Source: an optimization exercise on an open RTL-to-GDS flow (aim: small area, a short achievable clock period and few clock cycles). Production flows keep margins and buffers that such runs may drop. Function was checked by simulation only, so behaviour that the tests miss may differ from the original. The series may have gaps, and a smaller design here may also do less where the tests do not look.

### flow/design.v
module CPU (
	input signed [15:0] Mem_Data ,
	input clk ,
	input rst ,  
	output reg halt ,  
	output reg [6:0] Mem_Address ,
	output reg rd , wr, 
	output reg signed[15:0] Data_Out ,
	output reg fZ,
	output reg fO,
	output reg fN,
	output reg fC  
	);
reg signed [15:0] AC;  
reg [6:0] PC;   
reg [15:0] IR;  
reg [6:0] MAR;  
reg signed [15:0] MBR;  
reg [4:0] state;  
parameter Load = 1, Store = 2, ADD = 3, Sub = 4, Mul = 5, Div = 6, Branch = 7, BRZ = 8, Halt = 15;
reg [15:0] tempResult;
wire signed [15:0] quotM = AC / MBR;
wire [15:0] quotI = AC / IR[10:0];
always @(posedge clk) 
    begin
	if (rst) begin  
	PC <= 0;
	AC <= 0;
	state = 0;
	fZ = 0;
	fO = 0;
	fN = 0;
	fC = 0;
	rd = 0;
	wr = 0;
	halt <= 0;
	tempResult <= 0;
	end
	else
	case(state)
		0: begin 
			MAR <= PC ;
			state = 1 ;
		   end	
		1: begin
		    Mem_Address<= MAR[6:0];
		    rd = 1 ;
		    wr = 0 ;
			PC <= PC + 1 ;  
			state = 2;	
		   end
		2: state = 3; 
        3: begin 
		    MBR<= Mem_Data ;
		    state = 4;
		   end
		4: begin 
		    IR = MBR;
		    state = 5;
		   end
		5: begin
			if(IR[15:12]!=Store && IR[15:12]!=Branch && IR[15:12]!=BRZ && IR[11]!=0 )
                begin
                 MAR <= IR[6:0] ;
                 state = 6;
                end
		    else 
		        state = 8;	
		   end
		6: begin
		    Mem_Address<= MAR;
		    rd = 1;
		    wr = 0;
		    state = 7;
		   end
		7: state = 8;
		8: begin
            if(IR[15:12] == Store)
                begin 
                 MBR<= AC;
                 MAR <= IR[6:0];
                end
		    else if(IR[15:12]!=Store && IR[15:12]!=Branch && IR[15:12]!=BRZ)
		        MBR<= Mem_Data ;
		    state = 9;
		   end
		9: begin
            state = 0;  
            if(IR[15:12] == Load)
                begin
                 AC <= MBR;
                end
            else if(IR[15:12] == Store)
                begin
                 Mem_Address<= MAR[6:0];
                 Data_Out <= AC;
                 rd= 0 ; 
                 wr = 1;
                end
            else if(IR[15:12] == ADD)
                begin
                if(IR[11]==1)
                    begin
                     if(MBR> 0 && AC>0)   
                        begin
                         {fC , AC} <= AC + MBR;  
                         if (AC <= 0)
                             fO = 1 ;
                        end
                    else if(MBR < 0 && AC < 0)
                        begin 
                        {fC , AC} <= AC + MBR;  
                        if (AC>=0)
                            fO = 1 ;
                        end
                    else 
                        {fC , AC} <= AC + MBR;  
                    if(AC == 0)  
                        fZ = 1;
                    else 
						fZ=0;
                    if(AC < 0)  
                        fN = 1;
                    end
                else
                    begin
                        if(IR[10:0]> 0 && AC>0)
                            begin   
                                {fC , AC} <= AC + IR[10:0];  
                                if (AC<=0)
                                    fO = 1 ;
                            end
                        else if(IR[10:0]< 0 && AC<0)
                            begin 
                                {fC , AC} <= AC + IR[10:0];  
                                if (AC>=0)
                                    fO = 1 ;
                            end
                        else 
                            {fC , AC} <= AC + IR[10:0];  
                        if(AC == 0)  
                        fZ = 1;
                        else 
						fZ=0;
                        if(AC < 0)  
                        fN = 1;  
                        else 
								fN=0;   
                    end
                end
            else if(IR[15:12] == Sub)
                begin
                    if(IR[11] == 1)
                        begin
                            if(MBR< 0 && AC>0)
                                begin   
                                    {fC , AC} <= AC - MBR; 
                                    if (AC <= 0)
                                        fO = 1;
                                end
                            else if(MBR> 0 && AC<0)
                                begin 
                                    {fC , AC} <= AC - MBR;  
                                    if (AC >= 0)
                                        fO = 1;
                                end
                            else 
                                {fC , AC} <= AC - MBR; 
                            if(AC == 0)  
                            fZ = 1;
                            else 
								fZ=0;
                            if(AC < 0) 
                            fN = 1;
                            else 
								fN=0;
                        end
                    else 
                        begin
                            if(IR[10:0] < 0 && AC > 0)
                                begin   
                                    {fC , AC} <= AC - IR[10:0]; 
                                    if (AC <= 0)
                                        fO = 1; 
                                end
                            else if(IR[10:0] > 0 && AC < 0)
                                begin 
                                    {fC , AC} <= AC - IR[10:0];  
                                    if (AC >= 0)
                                        fO = 1;
                                end
                            else 
                                {fC , AC} <= AC - IR[10:0];  
                            if(AC == 0)  
                                fZ = 1;
                            else 
								fZ=0;
                            if(AC < 0)  
                                fN = 1;
                            else 
								fN=0;
                        end
                end
            else if(IR[15:12] == Mul)
                begin
                    if(IR[11] == 1)
                        begin
                            {tempResult , AC} <= AC * MBR;	 
                            if({tempResult , AC} != AC)
                                fO = 1;
                            if(AC == 0)  
                                fZ = 1;
                            else 
								fZ=0;
                            if(AC < 0) 
                                fN = 1;
                            else 
								fN=0;    
                        end
                    else 
                        begin
                            {tempResult , AC} <= AC *  IR[10:0];	 
                            if({tempResult , AC} != AC)
                                fO = 1;
                            if(AC == 0)  
                                fZ = 1;
                            else 
								fZ=0;
                            if(AC < 0)  
                                fN = 1;
                            else 
								fN=0;
                        end
                end
            else if(IR[15:12] == Div)
                begin
                    if(IR[11] == 1)
                        begin
                            AC <= (MBR == 0) ? 16'hFFFF : quotM;
                            if(AC == 0)
                                fZ = 1;
                             else 
								fZ=0;
                             if(AC < 0)  
                                fN = 1;
                            else 
								fN=0;    
                        end
                    else 
                        begin
                            AC <= (IR[10:0] == 0) ? 16'hFFFF : quotI;
                            if(AC == 0)  
                                fZ = 1;
                             else 
								fZ=0;
                            if(AC < 0)  
                                fN = 1;
                            else 
								fN=0;    
                        end
                end
            else if(IR[15:12] == Branch)
                begin
                    PC <= IR[6:0];
                end
            else if(IR[15:12] == BRZ)
                begin
                    if(fZ == 1)
                        PC <= IR[6:0];
                end     
            else if(IR[15:12] == Halt)
                begin
                    halt <= 1;
                    state = 10;
                end
           end
		10: state = 10;
    endcase
	end
endmodule	
### flow/constraint.sdc
create_clock -name core_clock -period 40.0 [get_ports {clk}]
set_input_delay 8.0000 -clock core_clock [delete_from_list [all_inputs] [get_ports {clk}]]
set_output_delay 8.0000 -clock core_clock [all_outputs]
set_load 0.01 [all_outputs]
### flow/run.sh
#!/bin/bash
# synth_recipe.tcl (not shown) runs the flow's synth.tcl, then flattens the netlist and writes it again
# the make line also repeats each setting of config.mk as NAME=value (left out here)
make -C /OpenROAD-flow-scripts/flow DESIGN_CONFIG=/design/flow/config.mk WORK_HOME=/design/flow/orfs CLKGATE_MAP_FILE= SYNTH_SCRIPT=/design/flow/synth_recipe.tcl finish
### flow/config.mk
export PLATFORM = sky130hd
export DESIGN_NAME = CPU
export DESIGN_NICKNAME = CPU
export VERILOG_FILES = /design/flow/design.v
export SDC_FILE = /design/flow/constraint.sdc
export NUM_CORES = 4
export LEC_CHECK = 0
export CAP_MARGIN = 20
export CORE_MARGIN = 2
export CORE_UTILIZATION = 40
export SLEW_MARGIN = 20
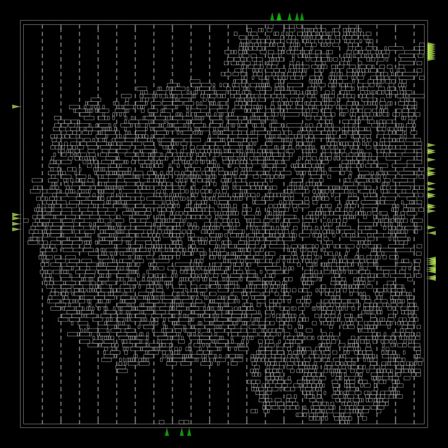
Run 1: placement view
fraction of area in registers: 0.0759
Std-Cell Rows: 109
Cell Count, Final, Fillers Out: 5558
Core Area: 88200 um^2

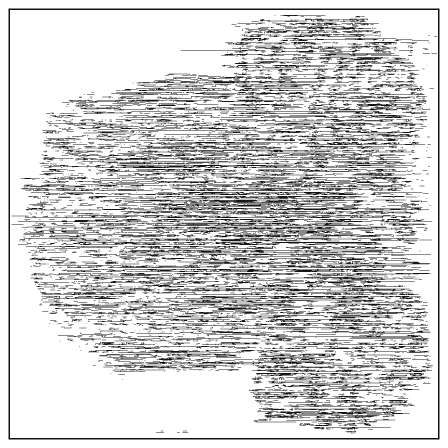
Run 1: signal wires on met1
The layer holds 45% of the routed length. The layer carries 53.6 mm of wire. The longest straight run is 68.1 um. 4894 nets have wire on it.

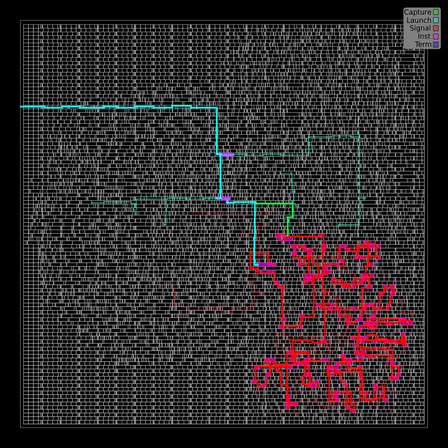
Run 1: path with the least slack
crit path setup slack, layout: 2.93 ns
core occupancy in the finished layout: 0.429
Total Negative Setup Slacks: 0 ns
clock period minus worst slack: 37.07 ns

run 1: layer usage:
| metal | track usage | wire length, um | vias to the layer above |
|---|---|---|---|
| met5 | 0 | 0 | - |
| met4 | 0.0832 | 4380 | 0 |
| met3 | 0.0449 | 9270 | 236 |
| met2 | 0.420 | 53000 | 1198 |
| met1 | 0.371 | 53600 | 15600 |
| li1 | - | - | 15100 |
run 1: registers in the layout, indices dropped and copies added, names as in the netlist:
| name | flops |
|---|---|
| tempResult | 16 |
| fC | 1 |
| AC | 16 |
| wr | 1 |
| Mem_Address | 7 |
| state | 4 |
| PC | 7 |
| fO | 1 |
| MAR | 7 |
| halt | 1 |
| rd | 1 |
| fZ | 1 |
| fN | 1 |
| Data_Out | 16 |
| IR | 16 |
| MBR | 16 |
run 1: cell usage in the layout, fill, tap and decap left out, types with 62 or more instances in the layout:
cell type,Yosys,final
sky130_fd_sc_hd__a21o_1,63,63
sky130_fd_sc_hd__a21oi_1,226,226
sky130_fd_sc_hd__and2_1,101,101
sky130_fd_sc_hd__buf_4,0,94
sky130_fd_sc_hd__edfxtp_1,62,62
sky130_fd_sc_hd__fa_1,391,391
sky130_fd_sc_hd__ha_1,467,467
sky130_fd_sc_hd__inv_1,521,521
sky130_fd_sc_hd__mux2_2,80,80
sky130_fd_sc_hd__nand2_1,456,455
sky130_fd_sc_hd__nand3_1,76,76
sky130_fd_sc_hd__nor2_1,368,366
sky130_fd_sc_hd__nor3_1,150,148
sky130_fd_sc_hd__o21a_1,98,98
sky130_fd_sc_hd__o21ai_0,197,196
sky130_fd_sc_hd__xnor2_1,165,163
sky130_fd_sc_hd__xor2_1,73,73
run 1: path summary, 6_finish.rpt:
kind	slack (ns)	to
worst min register to register	0.42	Mem_Address[6]
worst max register to register	2.93	AC[11]
worst min-delay path	0.42	Mem_Address[6]
worst max-delay path	2.93	AC[11]
run 1: cell families after synthesis:
kind of cell,after synthesis,synth area share
compound gates,963,0.179
xor+xnor,238,0.0585
mux,110,0.0337
flops,112,0.0804
buf+inv,729,0.0772
simple gates,1424,0.187
fa+ha+maj,859,0.384
run 1: layout make-up:
type | count | area share
antenna | 1 | 0.0000660
clock buffer | 9 | 0.00594
clock inverter | 7 | 0.00248
inverter | 529 | 0.0524
multi-input combinational | 3594 | 0.794
sequential | 112 | 0.0759
tap | 1165 | 0.0385
timing repair buffer | 141 | 0.0309
run 1: stage by stage:
| step | hold slack, ns | util | instances |
|---|---|---|---|
| 2_1_floorplan | 0.400 | - | 4435 |
| 3_3_place_gp | 0.402 | 0.426 | 5541 |
| 3_5_place_dp | 0.406 | 0.426 | 5541 |
| 4_1_cts | 0.428 | 0.429 | 5557 |
| 5_1_grt | 0.435 | 0.429 | 5557 |
| 6_report | 0.424 | 0.429 | 5558 |
==> results.json, run 1 <==
{
  "ff2ff_path_depth": 148,
  "synth_cell_type_count": 87,
  "result_of_the_run": "complete, no violations",
  "synth_area_per_cell_um2": 8.03,
  "post-synth-top-count-cell": "sky130_fd_sc_hd__inv_1",
  "area_enclosed_by_the_die_boundary_um2": 91400,
  "cp-end-kind": "flip-flop",
  "clkLatencyLatePin_ns": 0.41,
  "synth.top_cells.by_count": "sky130_fd_sc_hd__inv_1 (521), sky130_fd_sc_hd__ha_1 (467), sky130_fd_sc_hd__nand2_1 (456), sky130_fd_sc_hd__fa_1 (391), sky130_fd_sc_hd__nor2_1 (368)",
  "io-pin-count": 48,
  "crit_path_frequent_cell": "sky130_fd_sc_hd__o21a_1",
  "worst_hold_path_type": "reg -> reg",
  "grt_pass1_wl_um": 187000,
  "floorplan.initialDensity": 0.404,
  "timing.critical_path.depth": 148,
  "route.antenna.remaining_nets": 0,
  "cts_tree": "built",
  "critical_path.max_fanout": 25,
  "crit-reg2reg-launch": "MBR[1]",
  "start_kind": "flip-flop",
  "finalInstanceArea_um2": 37900,
  "place_area_um2": 37600,
  "via_count_of_the_first_global_routing_pass": 31500,
  "cts.sink_count": 112,
  "crit_required_ns": 40.27,
  "finClkSkew_ns": 0.0214,
  "yosysTopAreaCell": "sky130_fd_sc_hd__fa_1",
  "report.final.setup_viol": 0,
  "fraction_of_layout_instances_using_a_drive_strength_above_1": 0.0628,
  "slew_headroom": 0.266,
  "route.detailed.vias_per_inst": 5.78,
  "critical_path_arrival_ns": 37.34,
  "storage_cell_area_um2": 2880,
  "pin_count_of_the_biggest_net_entering_global_routing": 56,
  "min_delay_path_depth": 0,
  "startpoint": "MBR[1]",
  "async_reset_ff_frac": 0,
  "drt_pass1_iterations": 7,
  "path_clk_slew_ns": 0.10,
  "final_max_slew_viol_count": 0,
  "crit_path_top_delay_cell": "sky130_fd_sc_hd__o41ai_1",
  "final.period_utilization": 0.927,
  "grt_overflow": 0,
  "cap_viol_max_count": 0,
  "gp_routability_congestion": 0.981,
  "postSynthNetCount": 5311,
  "holdBufCountCts": 0
}
Testbench counts for the RTL of run 1, summed over its fixed seeds: cycles 381,226.
Run 1, clock distribution:
Bar = 100 um.
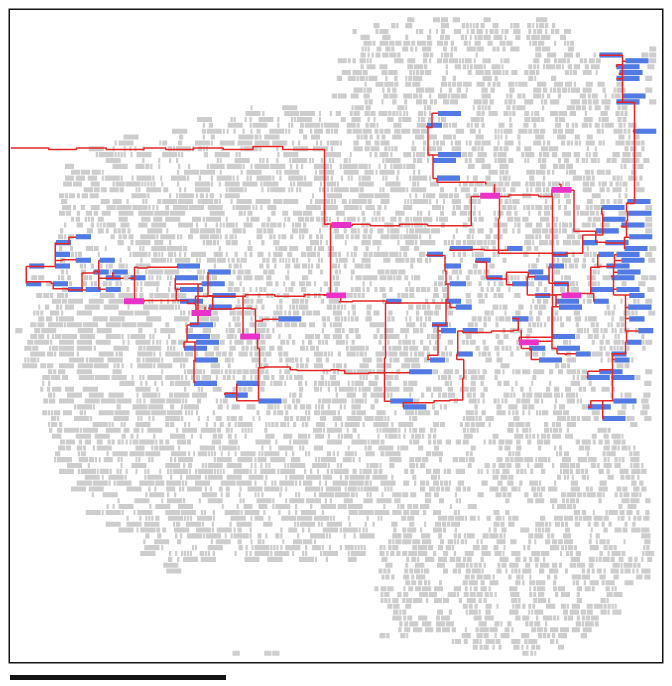

## Run 2: files that changed since run 1, shown whole
==> flow/design.v <==
module CPU (
	input signed [15:0] Mem_Data ,
	input clk ,
	input rst ,  
	output reg halt ,  
	output reg [6:0] Mem_Address ,
	output reg rd , wr,
	output reg signed [15:0] Data_Out ,
	output reg fZ,
	output reg fO,
	output reg fN,
	output reg fC
	);
localparam K_NONE = 2'd0, K_INS = 2'd1, K_OPR = 2'd2;
localparam S_IDLE = 3'd0, S_WAIT = 3'd1, S_X = 3'd2, S_MD = 3'd3, S_FIX = 3'd4;
localparam OP_LOAD = 4'd1, OP_STORE = 4'd2, OP_ADD = 4'd3, OP_SUB = 4'd4,
           OP_MUL = 4'd5, OP_DIV = 4'd6, OP_BR = 4'd7, OP_BRZ = 4'd8, OP_HALT = 4'd15;
reg [15:0] AC;         
reg [15:0] T;          
reg [15:0] IR;         
reg [2:0]  st;         
reg [15:0] IB;         
reg        bv;         
reg [1:0]  a_k;        
reg [1:0]  c_k;        
reg [6:0]  fpc;        
reg [16:0] X;          
reg [16:0] R;          
reg [1:0]  cnt;        
reg        neg;        
wire [15:0] W = Mem_Data;
wire a_ins = (a_k == K_INS);
wire a_opr = (a_k == K_OPR);
wire [3:0] ir_op = IR[15:12];
wire       ir_m  = IR[11];
wire       ir_md = (ir_op == OP_MUL) || (ir_op == OP_DIV);
wire       exec  = (st == S_X) || (st == S_WAIT && a_opr);
wire [15:0] B16 = ir_m ? W : {5'b0, IR[10:0]};
wire [16:0] A17 = {ir_m & AC[15], AC};
wire [16:0] B17 = {ir_m & W[15], B16};
wire [16:0] sum = (ir_op == OP_SUB) ? A17 - B17 : A17 + B17;
wire [15:0] negAC = -AC;
wire [15:0] aa = (ir_m & AC[15]) ? negAC : AC;
wire [15:0] bb = (ir_m & W[15]) ? -W : B16;
wire        dz = (B16 == 16'd0);
wire [1:0]  sk = dz ? 2'd0 :
                 (aa[15:12] != 0) ? 2'd0 :
                 (aa[11:8]  != 0) ? 2'd1 :
                 (aa[7:4]   != 0) ? 2'd2 : 2'd3;
wire [15:0] aash = (sk == 2'd0) ? aa : (sk == 2'd1) ? {aa[11:0], 4'b0} :
                   (sk == 2'd2) ? {aa[7:0], 8'b0} : {aa[3:0], 12'b0};
reg [16:0] acc;
reg [15:0] q;
reg [17:0] s18;
reg [16:0] r2;
reg [17:0] dif;
integer j;
always @* begin
	acc = R;
	q = AC;
	for (j = 0; j < 4; j = j + 1) begin
		if (ir_op == OP_MUL) begin
			if (cnt == 2'd0 && j == 3)
				s18 = {acc[16], acc} - (q[0] ? {X[16], X} : 18'd0);
			else
				s18 = {acc[16], acc} + (q[0] ? {X[16], X} : 18'd0);
			acc = s18[17:1];
			q = {s18[0], q[15:1]};
		end else begin
			r2 = {acc[15:0], q[15]};
			dif = {1'b0, r2} - {2'b0, X[15:0]};
			acc = dif[17] ? {1'b0, r2[15:0]} : {1'b0, dif[15:0]};
			q = {q[14:0], ~dif[17]};
		end
	end
end
wire md_last = (st == S_MD) && (cnt == 2'd0);
wire hf = (exec && !ir_md) || (md_last && !(ir_op == OP_DIV && neg)) || (st == S_FIX);
wire hfree = (st == S_IDLE) || hf;
reg [15:0] AC_nx;
always @* begin
	AC_nx = AC;
	if (exec) begin
		case (ir_op)
			OP_LOAD: AC_nx = ir_m ? W : IR;
			OP_ADD, OP_SUB: AC_nx = sum[15:0];
			OP_MUL: AC_nx = B16;
			OP_DIV: AC_nx = aash;
			default: AC_nx = AC;
		endcase
	end else if (st == S_MD)
		AC_nx = q;
	else if (st == S_FIX)
		AC_nx = negAC;
end
wire ex_flags = exec && (ir_op == OP_ADD || ir_op == OP_SUB || ir_md);
wire fZ_nx = ex_flags ? (AC == 16'd0) : fZ;
wire [15:0] S = bv ? IB : W;
wire s_valid = bv || a_ins;
wire start = s_valid && hfree && !halt;
wire [3:0] s_op = S[15:12];
wire s_alu = (s_op == OP_LOAD) || (s_op == OP_ADD) || (s_op == OP_SUB) ||
             (s_op == OP_MUL) || (s_op == OP_DIV);
wire s_mem = s_alu && S[11];
wire s_store = (s_op == OP_STORE);
wire s_br = (s_op == OP_BR) || (s_op == OP_BRZ && fZ_nx);
wire s_halt = (s_op == OP_HALT);
wire yw = bv && a_ins;
wire yc = (c_k == K_INS);
wire [6:0] fpc1 = fpc - 7'd1;
wire [6:0] fpc2 = fpc - 7'd2;
wire st_hit = s_store && ((yc && S[6:0] == fpc1) || (yw && S[6:0] == (yc ? fpc2 : fpc1)));
wire flush = start && (s_br || st_hit);
wire ovf = !start && yw && !halt;    
wire kill_c = flush || ovf;
reg [6:0] fpc_b;
always @* begin
	if (start && s_br) fpc_b = S[6:0];
	else if (flush || ovf) fpc_b = fpc - {5'b0, yw} - {5'b0, yc};
	else fpc_b = fpc;
end
reg        bv_nx;
reg [2:0]  st_nx;
reg [15:0] IR_nx;
always @* begin
	bv_nx = bv;
	if (start && bv) bv_nx = a_ins && !flush;
	else if (!start && !bv && a_ins && !halt) bv_nx = 1'b1;
	st_nx = st;
	IR_nx = IR;
	if (exec && ir_md) st_nx = S_MD;
	else if (md_last) st_nx = (ir_op == OP_DIV && neg) ? S_FIX : S_IDLE;
	else if (hf) st_nx = S_IDLE;
	if (start && s_alu) begin
		st_nx = s_mem ? S_WAIT : S_X;
		IR_nx = S;
	end
end
wire [1:0] a_k_nx = (yc && kill_c) ? K_NONE : c_k;
wire halt_nx = halt || (start && s_halt);
wire [1:0] cnt_nx = (exec && ir_md) ? ((ir_op == OP_DIV) ? 2'd3 - sk : 2'd3) :
                    (st == S_MD) ? cnt - 2'd1 : cnt;
wire irnx_md = (IR_nx[15:12] == OP_MUL) || (IR_nx[15:12] == OP_DIV);
wire md_busy = (st_nx == S_MD && cnt_nx != 2'd0) ||
               ((st_nx == S_X || st_nx == S_WAIT) && irnx_md);
wire [1:0] n_nx = {1'b0, bv_nx} + {1'b0, a_k_nx == K_INS};
wire fetch_ok = !halt_nx && (n_nx == 2'd0 || (n_nx == 2'd1 && !md_busy));
always @(posedge clk) begin
	if (rst) begin
		halt <= 1'b0;
		AC <= 16'd0;
		T <= 16'd0;
		fZ <= 1'b0;
		fO <= 1'b0;
		fN <= 1'b0;
		fC <= 1'b0;
		st <= S_IDLE;
		bv <= 1'b0;
		Mem_Address <= 7'd0;
		rd <= 1'b1;
		wr <= 1'b0;
		a_k <= K_NONE;
		c_k <= K_INS;
		fpc <= 7'd1;
	end else begin
		halt <= halt_nx;
		AC <= AC_nx;
		st <= st_nx;
		IR <= IR_nx;
		bv <= bv_nx;
		if (a_ins && ((start && bv && !flush) || (!start && !bv))) IB <= W;
		cnt <= cnt_nx;
		a_k <= a_k_nx;
		if (ex_flags) begin
			fZ <= (AC == 16'd0);
			fN <= (ir_op == OP_ADD && ir_m) ? (fN | AC[15]) : AC[15];
		end
		if (exec && (ir_op == OP_ADD || ir_op == OP_SUB))
			fC <= sum[16];
		if (exec && ir_op == OP_MUL)
			fO <= fO | (T != 16'd0);
		if (exec && ir_md) begin
			R <= 17'd0;
			if (ir_op == OP_MUL)
				X <= A17;
			else
				X <= {1'b0, bb};
			neg <= ir_m & (AC[15] ^ W[15]) & !dz;
		end else if (st == S_MD) begin
			R <= acc;
			if (cnt == 2'd0 && ir_op == OP_MUL)
				T <= acc[15:0];
		end
		if (start && s_mem) begin
			Mem_Address <= S[6:0];
			rd <= 1'b1;
			wr <= 1'b0;
			c_k <= K_OPR;
			fpc <= fpc_b;
		end else if (start && s_store) begin
			Mem_Address <= S[6:0];
			Data_Out <= AC_nx;
			rd <= 1'b0;
			wr <= 1'b1;
			c_k <= K_NONE;
			fpc <= fpc_b;
		end else if (fetch_ok) begin
			Mem_Address <= fpc_b;
			rd <= 1'b1;
			wr <= 1'b0;
			c_k <= K_INS;
			fpc <= fpc_b + 7'd1;
		end else begin
			rd <= 1'b0;
			wr <= 1'b0;
			c_k <= K_NONE;
			fpc <= fpc_b;
		end
	end
end
endmodule
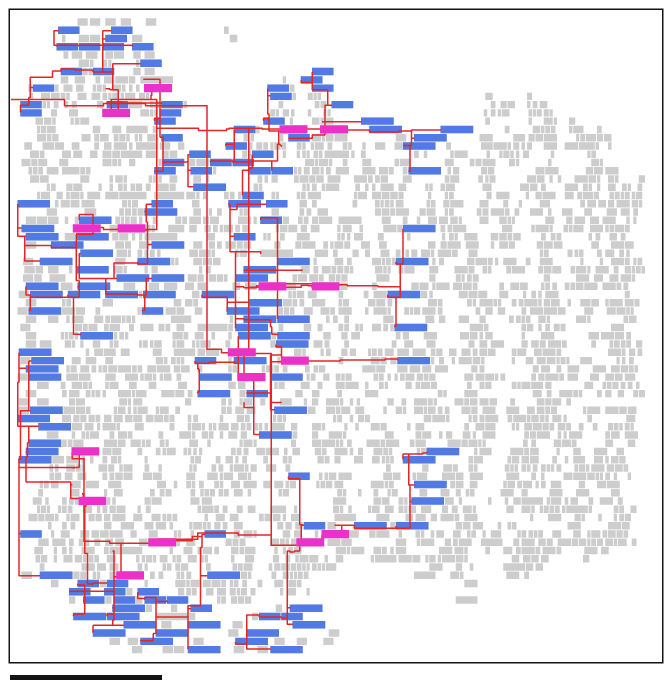
Run 2: clock distribution
Bar = 50 um.
Blue stands for flip-flops, count 146. Red stands for clock wires, length 2280 um. Magenta stands for clock-net drivers, count 17.
There are 18 routed clock nets.

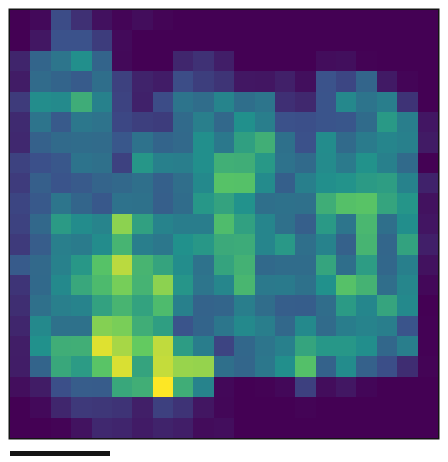
Run 2: wiring heat map
Bar = 50 um. 21 x 21 tiles, from dark purple (low) to yellow (high), scaled to the fullest tile. Values are wire area over tile area, all layers added.
18% of the tiles are nearly empty. The mean over all tiles is 0.22. 20% of the tiles are over half the peak. The emptiest ninth of the die: upper right.

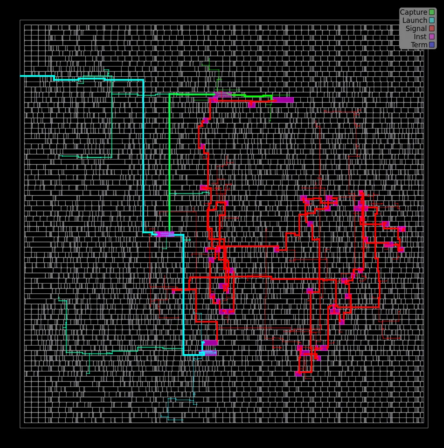
Run 2: path with the least slack
core occupancy in the finished layout: 0.441
Cell Count, Final, Fillers Out: 2890
clock period minus worst slack: 13.74 ns

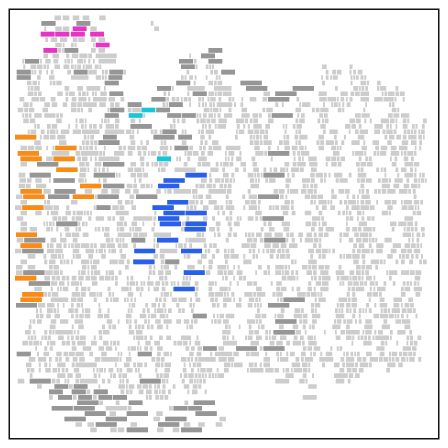
Run 2: register map, names as in the netlist
Other sequential cells in the stronger grey, the rest of the logic in the fainter grey.
Magenta stands for `Mem_Address`, flops 7, where upper left. Orange stands for `IB`, flops 16, where middle left. Cyan stands for `st`, flops 3. Blue stands for `X`, flops 17.
Another 103 sequential cells are not coloured.

==> run 2 against run 1 <==
Compared with the run above:
- still clean
- register-to-register slack better by 23 ns
- core utilization rose by 1.1 points
- global-route usage down 0.57 points
- final cell count down 48%
- sequential share of layout area rose by 12 points
- die area down 50%
- clock-buffer cell count increased by 9
- synthesized area decreased by 50%
- largest cell class unchanged
==> results.json, run 2 <==
{
  "result_of_the_run": "complete, no violations",
  "yosys-mux-area-fraction": 0.0470,
  "gp_routability_congestion": 0.955,
  "async_reset_ff_frac": 0,
  "synth.top_cells.by_count": "sky130_fd_sc_hd__nand2_1 (236), sky130_fd_sc_hd__a21oi_1 (233), sky130_fd_sc_hd__nor2_1 (232), sky130_fd_sc_hd__ha_1 (160), sky130_fd_sc_hd__o21ai_0 (147)",
  "area_enclosed_by_the_die_boundary_um2": 46100,
  "layout.cells.most_common": "sky130_fd_sc_hd__nand2_1",
  "start_kind": "flip-flop",
  "report.final.setup_viol": 0,
  "core_region_area_um2": 44000,
  "via_count_of_the_first_global_routing_pass": 16900,
  "grt_overflow": 0,
  "slew_headroom": 0.252,
  "route.detailed.vias_per_inst": 6.14,
  "startpoint": "AC[0]",
  "synth-simple-area-share": 0.216,
  "synth_compound_gate_area_share": 0.262,
  "holdBufCountCts": 0,
  "route.antenna.remaining_nets": 0,
  "path_clk_slew_ns": 0.06,
  "finalSetupTns_ns": 0,
  "min_delay_path_depth": 2,
  "cts_tree": "built",
  "final.period_utilization": 0.344,
  "yosysTopAreaCell": "sky130_fd_sc_hd__edfxtp_1",
  "critical_path_arrival_ns": 13.96
}
Testbench counts for the RTL of run 2, summed over its fixed seeds: cycles 89,337.
run 2: how the worst max path moves through the flow:
stage | endpoint | slack (ns) | cells after the start
floorplan | fpc[5] | 28.51 | 16
global placement | R[16] | 26.88 | 47
detailed placement | R[16] | 26.55 | 48
CTS | R[16] | 26.45 | 48
global route | R[16] | 25.32 | 51
finish | R[13] | 26.26 | 50
run 2: layer usage:
| layer | up-vias | routed length (um) | part of all wire |
|---|---|---|---|
| met5 | - | 0 | 0 |
| met4 | 0 | 2760 | 0.045 |
| met3 | 148 | 3820 | 0.062 |
| met2 | 729 | 28600 | 0.47 |
| met1 | 8444 | 26200 | 0.43 |
| li1 | 8411 | - | - |
run 2: logic make-up after synthesis:
logic type      after synthesis
fa+ha+maj                   170
flops                       146
simple gates                799
xor+xnor                    187
compound gates              726
mux                          80
buf+inv                     192
run 2: metrics by stage:
| step | setup slack [ns] | cells |
|---|---|---|
| finish | 26.26 | 2890 |
| global route | 25.32 | 2890 |
| CTS | 26.45 | 2889 |
| detailed placement | 26.55 | 2857 |
| global placement | 26.88 | 2857 |
| floorplan | 28.51 | 2300 |
run 2: area by class of cell:
cell class | instances | area share
multi-input combinational | 1962 | 0.683
tap | 592 | 0.0382
clock buffer | 18 | 0.0221
inverter | 83 | 0.0161
clock inverter | 14 | 0.0115
sequential | 146 | 0.194
timing repair buffer | 75 | 0.0350
run 2: worst max-delay path, delay by kind of cell, from the launching register on:
| kind | cells | cell delay [ns] |
|---|---|---|
| DFF | 1 | 0.86 |
| AOI/OAI and AO/OA | 25 | 6.13 |
| xor gates and xnor gates | 3 | 0.57 |
| and+or+nand+nor | 13 | 2.31 |
| adders and majority gates | 5 | 1.75 |
| buffers and inverters | 3 | 1.58 |
| muxes | 1 | 0.30 |
Run 2, signal wires on met1:
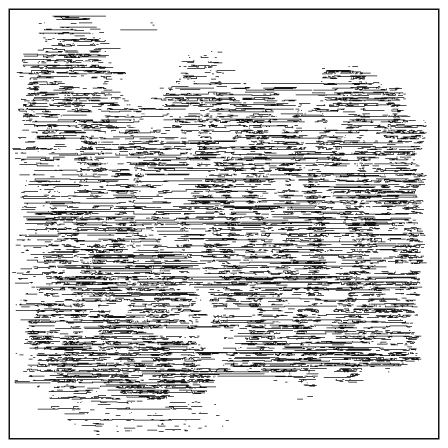

--- run 3 (changed files replaced; the others as in run 2) ---
==> flow/design.v <==
module CPU (
	input signed [15:0] Mem_Data ,
	input clk ,
	input rst ,  
	output reg halt ,  
	output reg [6:0] Mem_Address ,
	output reg rd , wr,
	output signed [15:0] Data_Out ,
	output reg fZ,
	output reg fO,
	output reg fN,
	output reg fC
	);
localparam K_NONE = 2'd0, K_INS = 2'd1, K_OPR = 2'd2;
localparam S_IDLE = 3'd0, S_WAIT = 3'd1, S_X = 3'd2, S_MD = 3'd3, S_FIX = 3'd4, S_ALN = 3'd5;
localparam OP_LOAD = 4'd1, OP_STORE = 4'd2, OP_ADD = 4'd3, OP_SUB = 4'd4,
           OP_MUL = 4'd5, OP_DIV = 4'd6, OP_BR = 4'd7, OP_BRZ = 4'd8, OP_HALT = 4'd15;
reg [15:0] AC;         
reg [15:0] T;          
reg [15:0] IR;         
reg [2:0]  st;         
reg [15:0] IB;         
reg        bv;         
reg [1:0]  a_k;        
reg [1:0]  c_k;        
reg [6:0]  fpc;        
reg [16:0] X;          
reg [16:0] R;          
reg [3:0]  cnt;        
reg        neg;        
reg        dz;         
assign Data_Out = AC;
wire [15:0] W = Mem_Data;
wire a_ins = (a_k == K_INS);
wire a_opr = (a_k == K_OPR);
function [17:0] radd18;  
	input [17:0] a, b;
	input ci;
	integer i;
	reg c;
	begin
		c = ci;
		for (i = 0; i < 18; i = i + 1) begin
			radd18[i] = a[i] ^ b[i] ^ c;
			c = (a[i] & b[i]) | (c & (a[i] ^ b[i]));
		end
	end
endfunction
function [16:0] radd17;  
	input [16:0] a, b;
	input ci;
	integer i;
	reg c;
	begin
		c = ci;
		for (i = 0; i < 17; i = i + 1) begin
			radd17[i] = a[i] ^ b[i] ^ c;
			c = (a[i] & b[i]) | (c & (a[i] ^ b[i]));
		end
	end
endfunction
function [15:0] rneg16;  
	input [15:0] a;
	integer i;
	reg c;
	begin
		c = 1'b1;
		for (i = 0; i < 16; i = i + 1) begin
			rneg16[i] = ~a[i] ^ c;
			c = c & ~a[i];
		end
	end
endfunction
function [4:0] clz16;
	input [15:0] a;
	integer i;
	begin
		clz16 = 5'd16;
		for (i = 0; i < 16; i = i + 1)
			if (a[i]) clz16 = 5'd15 - i[4:0];
	end
endfunction
wire [3:0] ir_op = IR[15:12];
wire       ir_m  = IR[11];
wire       ir_md = (ir_op == OP_MUL) || (ir_op == OP_DIV);
wire       ir_div = (ir_op == OP_DIV);
wire       exec  = (st == S_X) || (st == S_WAIT && a_opr);
wire [15:0] B16 = ir_m ? W : {5'b0, IR[10:0]};
wire [16:0] A17 = {ir_m & AC[15], AC};
wire [16:0] B17 = {ir_m & W[15], B16};
wire        alu_sub = (ir_op == OP_SUB);
wire [16:0] sum = A17 + (B17 ^ {17{alu_sub}}) + {16'd0, alu_sub};
wire [15:0] negAC = rneg16(AC);
reg [16:0] acc;
reg [15:0] q;
reg [17:0] s18;
reg [17:0] t18;
reg        rsub;
integer j;
always @* begin
	acc = R;
	q = AC;
	for (j = 0; j < 4; j = j + 1) begin
		rsub = (j == 3) && (cnt[1:0] == 2'd0);
		t18 = q[0] ? {X[16], X} : 18'd0;
		s18 = radd18({acc[16], acc}, t18 ^ {18{rsub}}, rsub);
		acc = s18[17:1];
		q = {s18[0], q[15:1]};
	end
end
wire [15:0] xb = X[16] ? rneg16(X[15:0]) : X[15:0];
wire [4:0]  la = clz16(R[15:0]);
wire [4:0]  lb = clz16(xb);
wire [4:0]  dd = lb - la;
wire        qzero = (la > lb);         
wire [15:0] xal = xb << dd[3:0];
wire [16:0] rn = radd17(R, {1'b0, X[15:0]} ^ {17{~R[16]}}, ~R[16]);
wire md_last = (st == S_MD) && (cnt == 4'd0);
wire aln_done = (st == S_ALN) && (dz || qzero);
wire hf = (exec && !ir_md) || (md_last && !(ir_div && neg)) || aln_done || (st == S_FIX);
wire hfree = (st == S_IDLE) || hf;
reg [15:0] AC_nx;
always @* begin
	AC_nx = AC;
	if (exec) begin
		case (ir_op)
			OP_LOAD: AC_nx = ir_m ? W : IR;
			OP_ADD, OP_SUB: AC_nx = sum[15:0];
			OP_MUL: AC_nx = B16;
			OP_DIV: AC_nx = 16'd0;
			default: AC_nx = AC;
		endcase
	end else if (st == S_MD)
		AC_nx = ir_div ? {AC[14:0], ~rn[16]} : q;
	else if (st == S_ALN)
		AC_nx = dz ? 16'hFFFF : AC;
	else if (st == S_FIX)
		AC_nx = negAC;
end
wire ex_flags = exec && (ir_op == OP_ADD || ir_op == OP_SUB || ir_md);
wire fZ_nx = ex_flags ? (AC == 16'd0) : fZ;
wire [15:0] S = bv ? IB : W;
wire s_valid = bv || a_ins;
wire start = s_valid && hfree && !halt;
wire [3:0] s_op = S[15:12];
wire s_alu = (s_op == OP_LOAD) || (s_op == OP_ADD) || (s_op == OP_SUB) ||
             (s_op == OP_MUL) || (s_op == OP_DIV);
wire s_mem = s_alu && S[11];
wire s_store = (s_op == OP_STORE);
wire s_br = (s_op == OP_BR) || (s_op == OP_BRZ && fZ_nx);
wire s_halt = (s_op == OP_HALT);
wire yw = bv && a_ins;
wire yc = (c_k == K_INS);
wire [6:0] fpc1 = fpc - 7'd1;
wire [6:0] fpc2 = fpc - 7'd2;
wire st_hit = s_store && ((yc && S[6:0] == fpc1) || (yw && S[6:0] == (yc ? fpc2 : fpc1)));
wire flush = start && (s_br || st_hit);
wire ovf = !start && yw && !halt;    
wire kill_c = flush || ovf;
reg [6:0] fpc_b;
always @* begin
	if (start && s_br) fpc_b = S[6:0];
	else if (flush || ovf) fpc_b = fpc - {5'b0, yw} - {5'b0, yc};
	else fpc_b = fpc;
end
reg        bv_nx;
reg [2:0]  st_nx;
reg [15:0] IR_nx;
reg [3:0]  cnt_nx;
always @* begin
	bv_nx = bv;
	if (start && bv) bv_nx = a_ins && !flush;
	else if (!start && !bv && a_ins && !halt) bv_nx = 1'b1;
	st_nx = st;
	IR_nx = IR;
	cnt_nx = cnt;
	if (exec && ir_md) begin
		st_nx = ir_div ? S_ALN : S_MD;
		cnt_nx = 4'd3;
	end else if (st == S_ALN) begin
		st_nx = (dz || qzero) ? S_IDLE : S_MD;
		cnt_nx = dd[3:0];
	end else if (md_last)
		st_nx = (ir_div && neg) ? S_FIX : S_IDLE;
	else if (st == S_MD)
		cnt_nx = cnt - 4'd1;
	else if (hf)
		st_nx = S_IDLE;
	if (start && s_alu) begin
		st_nx = s_mem ? S_WAIT : S_X;
		IR_nx = S;
	end
end
wire [1:0] a_k_nx = (yc && kill_c) ? K_NONE : c_k;
wire halt_nx = halt || (start && s_halt);
wire irnx_md = (IR_nx[15:12] == OP_MUL) || (IR_nx[15:12] == OP_DIV);
wire md_busy = (st_nx == S_MD && cnt_nx != 4'd0) || (st_nx == S_ALN) ||
               ((st_nx == S_X || st_nx == S_WAIT) && irnx_md);
wire [1:0] n_nx = {1'b0, bv_nx} + {1'b0, a_k_nx == K_INS};
wire fetch_ok = !halt_nx && (n_nx == 2'd0 || (n_nx == 2'd1 && !md_busy));
always @(posedge clk) begin
	if (rst) begin
		halt <= 1'b0;
		AC <= 16'd0;
		T <= 16'd0;
		fZ <= 1'b0;
		fO <= 1'b0;
		fN <= 1'b0;
		fC <= 1'b0;
		st <= S_IDLE;
		bv <= 1'b0;
		Mem_Address <= 7'd0;
		rd <= 1'b1;
		wr <= 1'b0;
		a_k <= K_NONE;
		c_k <= K_INS;
		fpc <= 7'd1;
	end else begin
		halt <= halt_nx;
		AC <= AC_nx;
		st <= st_nx;
		IR <= IR_nx;
		bv <= bv_nx;
		if (a_ins && ((start && bv && !flush) || (!start && !bv))) IB <= W;
		cnt <= cnt_nx;
		a_k <= a_k_nx;
		if (ex_flags) begin
			fZ <= (AC == 16'd0);
			fN <= (ir_op == OP_ADD && ir_m) ? (fN | AC[15]) : AC[15];
		end
		if (exec && (ir_op == OP_ADD || ir_op == OP_SUB))
			fC <= sum[16];
		if (exec && ir_op == OP_MUL)
			fO <= fO | (T != 16'd0);
		if (exec && ir_md) begin
			if (ir_div) begin
				R <= {1'b0, (ir_m & AC[15]) ? negAC : AC};
				X <= {ir_m & W[15], B16};
			end else begin
				R <= 17'd0;
				X <= A17;
			end
			neg <= ir_m & (AC[15] ^ W[15]);
			dz <= (B16 == 16'd0);
		end else if (st == S_ALN) begin
			X <= {1'b0, xal};
		end else if (st == S_MD) begin
			if (ir_div) begin
				R <= rn;
				X <= {1'b0, 1'b0, X[15:1]};
			end else begin
				R <= acc;
				if (cnt[1:0] == 2'd0)
					T <= acc[15:0];
			end
		end
		if (start && s_mem) begin
			Mem_Address <= S[6:0];
			rd <= 1'b1;
			wr <= 1'b0;
			c_k <= K_OPR;
			fpc <= fpc_b;
		end else if (start && s_store) begin
			Mem_Address <= S[6:0];
			rd <= 1'b0;
			wr <= 1'b1;
			c_k <= K_NONE;
			fpc <= fpc_b;
		end else if (fetch_ok) begin
			Mem_Address <= fpc_b;
			rd <= 1'b1;
			wr <= 1'b0;
			c_k <= K_INS;
			fpc <= fpc_b + 7'd1;
		end else begin
			rd <= 1'b0;
			wr <= 1'b0;
			c_k <= K_NONE;
			fpc <= fpc_b;
		end
	end
end
endmodule
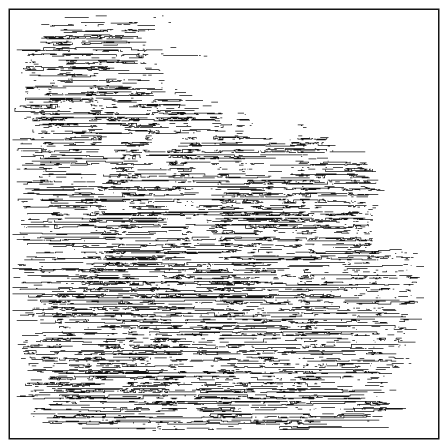
Run 3: signal wires on met1
The longest straight run is 59.3 um. The layer holds 45% of the routed length. 1549 nets have wire on it. The wires run mostly horizontal.

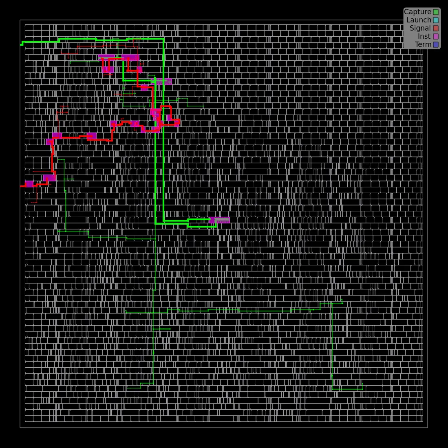
Run 3: path with the least slack
crit path setup slack, layout: 27.87 ns
core occupancy in the finished layout: 0.447
clock period minus worst slack: 12.13 ns

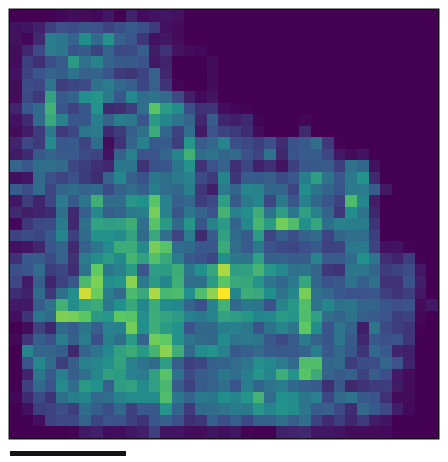
Run 3: wiring heat map
Bar = 50 um. 37 x 37 tiles, from dark purple (low) to yellow (high), scaled to the fullest tile. Values are wire area over tile area, all layers added.
The fullest tile reaches 0.77. The emptiest ninth of the die: upper right. 12% of the tiles are over half the peak. The mean over all tiles is 0.19. 24% of the tiles are nearly empty.

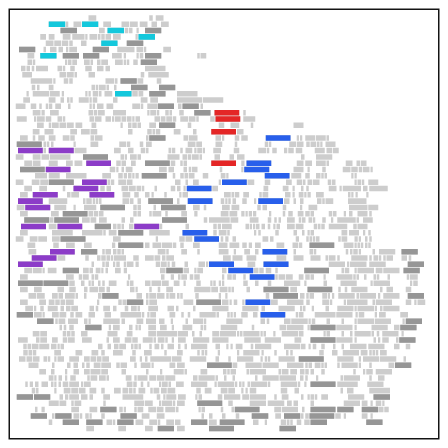
Run 3: register map, names as in the netlist
Other sequential cells in the stronger grey, the rest of the logic in the fainter grey.
Cyan stands for `Mem_Address`, flops 7, where upper left. Blue stands for `X`, flops 17, where centre. Purple stands for `IB`, flops 16, where middle left. Red stands for `cnt`, flops 4, where top centre.
Another 89 sequential cells are not coloured.

==> run 3 against run 2 <==
Compared with the run above:
- sequential share of layout area rose by 4.0 points
- via count fell by 36%
- synthesized area shrank 27%
- synthesized cell count shrank 34%
- final cell count shrank 32%
- critical endpoint is now fpc[6]
==> results.json, run 3 <==
{
  "slew_headroom": 0.347,
  "worst_hold_path_type": "reg -> reg",
  "final-instance-count-excl-fill": 1959,
  "dp.cells": 1927,
  "postSynthNetCount": 1673,
  "report.final.setup_viol": 0,
  "route.antenna.remaining_nets": 0,
  "post-synth-top-count-cell": "sky130_fd_sc_hd__nor2_1",
  "area_enclosed_by_the_die_boundary_um2": 34000,
  "floorplan.rows": 66,
  "grt_overflow": 0,
  "cts.sink_count": 133,
  "path_clk_slew_ns": 0.06,
  "antenna_cells_inserted": 0,
  "gp_routability_congestion": 0.903,
  "grt_pass1_wl_um": 63800,
  "finalSetupTns_ns": 0,
  "drt_pass1_iterations": 6,
  "critical_path.max_fanout": 12,
  "synth.top_cells.by_count": "sky130_fd_sc_hd__nor2_1 (166), sky130_fd_sc_hd__nand2_1 (162), sky130_fd_sc_hd__inv_1 (122), sky130_fd_sc_hd__fa_1 (82)",
  "pin_count_of_the_biggest_net_entering_global_routing": 60,
  "crit_path_top_delay_cell": "sky130_fd_sc_hd__or4bb_1",
  "register_to_register_setup_slack_ns": 28.92,
  "result_of_the_run": "complete, no violations",
  "yosysTopAreaCell": "sky130_fd_sc_hd__edfxtp_1",
  "critical_path_arrival_ns": 12.44,
  "clkLatencyLatePin_ns": 0.46,
  "final_max_slew_viol_count": 0,
  "io-pin-count": 48
}
Testbench counts for the RTL of run 3, summed over its fixed seeds: cycles 91,178.
## run 3: final timing paths
| path | start | to | cells past startpoint |
|---|---|---|---|
| worst max register to register | X[0] | R[15] | 33 |
| worst max-delay path | Mem_Data[0] | fpc[6] | 20 |
| worst min-delay path | fO | fO | 2 |
| worst min register to register | fO | fO | 2 |
## run 3: cell type report
cell class              count  area share
flip-flops and latches    133       0.234
clock buffers              19      0.0307
clock inverters            13     0.00832
multi-input cells        1152       0.608
inverters                 122      0.0317
repair buffers             78      0.0484
well taps                 442      0.0383
## run 3: logic make-up (layout without fill, tap and decap cells)
| group | after synthesis | in the layout | share of synthesized area |
|---|---|---|---|
| buffers and inverters | 226 | 232 | 0.0677 |
| DFF | 133 | 133 | 0.260 |
| xor gates and xnor gates | 90 | 90 | 0.0606 |
| and+or+nand+nor | 476 | 476 | 0.169 |
| AOI/OAI and AO/OA | 360 | 360 | 0.184 |
| muxes | 82 | 82 | 0.0725 |
| adders and majority gates | 144 | 144 | 0.186 |
## run 3: critical path, delay by kind of cell
family                   cells  cell delay (ns)
XOR/XNOR                     1             0.19
AO/OA/AOI/OAI                9             1.42
buffers and inverters        2             0.65
AND/OR/NAND/NOR              6             1.67
multiplexers                 1             0.31
adder cells (fa/ha/maj)      1             0.19
## run 3: per-layer routing
metal	share of wire	GRT usage	up-vias
met5	0	0	-
met4	0.030	0.0877	0
met3	0.060	0.0395	74
met2	0.46	0.391	421
met1	0.45	0.341	5506
li1	-	-	5305
## run 3: per-stage QoR
| step | hold slack, ns | setup slack, ns |
|---|---|---|
| 5_1_grt | 0.499 | 27.47 |
| 6_report | 0.481 | 27.87 |
| 3_3_place_gp | 0.455 | 27.55 |
| 2_1_floorplan | 0.438 | 28.50 |
| 3_5_place_dp | 0.469 | 27.45 |
| 4_1_cts | 0.484 | 27.92 |
Run 3, clock distribution:
Bar = 50 um.
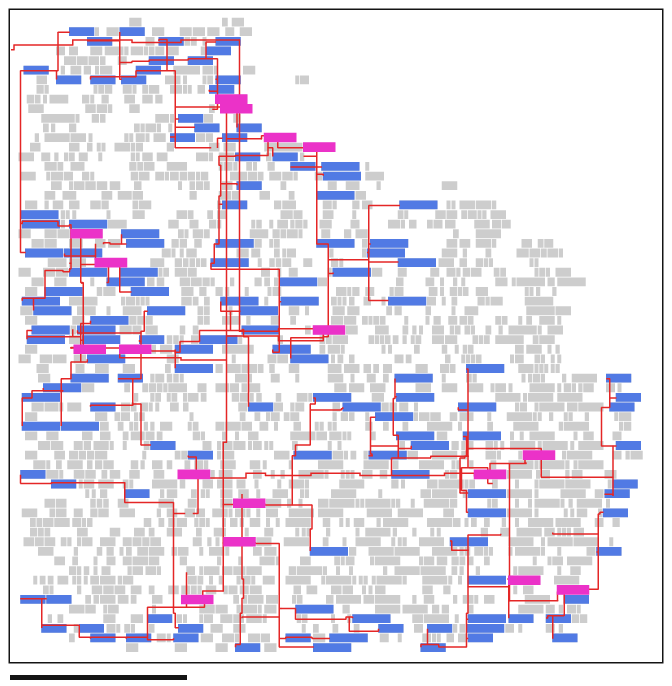

## Run 4: what changed since run 3
--- a/flow/design.v
+++ b/flow/design.v
@@ -18,3 +18,3 @@
 reg [15:0] AC;         
-reg [15:0] T;          
+reg        tnz;        
 reg [15:0] IR;         
@@ -28,2 +28,3 @@
 reg [16:0] R;          
+reg        bp;         
 reg [3:0]  cnt;        
@@ -35,4 +36,4 @@
 wire a_opr = (a_k == K_OPR);
-function [17:0] radd18;  
-	input [17:0] a, b;
+function [18:0] radd19;  
+	input [18:0] a, b;
 	input ci;
@@ -42,4 +43,4 @@
 		c = ci;
-		for (i = 0; i < 18; i = i + 1) begin
-			radd18[i] = a[i] ^ b[i] ^ c;
+		for (i = 0; i < 19; i = i + 1) begin
+			radd19[i] = a[i] ^ b[i] ^ c;
 			c = (a[i] & b[i]) | (c & (a[i] ^ b[i]));
@@ -95,5 +96,6 @@
 reg [15:0] q;
-reg [17:0] s18;
-reg [17:0] t18;
-reg        rsub;
+reg        qb;
+reg [18:0] pp;
+reg [18:0] s19;
+reg        b_one, b_two, b_neg;
 integer j;
@@ -102,8 +104,12 @@
 	q = AC;
-	for (j = 0; j < 4; j = j + 1) begin
-		rsub = (j == 3) && (cnt[1:0] == 2'd0);
-		t18 = q[0] ? {X[16], X} : 18'd0;
-		s18 = radd18({acc[16], acc}, t18 ^ {18{rsub}}, rsub);
-		acc = s18[17:1];
-		q = {s18[0], q[15:1]};
+	qb = bp;
+	for (j = 0; j < 2; j = j + 1) begin
+		b_one = q[0] ^ qb;
+		b_two = (q[1] & ~q[0] & ~qb) | (~q[1] & q[0] & qb);
+		b_neg = q[1];
+		pp = ({19{b_one}} & {X[16], X[16], X}) | ({19{b_two}} & {X[16], X, 1'b0});
+		s19 = radd19({acc[16], acc[16], acc}, pp ^ {19{b_neg}}, b_neg);
+		qb = q[1];
+		acc = s19[18:2];
+		q = {s19[1:0], q[15:2]};
 	end
@@ -151,2 +157,3 @@
 wire s_halt = (s_op == OP_HALT);
+wire s_mdop = (s_op == OP_MUL) || (s_op == OP_DIV);
 wire yw = bv && a_ins;
@@ -155,2 +162,3 @@
 wire [6:0] fpc2 = fpc - 7'd2;
+wire [6:0] fpc_rw = fpc - {5'b0, yw} - {5'b0, yc};    
 wire st_hit = s_store && ((yc && S[6:0] == fpc1) || (yw && S[6:0] == (yc ? fpc2 : fpc1)));
@@ -159,8 +167,5 @@
 wire kill_c = flush || ovf;
-reg [6:0] fpc_b;
-always @* begin
-	if (start && s_br) fpc_b = S[6:0];
-	else if (flush || ovf) fpc_b = fpc - {5'b0, yw} - {5'b0, yc};
-	else fpc_b = fpc;
-end
+wire [6:0] fbase = ovf ? fpc_rw : fpc;
+wire [6:0] fbase1 = fbase + 7'd1;
+wire [6:0] s_tgt1 = S[6:0] + 7'd1;
 reg        bv_nx;
@@ -195,7 +200,8 @@
 wire halt_nx = halt || (start && s_halt);
-wire irnx_md = (IR_nx[15:12] == OP_MUL) || (IR_nx[15:12] == OP_DIV);
-wire md_busy = (st_nx == S_MD && cnt_nx != 4'd0) || (st_nx == S_ALN) ||
-               ((st_nx == S_X || st_nx == S_WAIT) && irnx_md);
+wire md_busy = (start && s_alu) ? s_mdop :
+               (((st == S_WAIT) || (st == S_X)) && ir_md) || (st == S_ALN) ||
+               (st == S_MD && cnt_nx != 4'd0);
 wire [1:0] n_nx = {1'b0, bv_nx} + {1'b0, a_k_nx == K_INS};
 wire fetch_ok = !halt_nx && (n_nx == 2'd0 || (n_nx == 2'd1 && !md_busy));
+wire use_s = start && (s_mem || s_store || s_br);    
 always @(posedge clk) begin
@@ -204,3 +210,3 @@
 		AC <= 16'd0;
-		T <= 16'd0;
+		tnz <= 1'b0;
 		fZ <= 1'b0;
@@ -233,3 +239,3 @@
 		if (exec && ir_op == OP_MUL)
-			fO <= fO | (T != 16'd0);
+			fO <= fO | tnz;
 		if (exec && ir_md) begin
@@ -242,2 +248,3 @@
 			end
+			bp <= 1'b0;
 			neg <= ir_m & (AC[15] ^ W[15]);
@@ -252,20 +259,15 @@
 				R <= acc;
+				bp <= qb;
 				if (cnt[1:0] == 2'd0)
-					T <= acc[15:0];
+					tnz <= (acc[15:0] != 16'd0);
 			end
 		end
-		if (start && s_mem) begin
+		if (use_s) begin
 			Mem_Address <= S[6:0];
-			rd <= 1'b1;
-			wr <= 1'b0;
-			c_k <= K_OPR;
-			fpc <= fpc_b;
-		end else if (start && s_store) begin
-			Mem_Address <= S[6:0];
-			rd <= 1'b0;
-			wr <= 1'b1;
-			c_k <= K_NONE;
-			fpc <= fpc_b;
+			rd <= !s_store;
+			wr <= s_store;
+			c_k <= s_mem ? K_OPR : s_store ? K_NONE : K_INS;
+			fpc <= s_br ? s_tgt1 : st_hit ? fpc_rw : fpc;
 		end else if (fetch_ok) begin
-			Mem_Address <= fpc_b;
+			Mem_Address <= fbase;
 			rd <= 1'b1;
@@ -273,3 +275,3 @@
 			c_k <= K_INS;
-			fpc <= fpc_b + 7'd1;
+			fpc <= fbase1;
 		end else begin
@@ -278,3 +280,3 @@
 			c_k <= K_NONE;
-			fpc <= fpc_b;
+			fpc <= fbase;
 		end
--- a/flow/config.mk
+++ b/flow/config.mk
@@ -9,3 +9,3 @@
 export CORE_MARGIN = 2
-export CORE_UTILIZATION = 40
+export CORE_UTILIZATION = 60
 export SLEW_MARGIN = 20
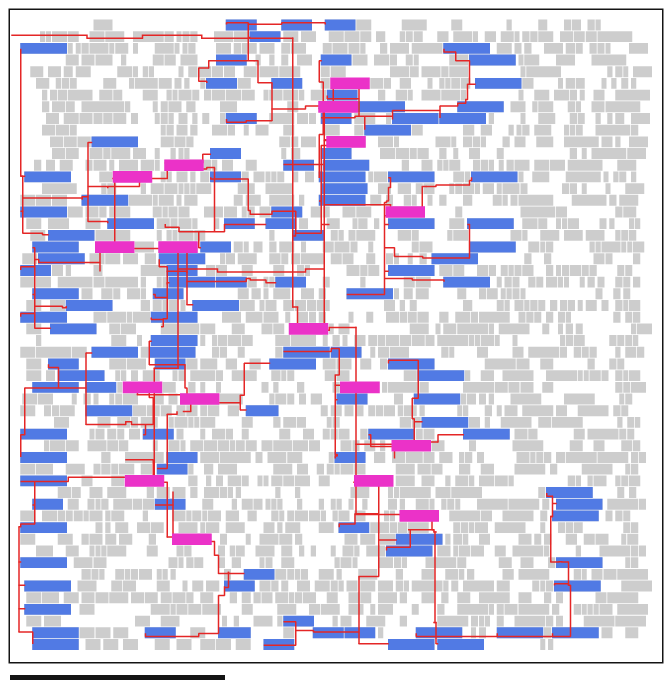
Run 4: clock distribution
Bar = 50 um.
Layout Skew: 0.0133 ns
source-to-sink clock delay at the later pin of the worst-skew pair: 0.43 ns

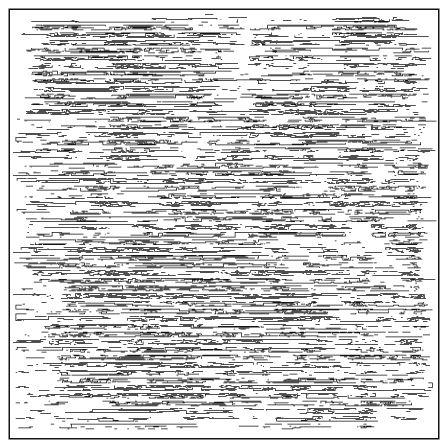
Run 4: signal wires on met1
The layer holds 41% of the routed length. The layer carries 17600 um of wire. 1546 nets have wire on it.

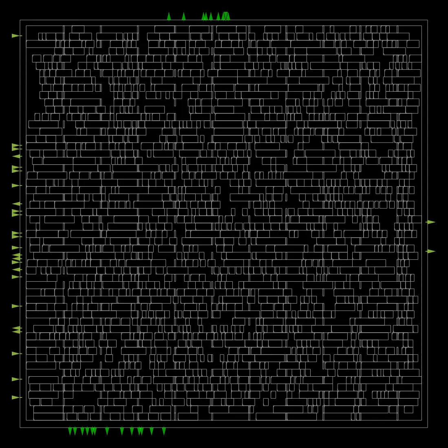
Run 4: placement view
layout filler cell count: 1845
Std-Cell Rows: 54
Core Area: 21600 um^2

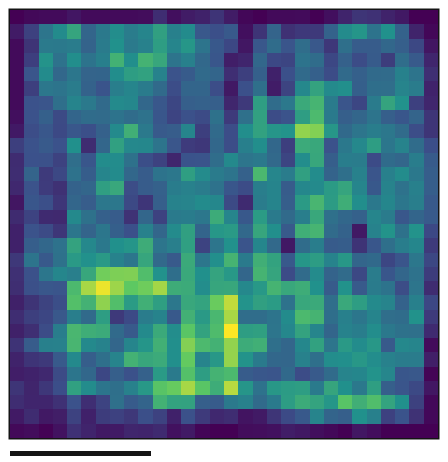
Run 4: wiring heat map
Bar = 50 um. 30 x 30 tiles, from dark purple (low) to yellow (high), scaled to the fullest tile. Values are wire area over tile area, all layers added.
global-route usage over all layers: 0.370
total length of routed wires: 42500 um
total via count in the routed design: 12.2k
final routed wire length divided by cell count: 23.4 um

==> run 4 against run 3 <==
Compared with the run above:
- clock-buffer cell count grew 2
- critical path depth shrank 9
- final cell count shrank 7.2%
- global-route usage grew 12 points
- via count grew 7.8%
- synthesized area grew 0.70%
- non-clock buffer count grew 1
- critical endpoint is now fpc[3]
- register-to-register slack gained 0.33 ns
- worst hold slack lost 0.0066 ns
- core utilization grew 21 points
==> results.json, run 4 <==
{
  "synth_cell_type_count": 107,
  "drt_pass1_iterations": 6,
  "final.period_utilization": 0.289,
  "yosysTopAreaCell": "sky130_fd_sc_hd__edfxtp_1",
  "critical_path_buf_inv_count": 1,
  "fraction_of_layout_instances_using_a_drive_strength_above_1": 0.0917,
  "storage_cell_area_um2": 3120,
  "cts.sink_count": 119,
  "cp-end-kind": "flip-flop",
  "place_area_um2": 13700,
  "report.final.setup_viol": 0,
  "crit_path_top_delay_cell": "sky130_fd_sc_hd__o41ai_2",
  "critical_path.max_fanout": 19,
  "most-common-layout-cells": "sky130_fd_sc_hd__a21oi_1 (133), sky130_fd_sc_hd__nand2_1 (125), sky130_fd_sc_hd__nor2_1 (119)",
  "cts_tree": "built",
  "floorplan.initialDensity": 0.606,
  "grt_pass1_wl_um": 63700,
  "critical_path_arrival_ns": 11.89,
  "result_of_the_run": "complete, no violations",
  "fin_crit_ns": 11.57,
  "via_count_of_the_first_global_routing_pass": 11000,
  "worst_hold_path_type": "reg -> reg",
  "route.detailed.vias_per_inst": 6.70,
  "area_enclosed_by_the_die_boundary_um2": 23000,
  "crit_path_frequent_cell": "sky130_fd_sc_hd__nor2_1",
  "grt_overflow": 0,
  "start_kind": "input port",
  "post-synth-top-count-cell": "sky130_fd_sc_hd__a21oi_1",
  "layout.cells.most_common": "sky130_fd_sc_hd__a21oi_1",
  "route.antenna.remaining_nets": 0,
  "dp.cells": 1786,
  "pin_count_of_the_biggest_net_entering_global_routing": 64,
  "async_reset_ff_frac": 0,
  "io-pin-count": 48,
  "path_clk_slew_ns": 0.06,
  "largest_registers": "R: 17 flops, X: 17 flops",
  "crit_required_ns": 40.32,
  "final-instance-count-excl-fill": 1818
}
Testbench counts for the RTL of run 4, summed over its fixed seeds: cycles 91,308.
==> run 4: cell count changes after synthesis, moves of 11 or more <==
cell	change
sky130_fd_sc_hd__xnor2_1	+19
sky130_fd_sc_hd__o311ai_0	-11
sky130_fd_sc_hd__o211ai_1	+17
sky130_fd_sc_hd__o21ai_0	+21
sky130_fd_sc_hd__dfxtp_1	-15
sky130_fd_sc_hd__nand2_1	-37
sky130_fd_sc_hd__nor2_1	-47
sky130_fd_sc_hd__fa_1	-32
sky130_fd_sc_hd__inv_1	-33
sky130_fd_sc_hd__a22oi_1	+18
sky130_fd_sc_hd__a21oi_1	+52
sky130_fd_sc_hd__nand3_1	+27
==> run 4: cells by family (layout without fill, tap and decap cells) <==
family	after synthesis	in the layout	share of synthesized area
buffers and inverters	211	206	0.0660
adder cells (fa/ha/maj)	115	115	0.138
AO/OA/AOI/OAI	480	480	0.244
XOR/XNOR	102	102	0.0694
multiplexers	92	92	0.0882
flip-flops	119	119	0.238
AND/OR/NAND/NOR	424	424	0.157
==> run 4: final timing paths <==
| path | from | to | slack (ns) | depth (start not counted) |
|---|---|---|---|---|
| worst max register to register | AC[0] | tnz | 29.25 | 33 |
| worst min register to register | c_k[0] | a_k[0] | 0.47 | 1 |
| worst min-delay path | c_k[0] | a_k[0] | 0.47 | 1 |
| worst max-delay path | Mem_Data[15] | fpc[3] | 28.43 | 11 |
==> run 4: layout make-up <==
type,count,share of cell area
tap,280,0.0246
timing repair buffer,79,0.0498
sequential,119,0.218
clock inverter,11,0.00561
clock buffer,21,0.0353
multi-input combinational,1213,0.641
inverter,95,0.0252
==> run 4: routing by layer <==
metal	global-route usage	routed length (um)	share of wire
met4	0.138	1500	0.035
met5	0	0	0
met3	0.0784	3830	0.090
met1	0.499	17600	0.41
met2	0.585	19600	0.46
==> run 4: stage by stage <==
step | util | hold WS (ns) | worst slack (ns)
floorplan | - | 0.430 | 28.92
global placement | 0.633 | 0.463 | 28.10
detailed placement | 0.633 | 0.454 | 28.04
CTS | 0.660 | 0.473 | 28.49
global route | 0.660 | 0.486 | 28.08
finish | 0.660 | 0.474 | 28.43
Run 4, register map, names as in the netlist:
Other sequential cells in the stronger grey, the rest of the logic in the fainter grey.
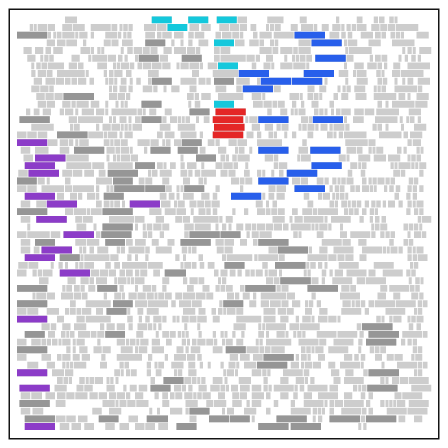

## Run 5: what changed since run 4
--- a/flow/config.mk
+++ b/flow/config.mk
@@ -9,3 +9,3 @@
 export CORE_MARGIN = 2
-export CORE_UTILIZATION = 60
+export CORE_UTILIZATION = 40
 export SLEW_MARGIN = 20
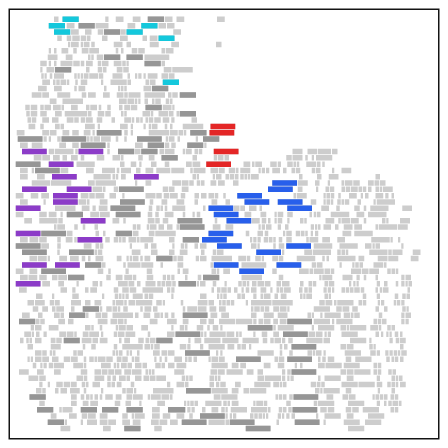
Run 5: register map, names as in the netlist
Other sequential cells in the stronger grey, the rest of the logic in the fainter grey.
Cyan stands for `Mem_Address`, flops 7. Blue stands for `X`, flops 17, where centre. Red stands for `cnt`, flops 4. Purple stands for `IB`, flops 16, where middle left.
Another 75 sequential cells are not coloured.

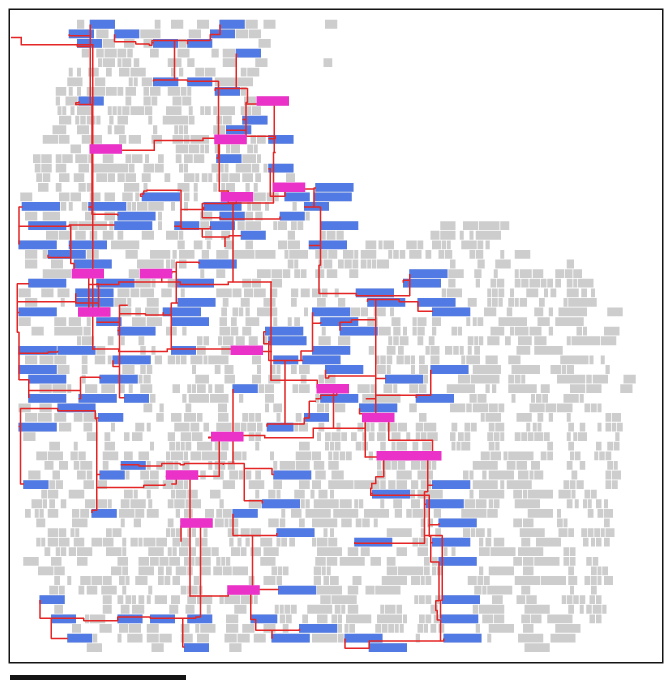
Run 5: clock distribution
Bar = 50 um.
Blue stands for flip-flops, count 119. Magenta stands for clock-net drivers, count 17. Red stands for clock wires, length 2090 um.
There are 18 routed clock nets.

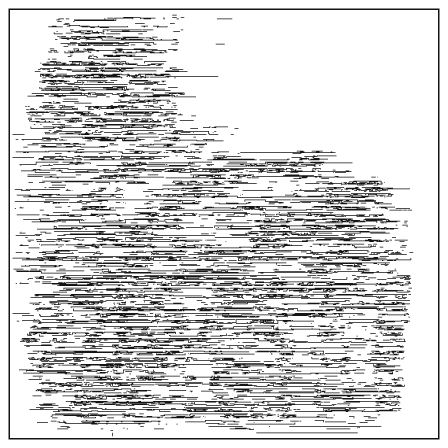
Run 5: signal wires on met1
The longest straight run is 57.0 um. The wires run mostly horizontal. The layer holds 45% of the routed length.

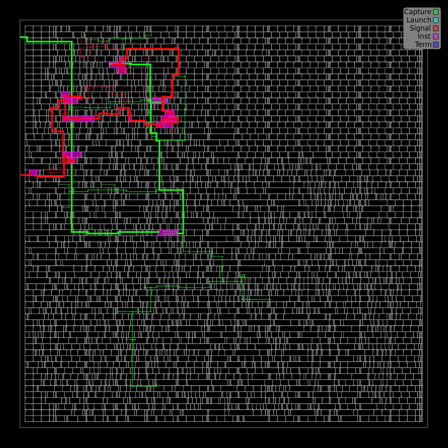
Run 5: path with the least slack
core occupancy in the finished layout: 0.445
crit path setup slack, layout: 28.39 ns
clock period minus worst slack: 11.61 ns

==> run 5 against run 4 <==
Compared with the run above:
- register-to-register slack lost 0.25 ns
- clock-buffer cell count down 4
- core utilization fell by 21 points
- flip-flop and latch count is the same
- critical path type unchanged
==> results.json, run 5 <==
{
  "largest_registers": "R: 17 flops, X: 17 flops",
  "grt_usage": 0.258,
  "post-synth-top-count-cell": "sky130_fd_sc_hd__a21oi_1",
  "fraction_of_layout_instances_using_a_drive_strength_above_1": 0.0862,
  "cts.sink_count": 119,
  "yosys-mux-area-fraction": 0.0882,
  "route.detailed.vias_per_inst": 6.16,
  "final.period_utilization": 0.290,
  "drt_pass1_iterations": 5,
  "core_region_area_um2": 32400,
  "crit_required_ns": 40.32,
  "final_max_slew_viol_count": 0,
  "critical_path_arrival_ns": 11.94,
  "route.antenna.remaining_nets": 0,
  "layout.cells.most_common": "sky130_fd_sc_hd__a21oi_1",
  "async_reset_ff_frac": 0,
  "finalInstanceArea_um2": 14400,
  "result_of_the_run": "complete, no violations",
  "start_kind": "input port",
  "area_enclosed_by_the_die_boundary_um2": 34200,
  "finalSetupTns_ns": 0,
  "worst_hold_path_type": "reg -> reg",
  "yosysTopAreaCell": "sky130_fd_sc_hd__edfxtp_1",
  "postSynthNetCount": 1674,
  "clkLatencyLatePin_ns": 0.44,
  "floorplan.rows": 66,
  "critical_path.max_fanout": 19,
  "finalHoldWorstSlack_ns": 0.466,
  "synth_area_per_cell_um2": 8.49,
  "synth_cell_type_count": 107,
  "io-pin-count": 48,
  "routed_wl_um": 43600,
  "report.final.setup_viol": 0,
  "dp_worst_setup_slack_ns": 28.01,
  "dp.cells": 1941,
  "synth_xor_xnor_area_share": 0.0694,
  "synth-simple-area-share": 0.157,
  "grt_overflow": 0,
  "cap_viol_max_count": 0,
  "synth.top_cells.by_count": "sky130_fd_sc_hd__a21oi_1 (133), sky130_fd_sc_hd__nand2_1 (125), sky130_fd_sc_hd__nor2_1 (119), sky130_fd_sc_hd__o21ai_0 (102), sky130_fd_sc_hd__inv_1 (89)",
  "cp-end-kind": "flip-flop",
  "most-common-layout-cells": "sky130_fd_sc_hd__a21oi_1 (132), sky130_fd_sc_hd__nand2_1 (125), sky130_fd_sc_hd__nor2_1 (119)"
}
-- run 5: cell type report --
class,count,area (um^2)
fillers,3284,18000
well taps,442,553
clock buffers,17,425
clock inverters,15,154
repair buffers,72,658
multi-input cells,1213,9150
inverters,95,359
flip-flops and latches,119,3120
-- run 5: path summary, 6_finish.rpt --
kind          startpoint      to  slack, ns  depth (start not counted)
max          Mem_Data[3]  fpc[3]      28.39                         15
max reg2reg        AC[0]     tnz      29.00                         33
min reg2reg       c_k[0]  a_k[0]       0.47                          1
min               c_k[0]  a_k[0]       0.47                          1
-- run 5: logic make-up (layout without fill, tap and decap cells) --
family / Yosys count / count (layout)
muxes: 92 / 92
xor gates and xnor gates: 102 / 102
adders and majority gates: 115 / 115
DFF: 119 / 119
AOI/OAI and AO/OA: 480 / 480
buffers and inverters: 211 / 199
and+or+nand+nor: 424 / 424
-- run 5: worst max-delay path, cell delays in order --
cell                              delay (ns)
sky130_fd_sc_hd__clkdlybuf4s50_1        0.49
sky130_fd_sc_hd__mux2i_4                0.23
sky130_fd_sc_hd__inv_4                  0.10
sky130_fd_sc_hd__xnor2_2                0.21
sky130_fd_sc_hd__mux2i_1                0.24
sky130_fd_sc_hd__o2111ai_1              0.18
sky130_fd_sc_hd__o32ai_4                0.46
sky130_fd_sc_hd__nor2_1                 0.15
sky130_fd_sc_hd__a221oi_1               0.38
sky130_fd_sc_hd__ha_1                   0.31
sky130_fd_sc_hd__a41oi_1                0.17
sky130_fd_sc_hd__nor2b_1                0.11
sky130_fd_sc_hd__nor2_4                 0.45
sky130_fd_sc_hd__nor2_1                 0.11
sky130_fd_sc_hd__a221o_1                0.34
-- run 5: metal layers --
| layer | global-route usage | vias up | routed length, um |
|---|---|---|---|
| li1 | - | 5617 | - |
| met1 | 0.367 | 5903 | 19500 |
| met2 | 0.386 | 545 | 19100 |
| met3 | 0.0525 | 91 | 3540 |
| met4 | 0.0965 | 0 | 1420 |
| met5 | 0 | - | 0 |
Run 5, wiring heat map:
Bar = 50 um. 37 x 37 tiles, from dark purple (low) to yellow (high), scaled to the fullest tile. Values are wire area over tile area, all layers added.
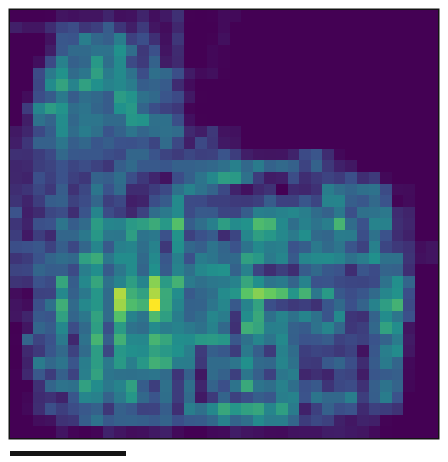

## Run 6: what changed since run 5
==> flow/flow/run.sh (new file) <==
#!/bin/bash
# Standard ORFS layout, with timing repair asked to reach a setup slack of
# 29 ns against the design's clock (the SDC is unchanged).
set -euo pipefail
bash standard.sh SETUP_SLACK_MARGIN=29 finish > flow_make.log 2>&1
==> flow/standard.sh (new file) <==
#!/bin/bash
# synth_recipe.tcl (not shown) runs the flow's synth.tcl, then flattens the netlist and writes it again
# the make line also repeats each setting of config.mk as NAME=value (left out here)
make -C /OpenROAD-flow-scripts/flow DESIGN_CONFIG=/design/flow/config.mk WORK_HOME=/design/flow/orfs CLKGATE_MAP_FILE= SYNTH_SCRIPT=/design/flow/synth_recipe.tcl "${@:-finish}"
removed: flow/run.sh
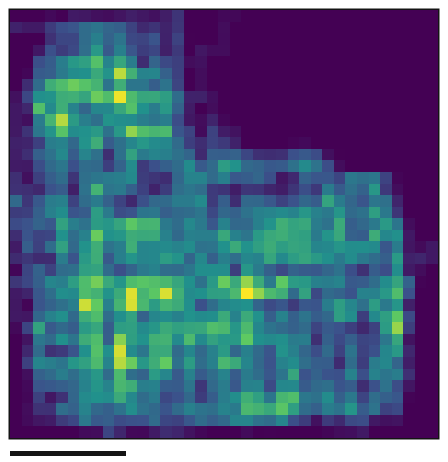
Run 6: wiring heat map
Bar = 50 um. 37 x 37 tiles, from dark purple (low) to yellow (high), scaled to the fullest tile. Values are wire area over tile area, all layers added.
The emptiest ninth of the die: upper right. The mean over all tiles is 0.22. 25% of the tiles are nearly empty. The fullest tile reaches 0.78. 17% of the tiles are over half the peak.

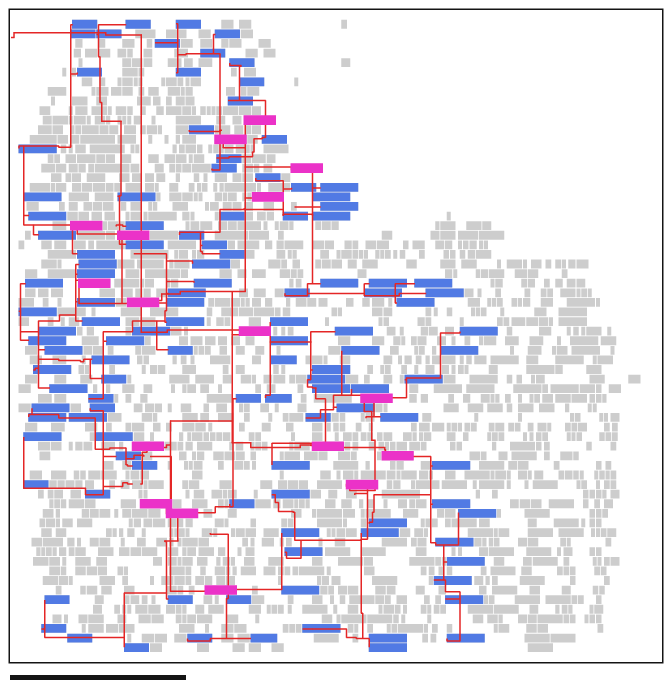
Run 6: clock distribution
Bar = 50 um.
source-to-sink clock delay at the later pin of the worst-skew pair: 0.44 ns
Layout Skew: 0.0133 ns

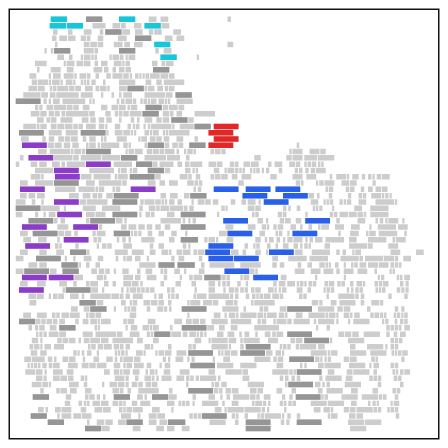
Run 6: register map, names as in the netlist
Other sequential cells in the stronger grey, the rest of the logic in the fainter grey.
Red stands for `cnt`, flops 4. Cyan stands for `Mem_Address`, flops 7, where upper left. Blue stands for `X`, flops 17, where centre. Purple stands for `IB`, flops 16, where middle left.
Another 75 sequential cells are not coloured.

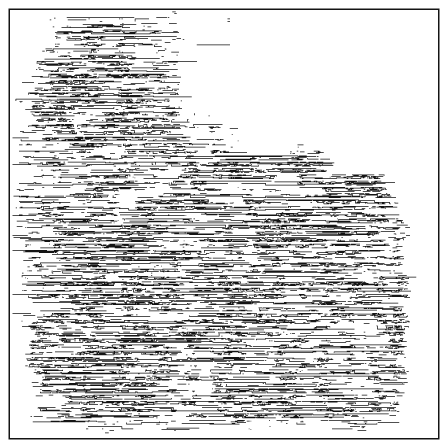
Run 6: signal wires on met1
total length of routed wires: 45000 um
total via count in the routed design: 12.4k
met1 Resource Use GR: 0.369

==> run 6 against run 5 <==
Compared with the run above:
- core utilization increased by 1.7 points
- die area unchanged
- flip-flop and latch count is the same
- critical path type unchanged
- critical endpoint is now bv
- largest cell class unchanged
==> results.json, run 6 <==
{
  "result_of_the_run": "complete, no violations",
  "pin_count_of_the_biggest_net_entering_global_routing": 73,
  "max_stage_delay_ns": 0.33,
  "worst_hold_path_type": "reg -> reg",
  "cap_viol_max_count": 0,
  "layout.cells.most_common": "sky130_fd_sc_hd__a21oi_1",
  "fin_crit_ns": 10.96,
  "floorplan.rows": 66,
  "async_reset_ff_frac": 0,
  "grt_usage": 0.264,
  "grt_pass1_wl_um": 69100,
  "crit_path_top_delay_cell": "sky130_fd_sc_hd__dlygate4sd2_1",
  "via_count_of_the_first_global_routing_pass": 11600,
  "critical_path_buf_inv_count": 15,
  "report.final.setup_viol": 0,
  "finalSetupTns_ns": 0,
  "route.antenna.remaining_nets": 0,
  "drt_pass1_iterations": 6,
  "grt_overflow": 0,
  "gp_routability_congestion": 0.905,
  "fraction_of_layout_instances_using_a_drive_strength_above_1": 0.130,
  "holdBufCountCts": 0,
  "slew_headroom": 0.286,
  "yosysTopAreaCell": "sky130_fd_sc_hd__edfxtp_1",
  "critical_path.max_fanout": 7,
  "core_region_area_um2": 32400,
  "finalInstanceArea_um2": 15000,
  "largest_registers": "R: 17 flops, X: 17 flops",
  "crit_required_ns": 40.37,
  "crit_path_frequent_cell": "sky130_fd_sc_hd__buf_4",
  "antenna_cells_inserted": 0,
  "cp_top_family": "buffers and inverters",
  "route.detailed.vias_per_inst": 6.16,
  "cts.sink_count": 119,
  "start_kind": "input port",
  "final.period_utilization": 0.274,
  "synth_cell_type_count": 107,
  "path_clk_slew_ns": 0.06,
  "final_max_slew_viol_count": 0
}
run 6: routing by layer:
metal,vias up,track usage,routed length (um)
met5,-,0,0
met4,0,0.0889,1430
li1,5683,-,-
met3,86,0.0448,3370
met1,6038,0.369,19900
met2,554,0.412,20300
run 6: final timing paths:
path,startpoint,to,slack (ns),depth (start not counted)
worst min-delay path,c_k[0],a_k[0],0.47,1
worst min register to register,c_k[0],a_k[0],0.47,1
worst max register to register,AC[1],tnz,29.26,33
worst max-delay path,Mem_Data[14],bv,29.04,22
run 6: cell families after synthesis:
family	synth area share
compound gates	0.244
xor+xnor	0.0694
flops	0.238
simple gates	0.157
mux	0.0882
fa+ha+maj	0.138
buf+inv	0.0660
run 6: cell type report:
| type | instances | area [um^2] |
|---|---|---|
| Sequential cell | 119 | 3120 |
| Clock inverter | 15 | 188 |
| Timing Repair Buffer | 105 | 900 |
| Inverter | 95 | 364 |
| Clock buffer | 17 | 425 |
| Multi-Input combinational cell | 1214 | 9430 |
| Tap cell | 442 | 553 |
| Fill cell | 3220 | 17400 |
run 6: repair_timing:
item,CTS,global route
endpoints found under the setup margin,20,23
gates resized for setup,36,34
pin swaps,9,13
buffers inserted,21,14
cloned,1,0
endpoints found under the hold margin,0,0
run 6: per-stage QoR:
step / util / hold slack, ns / std cells
finish: 0.463 / 0.469 / 2007
global route: 0.463 / 0.478 / 2007
CTS: 0.456 / 0.463 / 1993
detailed placement: 0.427 / 0.453 / 1939
global placement: 0.427 / 0.460 / 1939
floorplan: - / 0.430 / 1543
run 6: worst reg2reg max path: cells and delay by family, from the launching register on:
kind	cells	cell delay, ns
buf+inv	5	0.66
compound gates	2	0.24
xor+xnor	1	0.18
simple gates	3	1.00
mux	1	0.41
fa+ha+maj	21	7.76
flops	1	0.36
Run 6, placement view:
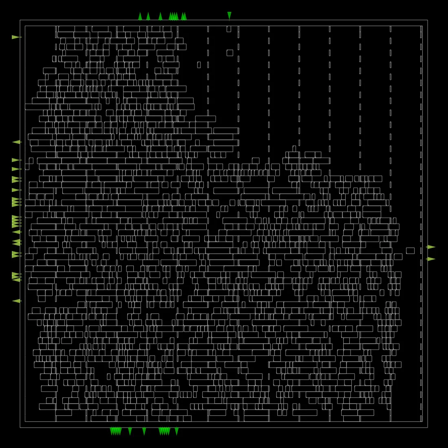

## Run 7: what changed since run 6
--- a/flow/design.v
+++ b/flow/design.v
@@ -14,3 +14,3 @@
 localparam K_NONE = 2'd0, K_INS = 2'd1, K_OPR = 2'd2;
-localparam S_IDLE = 3'd0, S_WAIT = 3'd1, S_X = 3'd2, S_MD = 3'd3, S_FIX = 3'd4, S_ALN = 3'd5;
+localparam S_IDLE = 3'd0, S_WAIT = 3'd1, S_X = 3'd2, S_MD = 3'd3, S_ALN = 3'd5;
 localparam OP_LOAD = 4'd1, OP_STORE = 4'd2, OP_ADD = 4'd3, OP_SUB = 4'd4,
@@ -19,3 +19,3 @@
 reg        tnz;        
-reg [15:0] IR;         
+reg [4:0]  IR;         
 reg [2:0]  st;         
@@ -28,3 +28,2 @@
 reg [16:0] R;          
-reg        bp;         
 reg [3:0]  cnt;        
@@ -36,4 +35,4 @@
 wire a_opr = (a_k == K_OPR);
-function [18:0] radd19;  
-	input [18:0] a, b;
+function [17:0] radd18;  
+	input [17:0] a, b;
 	input ci;
@@ -43,4 +42,4 @@
 		c = ci;
-		for (i = 0; i < 19; i = i + 1) begin
-			radd19[i] = a[i] ^ b[i] ^ c;
+		for (i = 0; i < 18; i = i + 1) begin
+			radd18[i] = a[i] ^ b[i] ^ c;
 			c = (a[i] & b[i]) | (c & (a[i] ^ b[i]));
@@ -83,4 +82,4 @@
 endfunction
-wire [3:0] ir_op = IR[15:12];
-wire       ir_m  = IR[11];
+wire [3:0] ir_op = IR[4:1];
+wire       ir_m  = IR[0];
 wire       ir_md = (ir_op == OP_MUL) || (ir_op == OP_DIV);
@@ -88,3 +87,3 @@
 wire       exec  = (st == S_X) || (st == S_WAIT && a_opr);
-wire [15:0] B16 = ir_m ? W : {5'b0, IR[10:0]};
+wire [15:0] B16 = ir_m ? W : {5'b0, X[10:0]};
 wire [16:0] A17 = {ir_m & AC[15], AC};
@@ -93,9 +92,9 @@
 wire [16:0] sum = A17 + (B17 ^ {17{alu_sub}}) + {16'd0, alu_sub};
-wire [15:0] negAC = rneg16(AC);
+wire [15:0] negv = rneg16((st == S_ALN) ? X[15:0] : AC);
+wire [15:0] negAC = negv;
 reg [16:0] acc;
 reg [15:0] q;
-reg        qb;
-reg [18:0] pp;
-reg [18:0] s19;
-reg        b_one, b_two, b_neg;
+reg [17:0] s18;
+reg [17:0] t18;
+reg        rsub;
 integer j;
@@ -104,15 +103,11 @@
 	q = AC;
-	qb = bp;
-	for (j = 0; j < 2; j = j + 1) begin
-		b_one = q[0] ^ qb;
-		b_two = (q[1] & ~q[0] & ~qb) | (~q[1] & q[0] & qb);
-		b_neg = q[1];
-		pp = ({19{b_one}} & {X[16], X[16], X}) | ({19{b_two}} & {X[16], X, 1'b0});
-		s19 = radd19({acc[16], acc[16], acc}, pp ^ {19{b_neg}}, b_neg);
-		qb = q[1];
-		acc = s19[18:2];
-		q = {s19[1:0], q[15:2]};
-	end
-end
-wire [15:0] xb = X[16] ? rneg16(X[15:0]) : X[15:0];
+	for (j = 0; j < 4; j = j + 1) begin
+		rsub = (j == 3) && (cnt[1:0] == 2'd0);
+		t18 = q[0] ? {X[16], X} : 18'd0;
+		s18 = radd18({acc[16], acc}, t18 ^ {18{rsub}}, rsub);
+		acc = s18[17:1];
+		q = {s18[0], q[15:1]};
+	end
+end
+wire [15:0] xb = X[16] ? negv : X[15:0];
 wire [4:0]  la = clz16(R[15:0]);
@@ -125,3 +120,3 @@
 wire aln_done = (st == S_ALN) && (dz || qzero);
-wire hf = (exec && !ir_md) || (md_last && !(ir_div && neg)) || aln_done || (st == S_FIX);
+wire hf = (exec && !ir_md) || md_last || aln_done;
 wire hfree = (st == S_IDLE) || hf;
@@ -132,3 +127,3 @@
 		case (ir_op)
-			OP_LOAD: AC_nx = ir_m ? W : IR;
+			OP_LOAD: AC_nx = ir_m ? W : X[15:0];
 			OP_ADD, OP_SUB: AC_nx = sum[15:0];
@@ -138,8 +133,11 @@
 		endcase
-	end else if (st == S_MD)
-		AC_nx = ir_div ? {AC[14:0], ~rn[16]} : q;
-	else if (st == S_ALN)
+	end else if (st == S_MD) begin
+		if (!ir_div)
+			AC_nx = q;
+		else if (cnt == 4'd0 && neg)     
+			AC_nx = rn[16] ? {negAC[14:0], 1'b0} : {~AC[14:0], 1'b1};
+		else
+			AC_nx = {AC[14:0], ~rn[16]};
+	end else if (st == S_ALN)
 		AC_nx = dz ? 16'hFFFF : AC;
-	else if (st == S_FIX)
-		AC_nx = negAC;
 end
@@ -172,3 +170,3 @@
 reg [2:0]  st_nx;
-reg [15:0] IR_nx;
+reg [4:0]  IR_nx;
 reg [3:0]  cnt_nx;
@@ -188,3 +186,3 @@
 	end else if (md_last)
-		st_nx = (ir_div && neg) ? S_FIX : S_IDLE;
+		st_nx = S_IDLE;
 	else if (st == S_MD)
@@ -195,3 +193,3 @@
 		st_nx = s_mem ? S_WAIT : S_X;
-		IR_nx = S;
+		IR_nx = S[15:11];
 	end
@@ -248,3 +246,2 @@
 			end
-			bp <= 1'b0;
 			neg <= ir_m & (AC[15] ^ W[15]);
@@ -259,3 +256,2 @@
 				R <= acc;
-				bp <= qb;
 				if (cnt[1:0] == 2'd0)
@@ -264,2 +260,4 @@
 		end
+		if (start && s_alu && !s_mem)
+			X <= {1'b0, S};
 		if (use_s) begin
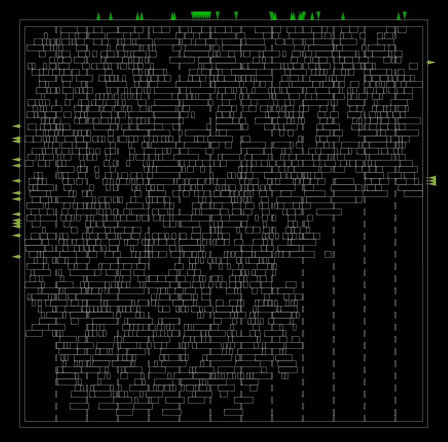
Run 7: placement view
Std-Cell Rows: 65
core occupancy in the finished layout: 0.461
fraction of area in registers: 0.190

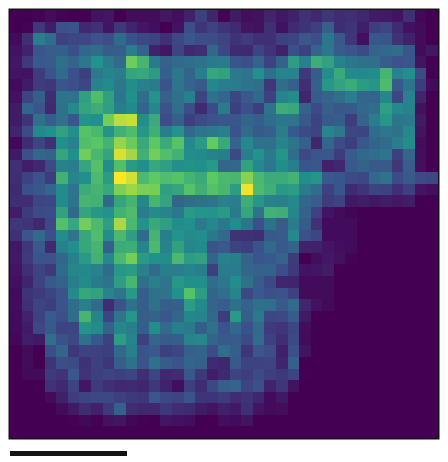
Run 7: wiring heat map
Bar = 50 um. 37 x 37 tiles, from dark purple (low) to yellow (high), scaled to the fullest tile. Values are wire area over tile area, all layers added.
total length of routed wires: 45300 um
global-route usage over all layers: 0.274

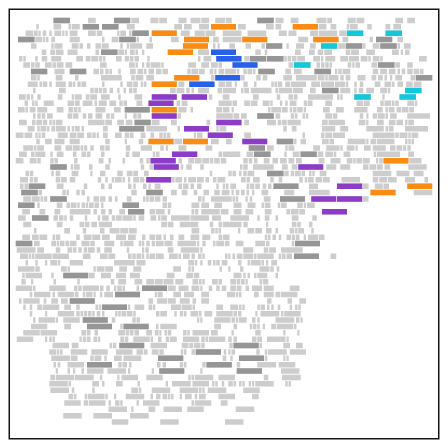
Run 7: register map, names as in the netlist
Other sequential cells in the stronger grey, the rest of the logic in the fainter grey.
Storage cell area: 2750 um^2

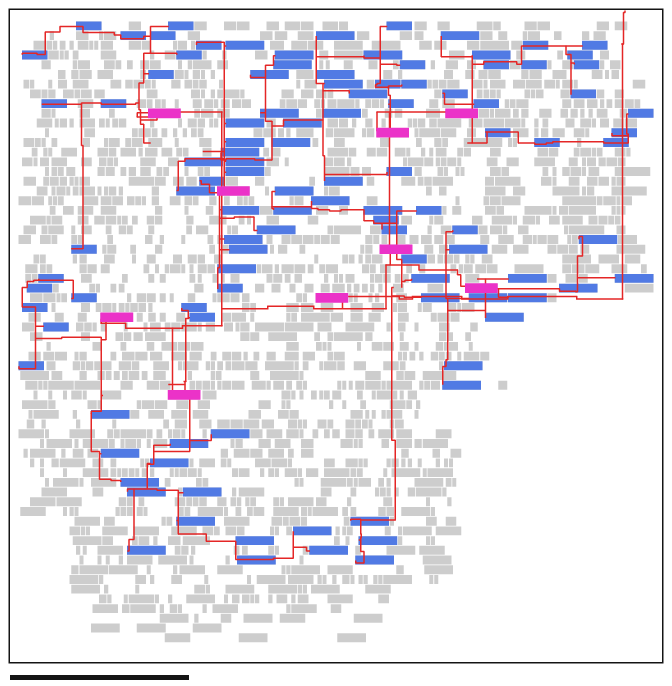
Run 7: clock distribution
Bar = 50 um.
Magenta stands for clock-net drivers, count 9. Red stands for clock wires, length 1850 um. Blue stands for flip-flops, count 107.
Position of the flops: all over the die.

==> run 7 against run 6 <==
Compared with the run above:
- global-route usage rose by 1.0 points
- cell area fell by 3.1%
- setup slack improved by 0.15 ns
- clock-buffer cell count fell by 8
- largest cell class unchanged
==> results.json, run 7 <==
{
  "post-synth-top-count-cell": "sky130_fd_sc_hd__nand2_1",
  "worst_hold_path_type": "reg -> reg",
  "async_reset_ff_frac": 0,
  "critical_path_arrival_ns": 11.13,
  "route.antenna.remaining_nets": 0,
  "final-instance-count-excl-fill": 1947,
  "floorplan.initialDensity": 0.405,
  "start_kind": "input port",
  "critical_path.max_fanout": 6,
  "cp_top_family": "compound AO/OA/AOI/OAI gates",
  "critical_path_buf_inv_count": 1,
  "route.detailed.vias_per_inst": 6.15,
  "setup_slack_ns": 29.19,
  "area_enclosed_by_the_die_boundary_um2": 33300,
  "cts.sink_count": 107,
  "final_max_slew_viol_count": 0,
  "most-common-layout-cells": "sky130_fd_sc_hd__nand2_1 (150), sky130_fd_sc_hd__nor2_1 (145), sky130_fd_sc_hd__o21ai_0 (102)",
  "grt_overflow": 0,
  "dp.cells": 1908,
  "report.final.setup_viol": 0,
  "yosysTopAreaCell": "sky130_fd_sc_hd__edfxtp_1",
  "via_count_of_the_first_global_routing_pass": 11600,
  "cap_viol_max_count": 0,
  "path_clk_slew_ns": 0.09,
  "num-fill-cells": 3064,
  "postSynthNetCount": 1677,
  "synth_cell_type_count": 88,
  "grt_pass1_wl_um": 69700,
  "crit_required_ns": 40.33,
  "result_of_the_run": "complete, no violations",
  "finalInstanceArea_um2": 14500,
  "cp-end-kind": "flip-flop",
  "place_area_um2": 13600,
  "slew_headroom": 0.273,
  "pin_count_of_the_biggest_net_entering_global_routing": 51,
  "synth_area_per_cell_um2": 8.35,
  "final.period_utilization": 0.270,
  "crit_path_top_delay_cell": "sky130_fd_sc_hd__clkdlybuf4s50_1",
  "largest_registers": "R: 17 flops, X: 17 flops",
  "dp_worst_setup_slack_ns": 27.86,
  "cts_tree": "built",
  "finalSetupTns_ns": 0,
  "drt_pass1_iterations": 6,
  "finClkSkew_ns": 0.0112
}
Testbench counts for the RTL of run 7, summed over its fixed seeds: cycles 91,104.
-- run 7: cell count changes after synthesis, sizes merged, moves of 17 or more --
cell,delta
fa,+32
a21oi,-31
mux2i,+31
nand2,+26
nand3,-26
nor2,+25
xnor2,-19
and2,+18
a22oi,-17
-- run 7: final timing paths --
check,depth (start not counted),from,end,slack (ns)
max reg2reg,34,X[0],tnz,29.29
min reg2reg,2,c_k[0],a_k[0],0.46
min,2,c_k[0],a_k[0],0.46
max,14,Mem_Data[2],fpc[2],29.19
-- run 7: layout make-up --
class,instances,area [um^2],share of cell area
inverter,99,372,0.0256
antenna,2,5.00,0.000345
timing repair buffer,105,927,0.0639
clock buffer,9,225,0.0155
tap,402,503,0.0347
clock inverter,7,93.8,0.00647
sequential,107,2750,0.190
multi-input combinational,1216,9630,0.664
-- run 7: cell families after synthesis --
kind of cell / Yosys count / synth area share
xor gates and xnor gates: 95 / 0.0658
adders and majority gates: 130 / 0.176
and+or+nand+nor: 484 / 0.181
AOI/OAI and AO/OA: 394 / 0.198
buffers and inverters: 208 / 0.0655
muxes: 111 / 0.0984
DFF: 107 / 0.216
-- run 7: worst register-to-register path: cells and delay by family, from the launching register on --
kind	cells	cell delay [ns]
flops	1	0.49
compound gates	1	0.12
fa+ha+maj	23	8.89
simple gates	4	0.69
buf+inv	6	0.39
-- run 7: repair_timing --
action	in CTS	in global routing
cloned	1	1
pin swaps	6	19
hold endpoints to repair	0	0
setup buffers	11	8
resized for setup	39	59
endpoints found under the setup margin	52	41
-- run 7: routing by layer --
metal  vias up  track usage  wire [um]
met5         -            0          0
met2       558        0.433      20600
met4         0       0.0961       1500
li1       5459            -          -
met1      5849        0.375      19600
met3       100       0.0519       3580
Run 7, signal wires on met1:
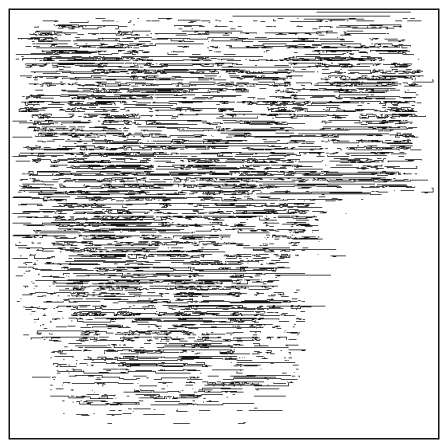

## Run 8: what changed since run 7
==> flow/flow/run.sh (replaced) <==
#!/bin/bash
# Standard ORFS layout, with timing repair asked to reach a setup slack of
# 30 ns against the design's clock (the SDC is unchanged).
set -euo pipefail
bash standard.sh SETUP_SLACK_MARGIN=30 finish > flow_make.log 2>&1
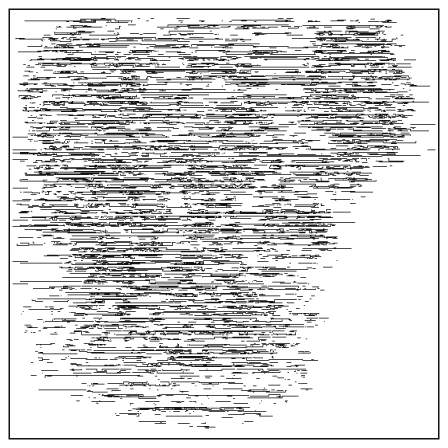
Run 8: signal wires on met1
The layer carries 19400 um of wire. The longest straight run is 50.1 um. The wires run mostly horizontal. The layer holds 42% of the routed length.

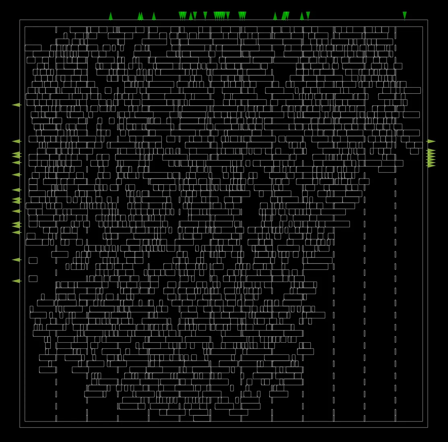
Run 8: placement view
fraction of area in registers: 0.180
layout filler cell count: 2962
Cell Count, Final, Fillers Out: 1996

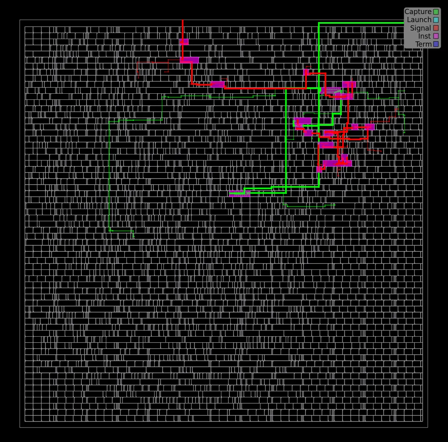
Run 8: path with the least slack
crit path setup slack, layout: 29.35 ns
core occupancy in the finished layout: 0.486

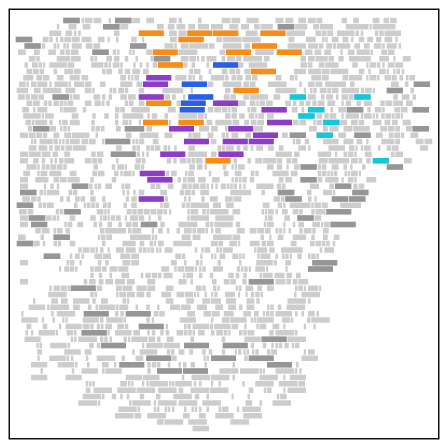
Run 8: register map, names as in the netlist
Other sequential cells in the stronger grey, the rest of the logic in the fainter grey.
Purple stands for `X`, flops 17. Orange stands for `IB`, flops 16, where top centre. Blue stands for `IR`, flops 5, where top centre. Cyan stands for `Mem_Address`, flops 7, where upper right.

==> run 8 against run 7 <==
Compared with the run above:
- sequential share of layout area is 0.94 points lower
- largest cell class unchanged
- cell area is 5.4% higher
- clock-buffer cell count stayed put
- critical endpoint is now Mem_Address[2]
==> results.json, run 8 <==
{
  "result_of_the_run": "complete, no violations",
  "post-synth-top-count-cell": "sky130_fd_sc_hd__nand2_1",
  "core_region_area_um2": 31500,
  "gp_routability_congestion": 0.937,
  "dp_worst_setup_slack_ns": 28.19,
  "yosysTopAreaCell": "sky130_fd_sc_hd__edfxtp_1",
  "wire_per_inst_um": 23.3,
  "floorplan.initialDensity": 0.405,
  "final_max_slew_viol_count": 0,
  "pin_count_of_the_biggest_net_entering_global_routing": 35,
  "crit_required_ns": 40.25,
  "finalInstanceArea_um2": 15300,
  "min_delay_path_depth": 2,
  "fraction_of_layout_instances_using_a_drive_strength_above_1": 0.194,
  "io-pin-count": 48,
  "floorplan.rows": 65,
  "register_to_register_setup_slack_ns": 29.83,
  "min_delay_worst_endpoint": "a_k[0]",
  "place_area_um2": 13900,
  "postSynthNetCount": 1677,
  "grt_overflow": 0,
  "layout.cells.most_common": "sky130_fd_sc_hd__nand2_1",
  "cp-end-kind": "flip-flop",
  "critical_path_arrival_ns": 10.90,
  "grt_usage": 0.282,
  "worst_hold_path_type": "reg -> reg",
  "clkLatencyLatePin_ns": 0.38,
  "final.period_utilization": 0.266,
  "drt_pass1_iterations": 6,
  "finalSetupTns_ns": 0,
  "ff2ff_path_depth": 34,
  "cts.sink_count": 107,
  "slew_headroom": 0.226,
  "crit-reg2reg-launch": "X[0]",
  "critical_path.max_fanout": 6,
  "hold_path.startpoint": "c_k[0]",
  "path_clk_slew_ns": 0.08,
  "route.detailed.vias_per_inst": 6.20,
  "fin_crit_ns": 10.65,
  "start_kind": "input port",
  "report.final.setup_viol": 0,
  "synth_area_per_cell_um2": 8.35,
  "async_reset_ff_frac": 0,
  "via_count_of_the_first_global_routing_pass": 12000,
  "finalHoldWorstSlack_ns": 0.445
}
==> run 8: changes by cell type in the layout (fill, tap and decap cells not counted), moves of 5 or more <==
cell	change
sky130_fd_sc_hd__a21oi_1	-6
sky130_fd_sc_hd__o21ai_0	-6
sky130_fd_sc_hd__mux2i_4	+9
sky130_fd_sc_hd__fa_1	-16
sky130_fd_sc_hd__buf_4	+47
sky130_fd_sc_hd__dlymetal6s2s_1	-9
sky130_fd_sc_hd__clkdlybuf4s50_1	-5
sky130_fd_sc_hd__fa_2	+16
sky130_fd_sc_hd__mux2i_1	-8
==> run 8: worst max path at each step <==
stage	start	endpoint	cells past startpoint
after floorplan	Mem_Data[4]	Mem_Address[0]	15
after global routing	Mem_Data[6]	Mem_Address[2]	17
final	Mem_Data[13]	Mem_Address[2]	16
after global placement	Mem_Data[4]	fpc[5]	15
after CTS	Mem_Data[4]	Mem_Address[3]	17
after detailed placement	Mem_Data[15]	Mem_Address[4]	15
==> run 8: final cells by class <==
class | instances | area, um^2 | area share
Multi-Input combinational cell | 1215 | 9990 | 0.653
Sequential cell | 107 | 2760 | 0.180
Timing Repair Buffer | 157 | 1370 | 0.0894
Tap cell | 402 | 503 | 0.0329
Inverter | 99 | 372 | 0.0243
Clock buffer | 9 | 225 | 0.0147
Clock inverter | 7 | 73.8 | 0.00483
==> run 8: timing repair <==
item,4_1_cts,5_1_grt
pin swaps,72,50
endpoints found under the setup margin,89,73
cloned,1,0
buffers inserted,52,18
gates resized for setup,119,57
==> run 8: cell families (layout without fill, tap and decap cells) <==
kind of cell	Yosys count	after routing	synth area share
AO/OA/AOI/OAI	394	394	0.198
XOR/XNOR	95	95	0.0658
adder cells (fa/ha/maj)	130	130	0.176
buffers and inverters	208	272	0.0655
flip-flops	107	107	0.216
multiplexers	111	111	0.0984
AND/OR/NAND/NOR	484	485	0.181
==> run 8: routing by layer <==
layer | up-vias | routed length (um) | GRT usage
met3 | 122 | 4290 | 0.0619
met1 | 6078 | 19400 | 0.374
met2 | 610 | 21000 | 0.454
met4 | 2 | 1890 | 0.101
li1 | 5567 | - | -
met5 | - | 12 | 0
==> run 8: critical path, stage by stage <==
cell                              delay [ns]
sky130_fd_sc_hd__clkdlybuf4s15_1        0.30
sky130_fd_sc_hd__mux2i_4                0.13
sky130_fd_sc_hd__nor3_4                 0.31
sky130_fd_sc_hd__nand4_1                0.22
sky130_fd_sc_hd__nor4_4                 0.33
sky130_fd_sc_hd__nor3_4                 0.08
sky130_fd_sc_hd__buf_6                  0.13
sky130_fd_sc_hd__a21oi_2                0.10
sky130_fd_sc_hd__o21a_1                 0.19
sky130_fd_sc_hd__ha_4                   0.21
sky130_fd_sc_hd__nand4_1                0.07
sky130_fd_sc_hd__a21boi_4               0.26
sky130_fd_sc_hd__buf_4                  0.16
sky130_fd_sc_hd__nand2_4                0.09
sky130_fd_sc_hd__mux2i_1                0.14
sky130_fd_sc_hd__o2bb2ai_1              0.15
Run 8, clock distribution:
Bar = 50 um.
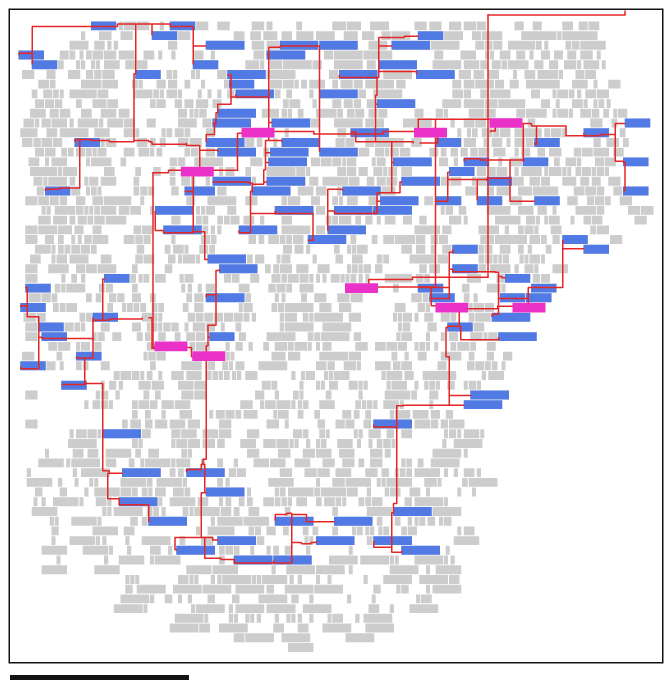

## Run 9: what changed since run 8
==> flow/flow/run.sh (replaced) <==
#!/bin/bash
# Standard ORFS layout, with timing repair asked to reach a setup slack of
# 28 ns against the design's clock (the SDC is unchanged).
set -euo pipefail
bash standard.sh SETUP_SLACK_MARGIN=28 finish > flow_make.log 2>&1
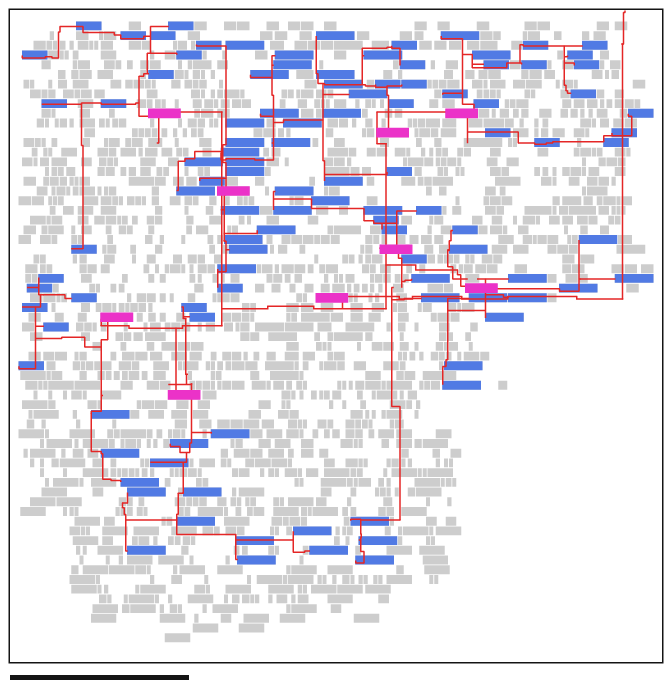
Run 9: clock distribution
Bar = 50 um.
source-to-sink clock delay at the later pin of the worst-skew pair: 0.38 ns
Layout Skew: 0.0133 ns

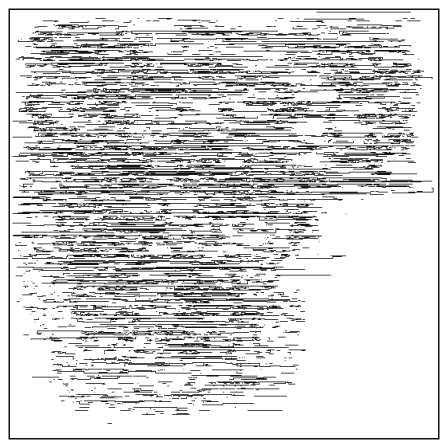
Run 9: signal wires on met1
total via count in the routed design: 11.8k
total length of routed wires: 44300 um
met1 Resource Use GR: 0.373

==> run 9 against run 8 <==
Compared with the run above:
- cell area decreased by 8.5%
- clock skew fell by 0.0099 ns
- wire length is 4.8% lower
- register-to-register slack worse by 1.3 ns
- largest cell class unchanged
- worst hold slack improved by 0.020 ns
- clock-buffer cell count is the same
==> results.json, run 9 <==
{
  "result_of_the_run": "complete, no violations",
  "layout.cells.most_common": "sky130_fd_sc_hd__nand2_1",
  "report.final.setup_viol": 0,
  "wire_per_inst_um": 23.0,
  "path_clk_slew_ns": 0.09,
  "fin_crit_ns": 11.59,
  "area_enclosed_by_the_die_boundary_um2": 33300,
  "largest_registers": "R: 17 flops, X: 17 flops",
  "global_route_hottest_layer": "met2",
  "route.detailed.vias_per_inst": 6.12,
  "globalRouteMet3Util": 0.0493,
  "async_reset_ff_frac": 0,
  "post-synth-top-count-cell": "sky130_fd_sc_hd__nand2_1",
  "final_max_slew_viol_count": 0,
  "cts.sink_count": 107,
  "io-pin-count": 48,
  "route.antenna.remaining_nets": 0,
  "via_count_of_the_first_global_routing_pass": 11500,
  "fraction_of_layout_instances_using_a_drive_strength_above_1": 0.0714,
  "synth_area_per_cell_um2": 8.35,
  "slew_headroom": 0.274,
  "worst_hold_path_type": "reg -> reg",
  "most-common-layout-cells": "sky130_fd_sc_hd__nand2_1 (151), sky130_fd_sc_hd__nor2_1 (146), sky130_fd_sc_hd__o21ai_0 (105)",
  "floorplan.rows": 65,
  "dp.cells": 1908,
  "final.period_utilization": 0.290,
  "critical_path_arrival_ns": 11.88,
  "cap_viol_max_count": 0,
  "num-fill-cells": 3126,
  "yosysTopAreaCell": "sky130_fd_sc_hd__edfxtp_1",
  "postSynthNetCount": 1677,
  "crit_required_ns": 40.29
}
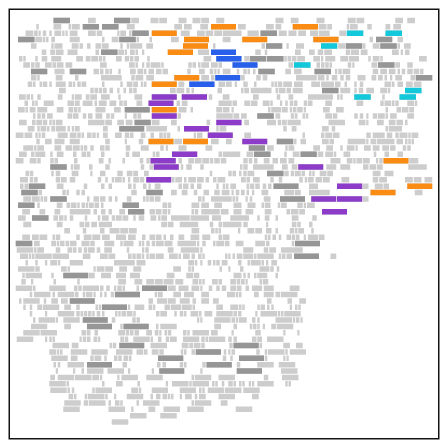
Run 9: register map, names as in the netlist
Other sequential cells in the stronger grey, the rest of the logic in the fainter grey.
fraction of area in registers: 0.197
core occupancy in the finished layout: 0.444

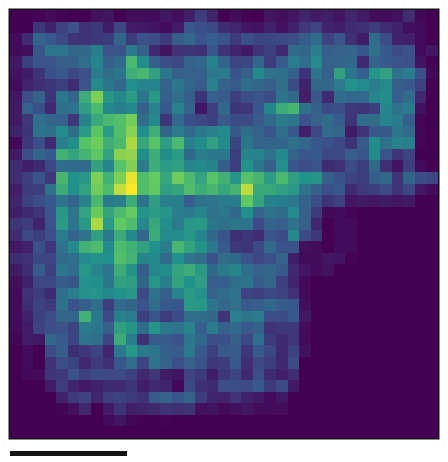
Run 9: wiring heat map
Bar = 50 um. 37 x 37 tiles, from dark purple (low) to yellow (high), scaled to the fullest tile. Values are wire area over tile area, all layers added.
23% of the tiles are nearly empty. The mean over all tiles is 0.22. The fullest tile reaches 0.92. The emptiest ninth of the die: lower right. 12% of the tiles are over half the peak.

## run 9: cell families (layout without fill, tap and decap cells)
family	after synthesis	count (layout)	synth area share
xor gates and xnor gates	95	95	0.0658
muxes	111	111	0.0984
adders and majority gates	130	130	0.176
buffers and inverters	208	206	0.0655
DFF	107	107	0.216
and+or+nand+nor	484	484	0.181
AOI/OAI and AO/OA	394	394	0.198
## run 9: timing repair
item / in CTS / in global routing
buffers inserted: 0 / 5
gates resized for setup: 0 / 2
endpoints found under the setup margin: 0 / 15
hold endpoints to repair: 0 / 0
## run 9: critical path, stage by stage
cell,delay (ns)
sky130_fd_sc_hd__clkdlybuf4s50_1,0.46
sky130_fd_sc_hd__mux2i_1,0.54
sky130_fd_sc_hd__xor2_1,0.22
sky130_fd_sc_hd__nor4_1,0.39
sky130_fd_sc_hd__nand2_1,0.12
sky130_fd_sc_hd__a221oi_2,0.43
sky130_fd_sc_hd__nor3_1,0.17
sky130_fd_sc_hd__o21ai_0,0.23
sky130_fd_sc_hd__or2_2,0.15
sky130_fd_sc_hd__ha_1,0.23
sky130_fd_sc_hd__nand4_1,0.07
sky130_fd_sc_hd__a21boi_2,0.26
sky130_fd_sc_hd__nand2_4,0.21
sky130_fd_sc_hd__and2_1,0.20
sky130_fd_sc_hd__o32ai_1,0.20
## run 9: per-layer routing
metal | part of all wire | wire [um]
met1 | 0.43 | 19200
met2 | 0.45 | 20000
met3 | 0.082 | 3660
met4 | 0.034 | 1490
met5 | 0 | 0
## run 9: final timing paths
kind                                   from        endpoint  slack, ns
worst max-delay path            Mem_Data[5]  Mem_Address[4]      28.41
worst min-delay path                 c_k[0]          a_k[0]       0.46
worst max register to register         X[1]             tnz      28.55
worst min register to register       c_k[0]          a_k[0]       0.46
## run 9: final cells by class
type	count	area (um^2)	share of cell area
multi-input cells	1214	9240	0.661
flip-flops and latches	107	2750	0.197
repair buffers	91	801	0.0573
well taps	402	503	0.0360
inverters	99	372	0.0266
clock buffers	9	225	0.0161
clock inverters	7	93.8	0.00671
## run 9: per-stage QoR
| stage | cell area [um^2] | setup slack, ns | hold WS (ns) | utilization |
|---|---|---|---|---|
| 2_1_floorplan | 12800 | 29.10 | 0.412 | - |
| 3_3_place_gp | 13600 | 28.04 | 0.456 | 0.432 |
| 3_5_place_dp | 13600 | 27.86 | 0.450 | 0.432 |
| 4_1_cts | 13900 | 28.23 | 0.463 | 0.442 |
| 5_1_grt | 14000 | 28.10 | 0.473 | 0.444 |
| 6_report | 14000 | 28.41 | 0.465 | 0.444 |
Run 9, path with the least slack:
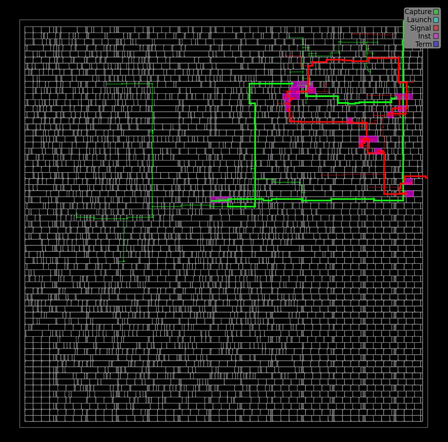

## Run 10: what changed since run 9
==> flow/flow/run.sh (replaced) <==
#!/bin/bash
# Standard ORFS layout, with timing repair asked to reach a setup slack of
# 29 ns against the design's clock (the SDC is unchanged), and the ports
# buffered with buf_2 cells.
set -euo pipefail
bash standard.sh SETUP_SLACK_MARGIN=29 "BUFFER_PORTS_ARGS=-buffer_cell sky130_fd_sc_hd__buf_2" finish > flow_make.log 2>&1
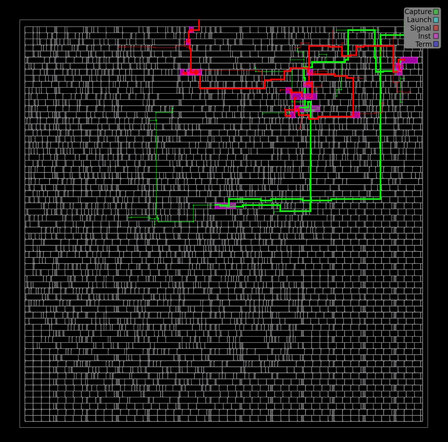
Run 10: path with the least slack
Cell Count, Final, Fillers Out: 1935
crit path setup slack, layout: 29.20 ns

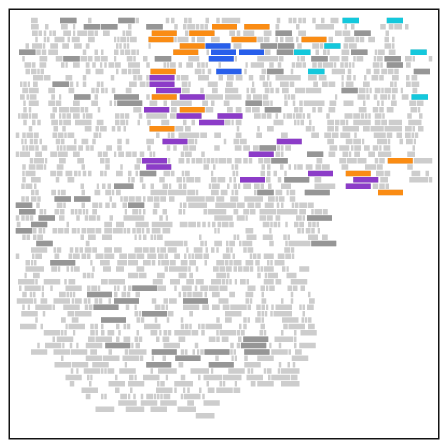
Run 10: register map, names as in the netlist
Other sequential cells in the stronger grey, the rest of the logic in the fainter grey.
fraction of area in registers: 0.197

==> run 10 against run 9 <==
Compared with the run above:
- still clean on timing, DRC and antenna
- cell area decreased by 0.21%
- first-iteration DRC count decreased by 7.0%
- setup slack improved by 0.79 ns
- critical path depth unchanged
- clock-buffer cell count increased by 1
- die area unchanged
- final cell count increased by 0.31%
- global-route usage decreased by 0.19 points
- critical endpoint unchanged
==> results.json, run 10 <==
{
  "floorplan.rows": 65,
  "cp-endpoint": "Mem_Address[4]",
  "worst_hold_path_type": "reg -> reg",
  "cts_tree": "built",
  "most-common-layout-cells": "sky130_fd_sc_hd__nand2_1 (150), sky130_fd_sc_hd__nor2_1 (145), sky130_fd_sc_hd__o21ai_0 (105)",
  "core_region_area_um2": 31500,
  "grt_pass1_wl_um": 68500,
  "result_of_the_run": "complete, no violations",
  "slew_headroom": 0.252,
  "critical_path.max_fanout": 17,
  "timing.critical_path.depth": 15,
  "yosysTopAreaCell": "sky130_fd_sc_hd__edfxtp_1",
  "layout.cells.most_common": "sky130_fd_sc_hd__nand2_1",
  "wire_per_inst_um": 23.0,
  "startpoint": "Mem_Data[12]",
  "critical_path_arrival_ns": 11.09,
  "async_reset_ff_frac": 0,
  "cp_top_family": "simple AND/OR/NAND/NOR gates",
  "max_stage_delay_ns": 0.33,
  "post-synth-top-count-cell": "sky130_fd_sc_hd__nand2_1",
  "postSynthNetCount": 1677,
  "floorplan.initialDensity": 0.405,
  "num-fill-cells": 3086,
  "fraction_of_layout_instances_using_a_drive_strength_above_1": 0.125,
  "grt_setup_unrepaired": "false",
  "synth_cell_type_count": 88,
  "cp-end-kind": "flip-flop",
  "finClkSkew_ns": 0.0175,
  "clkLatencyLatePin_ns": 0.37,
  "crit_path_top_delay_cell": "sky130_fd_sc_hd__nor3_2",
  "path_clk_slew_ns": 0.08,
  "cap_viol_max_count": 0,
  "gp_routability_congestion": 0.937,
  "antenna_cells_inserted": 0,
  "routed_wl_um": 44500,
  "holdBufCountCts": 0,
  "largest_registers": "R: 17 flops, X: 17 flops",
  "ff2ff_path_depth": 34,
  "crit-reg2reg-launch": "X[0]",
  "final_max_slew_viol_count": 0,
  "start_kind": "input port",
  "via_count_of_the_first_global_routing_pass": 11400,
  "final.period_utilization": 0.270,
  "critical_path_buf_inv_count": 1,
  "synth.top_cells.by_count": "sky130_fd_sc_hd__nand2_1 (151), sky130_fd_sc_hd__nor2_1 (147), sky130_fd_sc_hd__o21ai_0 (105), sky130_fd_sc_hd__a21oi_1 (102), sky130_fd_sc_hd__inv_1 (98)",
  "grt_overflow": 0,
  "route.antenna.remaining_nets": 0,
  "ordered_list_of_cells_on_the_worst_path": "buf_2, nor3_1, a21oi_2, nor3_1, o21ai_0, nand2_2, nor3_2, o21ai_0, or2_2, ha_1, nand4_1, a21boi_4, nand2_4, and2_1, o32ai_1",
  "inserted_clock_buffers": 9,
  "r2r-end": "tnz",
  "register_to_register_setup_slack_ns": 29.27,
  "crit_required_ns": 40.29,
  "dp.cells": 1909,
  "synth_area_per_cell_um2": 8.35,
  "dr_total_vias": 12000
}
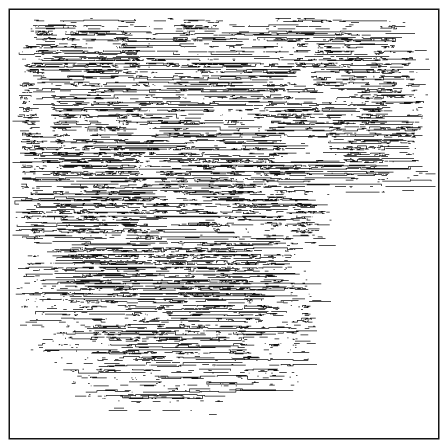
Run 10: signal wires on met1
1569 nets have wire on it. The longest straight run is 55.2 um. The layer holds 42% of the routed length. The layer carries 18800 um of wire.

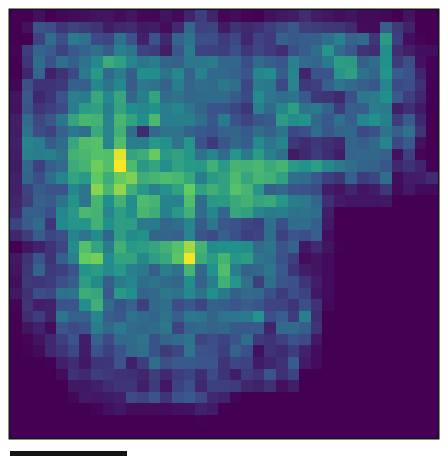
Run 10: wiring heat map
Bar = 50 um. 37 x 37 tiles, from dark purple (low) to yellow (high), scaled to the fullest tile. Values are wire area over tile area, all layers added.
The emptiest ninth of the die: lower right. The densest ninth of the die: centre. The fullest tile reaches 0.93. 12% of the tiles are over half the peak.

==> run 10: cell types whose count changed in the layout (fill, tap and decap cells not counted), moves of 4 or more <==
cell / previous run / this run
sky130_fd_sc_hd__mux2i_1: 91 / 87
sky130_fd_sc_hd__buf_2: 0 / 47
sky130_fd_sc_hd__fa_2: 0 / 16
sky130_fd_sc_hd__fa_1: 82 / 66
sky130_fd_sc_hd__buf_4: 44 / 49
sky130_fd_sc_hd__clkdlybuf4s50_1: 47 / 0
==> run 10: cell type report <==
cell class	instances	area, um^2	share of cell area
Sequential cell	107	2760	0.197
Tap cell	402	503	0.0360
Timing Repair Buffer	97	623	0.0446
Clock buffer	10	250	0.0179
Multi-Input combinational cell	1214	9390	0.672
Clock inverter	6	68.8	0.00493
Inverter	99	372	0.0266
==> run 10: worst min-delay path by stage <==
stage / endpoint / slack [ns] / cells past startpoint
4_1_cts: a_k[1] / 0.46 / 2
3_5_place_dp: a_k[0] / 0.46 / 2
5_1_grt: a_k[1] / 0.49 / 2
2_1_floorplan: a_k[0] / 0.41 / 2
6_report: a_k[0] / 0.46 / 2
3_3_place_gp: a_k[0] / 0.46 / 2
==> run 10: cell families (layout without fill, tap and decap cells) <==
group,count (synthesis),count (layout),synth area share
xor+xnor,95,95,0.0658
fa+ha+maj,130,130,0.176
simple gates,484,484,0.181
flops,107,107,0.216
compound gates,394,394,0.198
mux,111,111,0.0984
buf+inv,208,212,0.0655
==> run 10: stage by stage <==
step                      setup slack (ns)  cell area (um^2)
after floorplan                      29.10             12800
after global placement               28.43             13400
after detailed placement             28.21             13400
after CTS                            29.01             13800
after global routing                 29.00             14000
final                                29.20             14000
==> run 10: what timing repair did <==
item	in CTS	in global routing
pin swaps	2	5
setup buffers	1	9
resized for setup	11	32
setup endpoints to repair	17	18
==> run 10: worst register-to-register path, delay by kind of cell, from the launching register on <==
| family | cells | cell delay, ns |
|---|---|---|
| flip-flops | 1 | 0.37 |
| adder cells (fa/ha/maj) | 23 | 9.00 |
| AND/OR/NAND/NOR | 4 | 0.73 |
| buffers and inverters | 6 | 0.37 |
| AO/OA/AOI/OAI | 1 | 0.12 |
==> run 10: layer usage <==
layer	vias up	GRT usage	wire length, um
li1	5444	-	-
met5	-	0	0
met4	0	0.111	1910
met1	5794	0.362	18800
met3	130	0.0517	3750
met2	591	0.420	20000
Run 10, placement view:
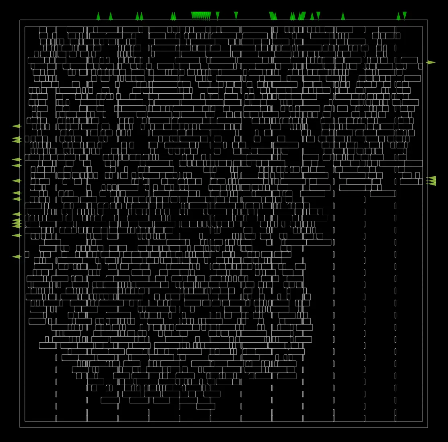

## Run 11: what changed since run 10
==> flow/flow/run.sh (replaced) <==
#!/bin/bash
# Standard ORFS layout, with timing repair asked to reach a setup slack of
# 30 ns against the design's clock (the SDC is unchanged), and the ports
# buffered with buf_2 cells.
set -euo pipefail
bash standard.sh SETUP_SLACK_MARGIN=30 "BUFFER_PORTS_ARGS=-buffer_cell sky130_fd_sc_hd__buf_2" finish > flow_make.log 2>&1
--- a/flow/config.mk
+++ b/flow/config.mk
@@ -7,2 +7,3 @@
 export LEC_CHECK = 0
+export ABC_AREA = 1
 export CAP_MARGIN = 20
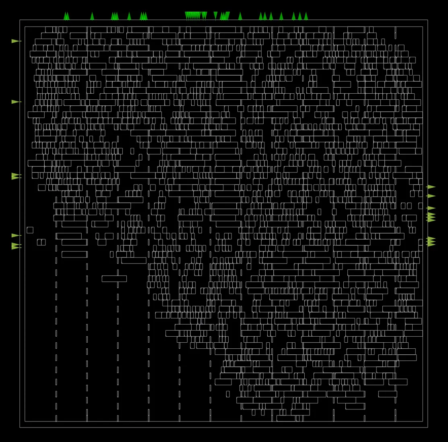
Run 11: placement view
Cell Count, Final, Fillers Out: 2258
Core Area: 31500 um^2
number of flip-flops and latches: 107
layout filler cell count: 3258
fraction of area in registers: 0.191

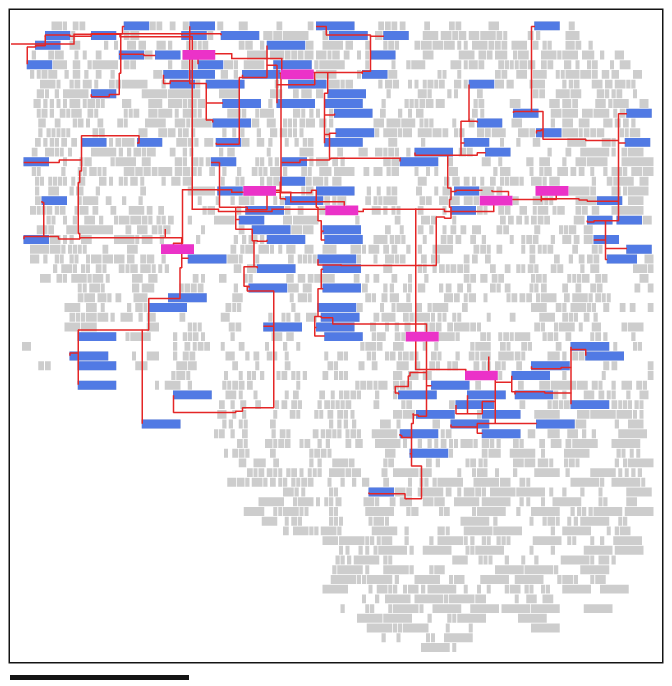
Run 11: clock distribution
Bar = 50 um.
Blue stands for flip-flops, count 107. Red stands for clock wires, length 1760 um. Magenta stands for clock-net drivers, count 9.
There are 10 routed clock nets.

==> run 11 against run 10 <==
Compared with the run above:
- still clean on timing, DRC and antenna
- first-iteration DRC count shrank 1.5%
- synthesized cell count grew 19%
- critical endpoint is now fpc[2]
- worst hold slack lost 0.015 ns
==> results.json, run 11 <==
{
  "dp.cells": 2202,
  "dp_worst_setup_slack_ns": 29.02,
  "routed_wl_um": 46400,
  "async_reset_ff_frac": 0,
  "final.period_utilization": 0.255,
  "result_of_the_run": "complete, no violations",
  "grt_setup_unrepaired": "true",
  "cts_tree": "built",
  "cp-end-kind": "flip-flop",
  "report.final.setup_viol": 0,
  "path_clk_slew_ns": 0.09,
  "drt_pass1_iterations": 6,
  "post-synth-top-count-cell": "sky130_fd_sc_hd__nand2_1",
  "slew_headroom": 0.262,
  "setup_slack_ns": 29.80,
  "pin_count_of_the_biggest_net_entering_global_routing": 47,
  "layout.cells.most_common": "sky130_fd_sc_hd__nand2_1",
  "final_max_slew_viol_count": 0,
  "fin_crit_ns": 10.20,
  "cts.sink_count": 107,
  "multi_input_area_um2": 9160,
  "max_stage_delay_ns": 0.22,
  "area_enclosed_by_the_die_boundary_um2": 33300,
  "wl_met1_um": 19000,
  "gp_routability_congestion": 0.985,
  "place_area_um2": 13400,
  "finClkSkew_ns": 0.0125,
  "routed.top_layer": "met4",
  "finalSetupTns_ns": 0,
  "globalRouteMet3Util": 0.0483,
  "clkLatencyLatePin_ns": 0.38,
  "worst_hold_path_type": "reg -> reg",
  "met2_wirelength_um": 22000,
  "grt_overflow": 0,
  "inserted_clock_buffers": 9,
  "io-pin-count": 48,
  "critical_path.max_fanout": 7,
  "finalHoldWorstSlack_ns": 0.447,
  "cap_viol_max_count": 0,
  "floorplan.initialDensity": 0.405,
  "critical_path_arrival_ns": 10.51,
  "route.antenna.remaining_nets": 0
}
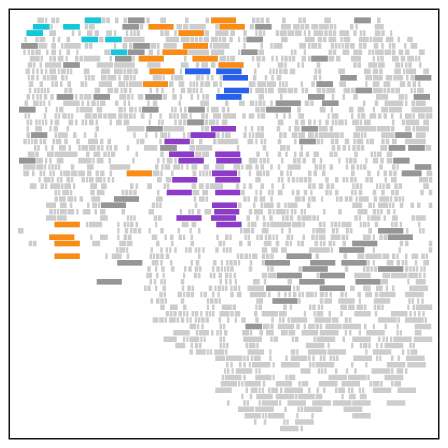
Run 11: register map, names as in the netlist
Other sequential cells in the stronger grey, the rest of the logic in the fainter grey.
Purple stands for `X`, flops 17, where centre. Blue stands for `IR`, flops 5, where top centre. Orange stands for `IB`, flops 16. Cyan stands for `Mem_Address`, flops 7, where upper left.
Another 62 sequential cells are not coloured.

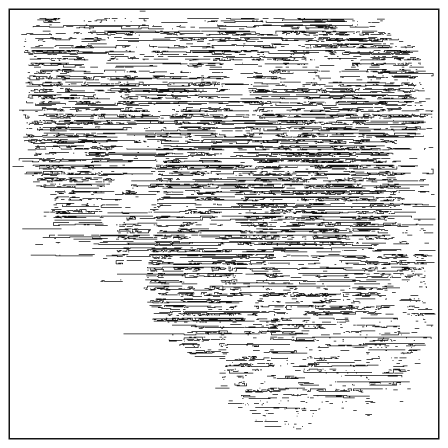
Run 11: signal wires on met1
total via count in the routed design: 12.9k
met1 Resource Use GR: 0.354

==> run 11: changes by cell type in the layout (fill, tap and decap cells not counted), moves of 23 or more <==
cell,previous run,this run
sky130_fd_sc_hd__nand2_1,150,432
sky130_fd_sc_hd__inv_1,98,230
sky130_fd_sc_hd__o21ai_0,105,203
sky130_fd_sc_hd__mux2i_1,87,6
sky130_fd_sc_hd__xnor2_1,49,12
sky130_fd_sc_hd__nand3_1,28,63
sky130_fd_sc_hd__nor2_1,145,113
sky130_fd_sc_hd__nand2_2,1,32
sky130_fd_sc_hd__fa_1,66,36
sky130_fd_sc_hd__fa_2,16,46
sky130_fd_sc_hd__a211oi_1,29,6
sky130_fd_sc_hd__a21oi_1,100,77
==> run 11: timing repair <==
item                                    CTS  global route
gates resized for setup                  72            77
hold buffers                              0             0
endpoints found under the setup margin   48            47
setup buffers                            22            17
pin swaps                                30            53
==> run 11: logic make-up after synthesis <==
family | count (synthesis) | share of synthesized area
AO/OA/AOI/OAI | 419 | 0.190
XOR/XNOR | 84 | 0.0588
adder cells (fa/ha/maj) | 130 | 0.176
buffers and inverters | 345 | 0.107
flip-flops | 107 | 0.216
multiplexers | 6 | 0.00471
AND/OR/NAND/NOR | 729 | 0.247
==> run 11: layout make-up <==
type,instances,area share
Multi-Input combinational cell,1368,0.633
Sequential cell,107,0.191
Inverter,258,0.0690
Timing Repair Buffer,106,0.0529
Tap cell,402,0.0348
Clock buffer,10,0.0158
Clock inverter,6,0.00337
Antenna cell,1,0.000173
==> run 11: path summary, 6_finish.rpt <==
path | startpoint | to | slack (ns) | cells past startpoint
max | Mem_Data[3] | fpc[2] | 29.80 | 26
min | Mem_Address[3] | Mem_Address[3] | 0.45 | 2
max reg2reg | X[0] | R[15] | 30.05 | 33
min reg2reg | Mem_Address[3] | Mem_Address[3] | 0.45 | 2

==> separate check: timing with driven ports <==
Ports are ideal in the flow. The routed layouts listed here were re-timed in OpenROAD.
Step 1: set_driving_cell puts a clkbuf_16 on clk and a buf_2 on each other input, an assumption about the parent block.
Step 2 also shifts input and output timing later by t, the mid clock arrival at the registers, as if the neighbouring blocks saw the same clock.
a / b / c = ideal / step 1 / step 2; a / b = the first two.
| run | shift t [ns] | slack for setup (ns) | hold WS [ns] | worst setup path after step 2 | worst slew at a driven data input, ns |
|---|---|---|---|---|---|
| run 1 | 0.451 | 2.929 / 2.929 / 2.929 | 0.424 / 0.424 / 0.424 | register to register | 0.04 |
| run 2 | 0.494 | 26.258 / 26.258 / 26.258 | 0.454 / 0.454 / 0.454 | register to register | 0.03 |
| run 3 | 0.499 | 27.867 / 27.898 / 27.398 | 0.481 / 0.481 / 0.481 | input to register | 0.03 |
| run 4 | 0.472 | 28.429 / 28.456 / 27.984 | 0.474 / 0.474 / 0.474 | input to register | 0.03 |
| run 5 | 0.484 | 28.385 / 28.415 / 27.931 | 0.466 / 0.466 / 0.466 | input to register | 0.04 |
| run 6 | 0.485 | 29.044 / 29.067 / 28.581 | 0.469 / 0.469 / 0.469 | input to register | 0.03 |
| run 7 | 0.433 | 29.192 / 29.222 / 28.789 | 0.461 / 0.461 / 0.461 | input to register | 0.04 |
| run 8 | 0.419 | 29.348 / 29.369 / 28.950 | 0.445 / 0.445 / 0.445 | input to register | 0.07 |
| run 9 | 0.428 | 28.410 / 28.437 / 28.009 | 0.465 / 0.465 / 0.465 | input to register | 0.04 |
| run 10 | 0.416 | 29.196 / 29.223 / 28.807 | 0.462 / 0.462 / 0.462 | input to register | 0.03 |
| run 11 | 0.418 | 29.799 / 29.786 / 29.368 | 0.447 / 0.447 / 0.447 | input to register | 0.07 |
After both steps setup and hold are still met in every run listed. For run 3, which loses most, drivers alone change the setup slack by +0.031 ns; drivers and shift together by -0.469 ns.
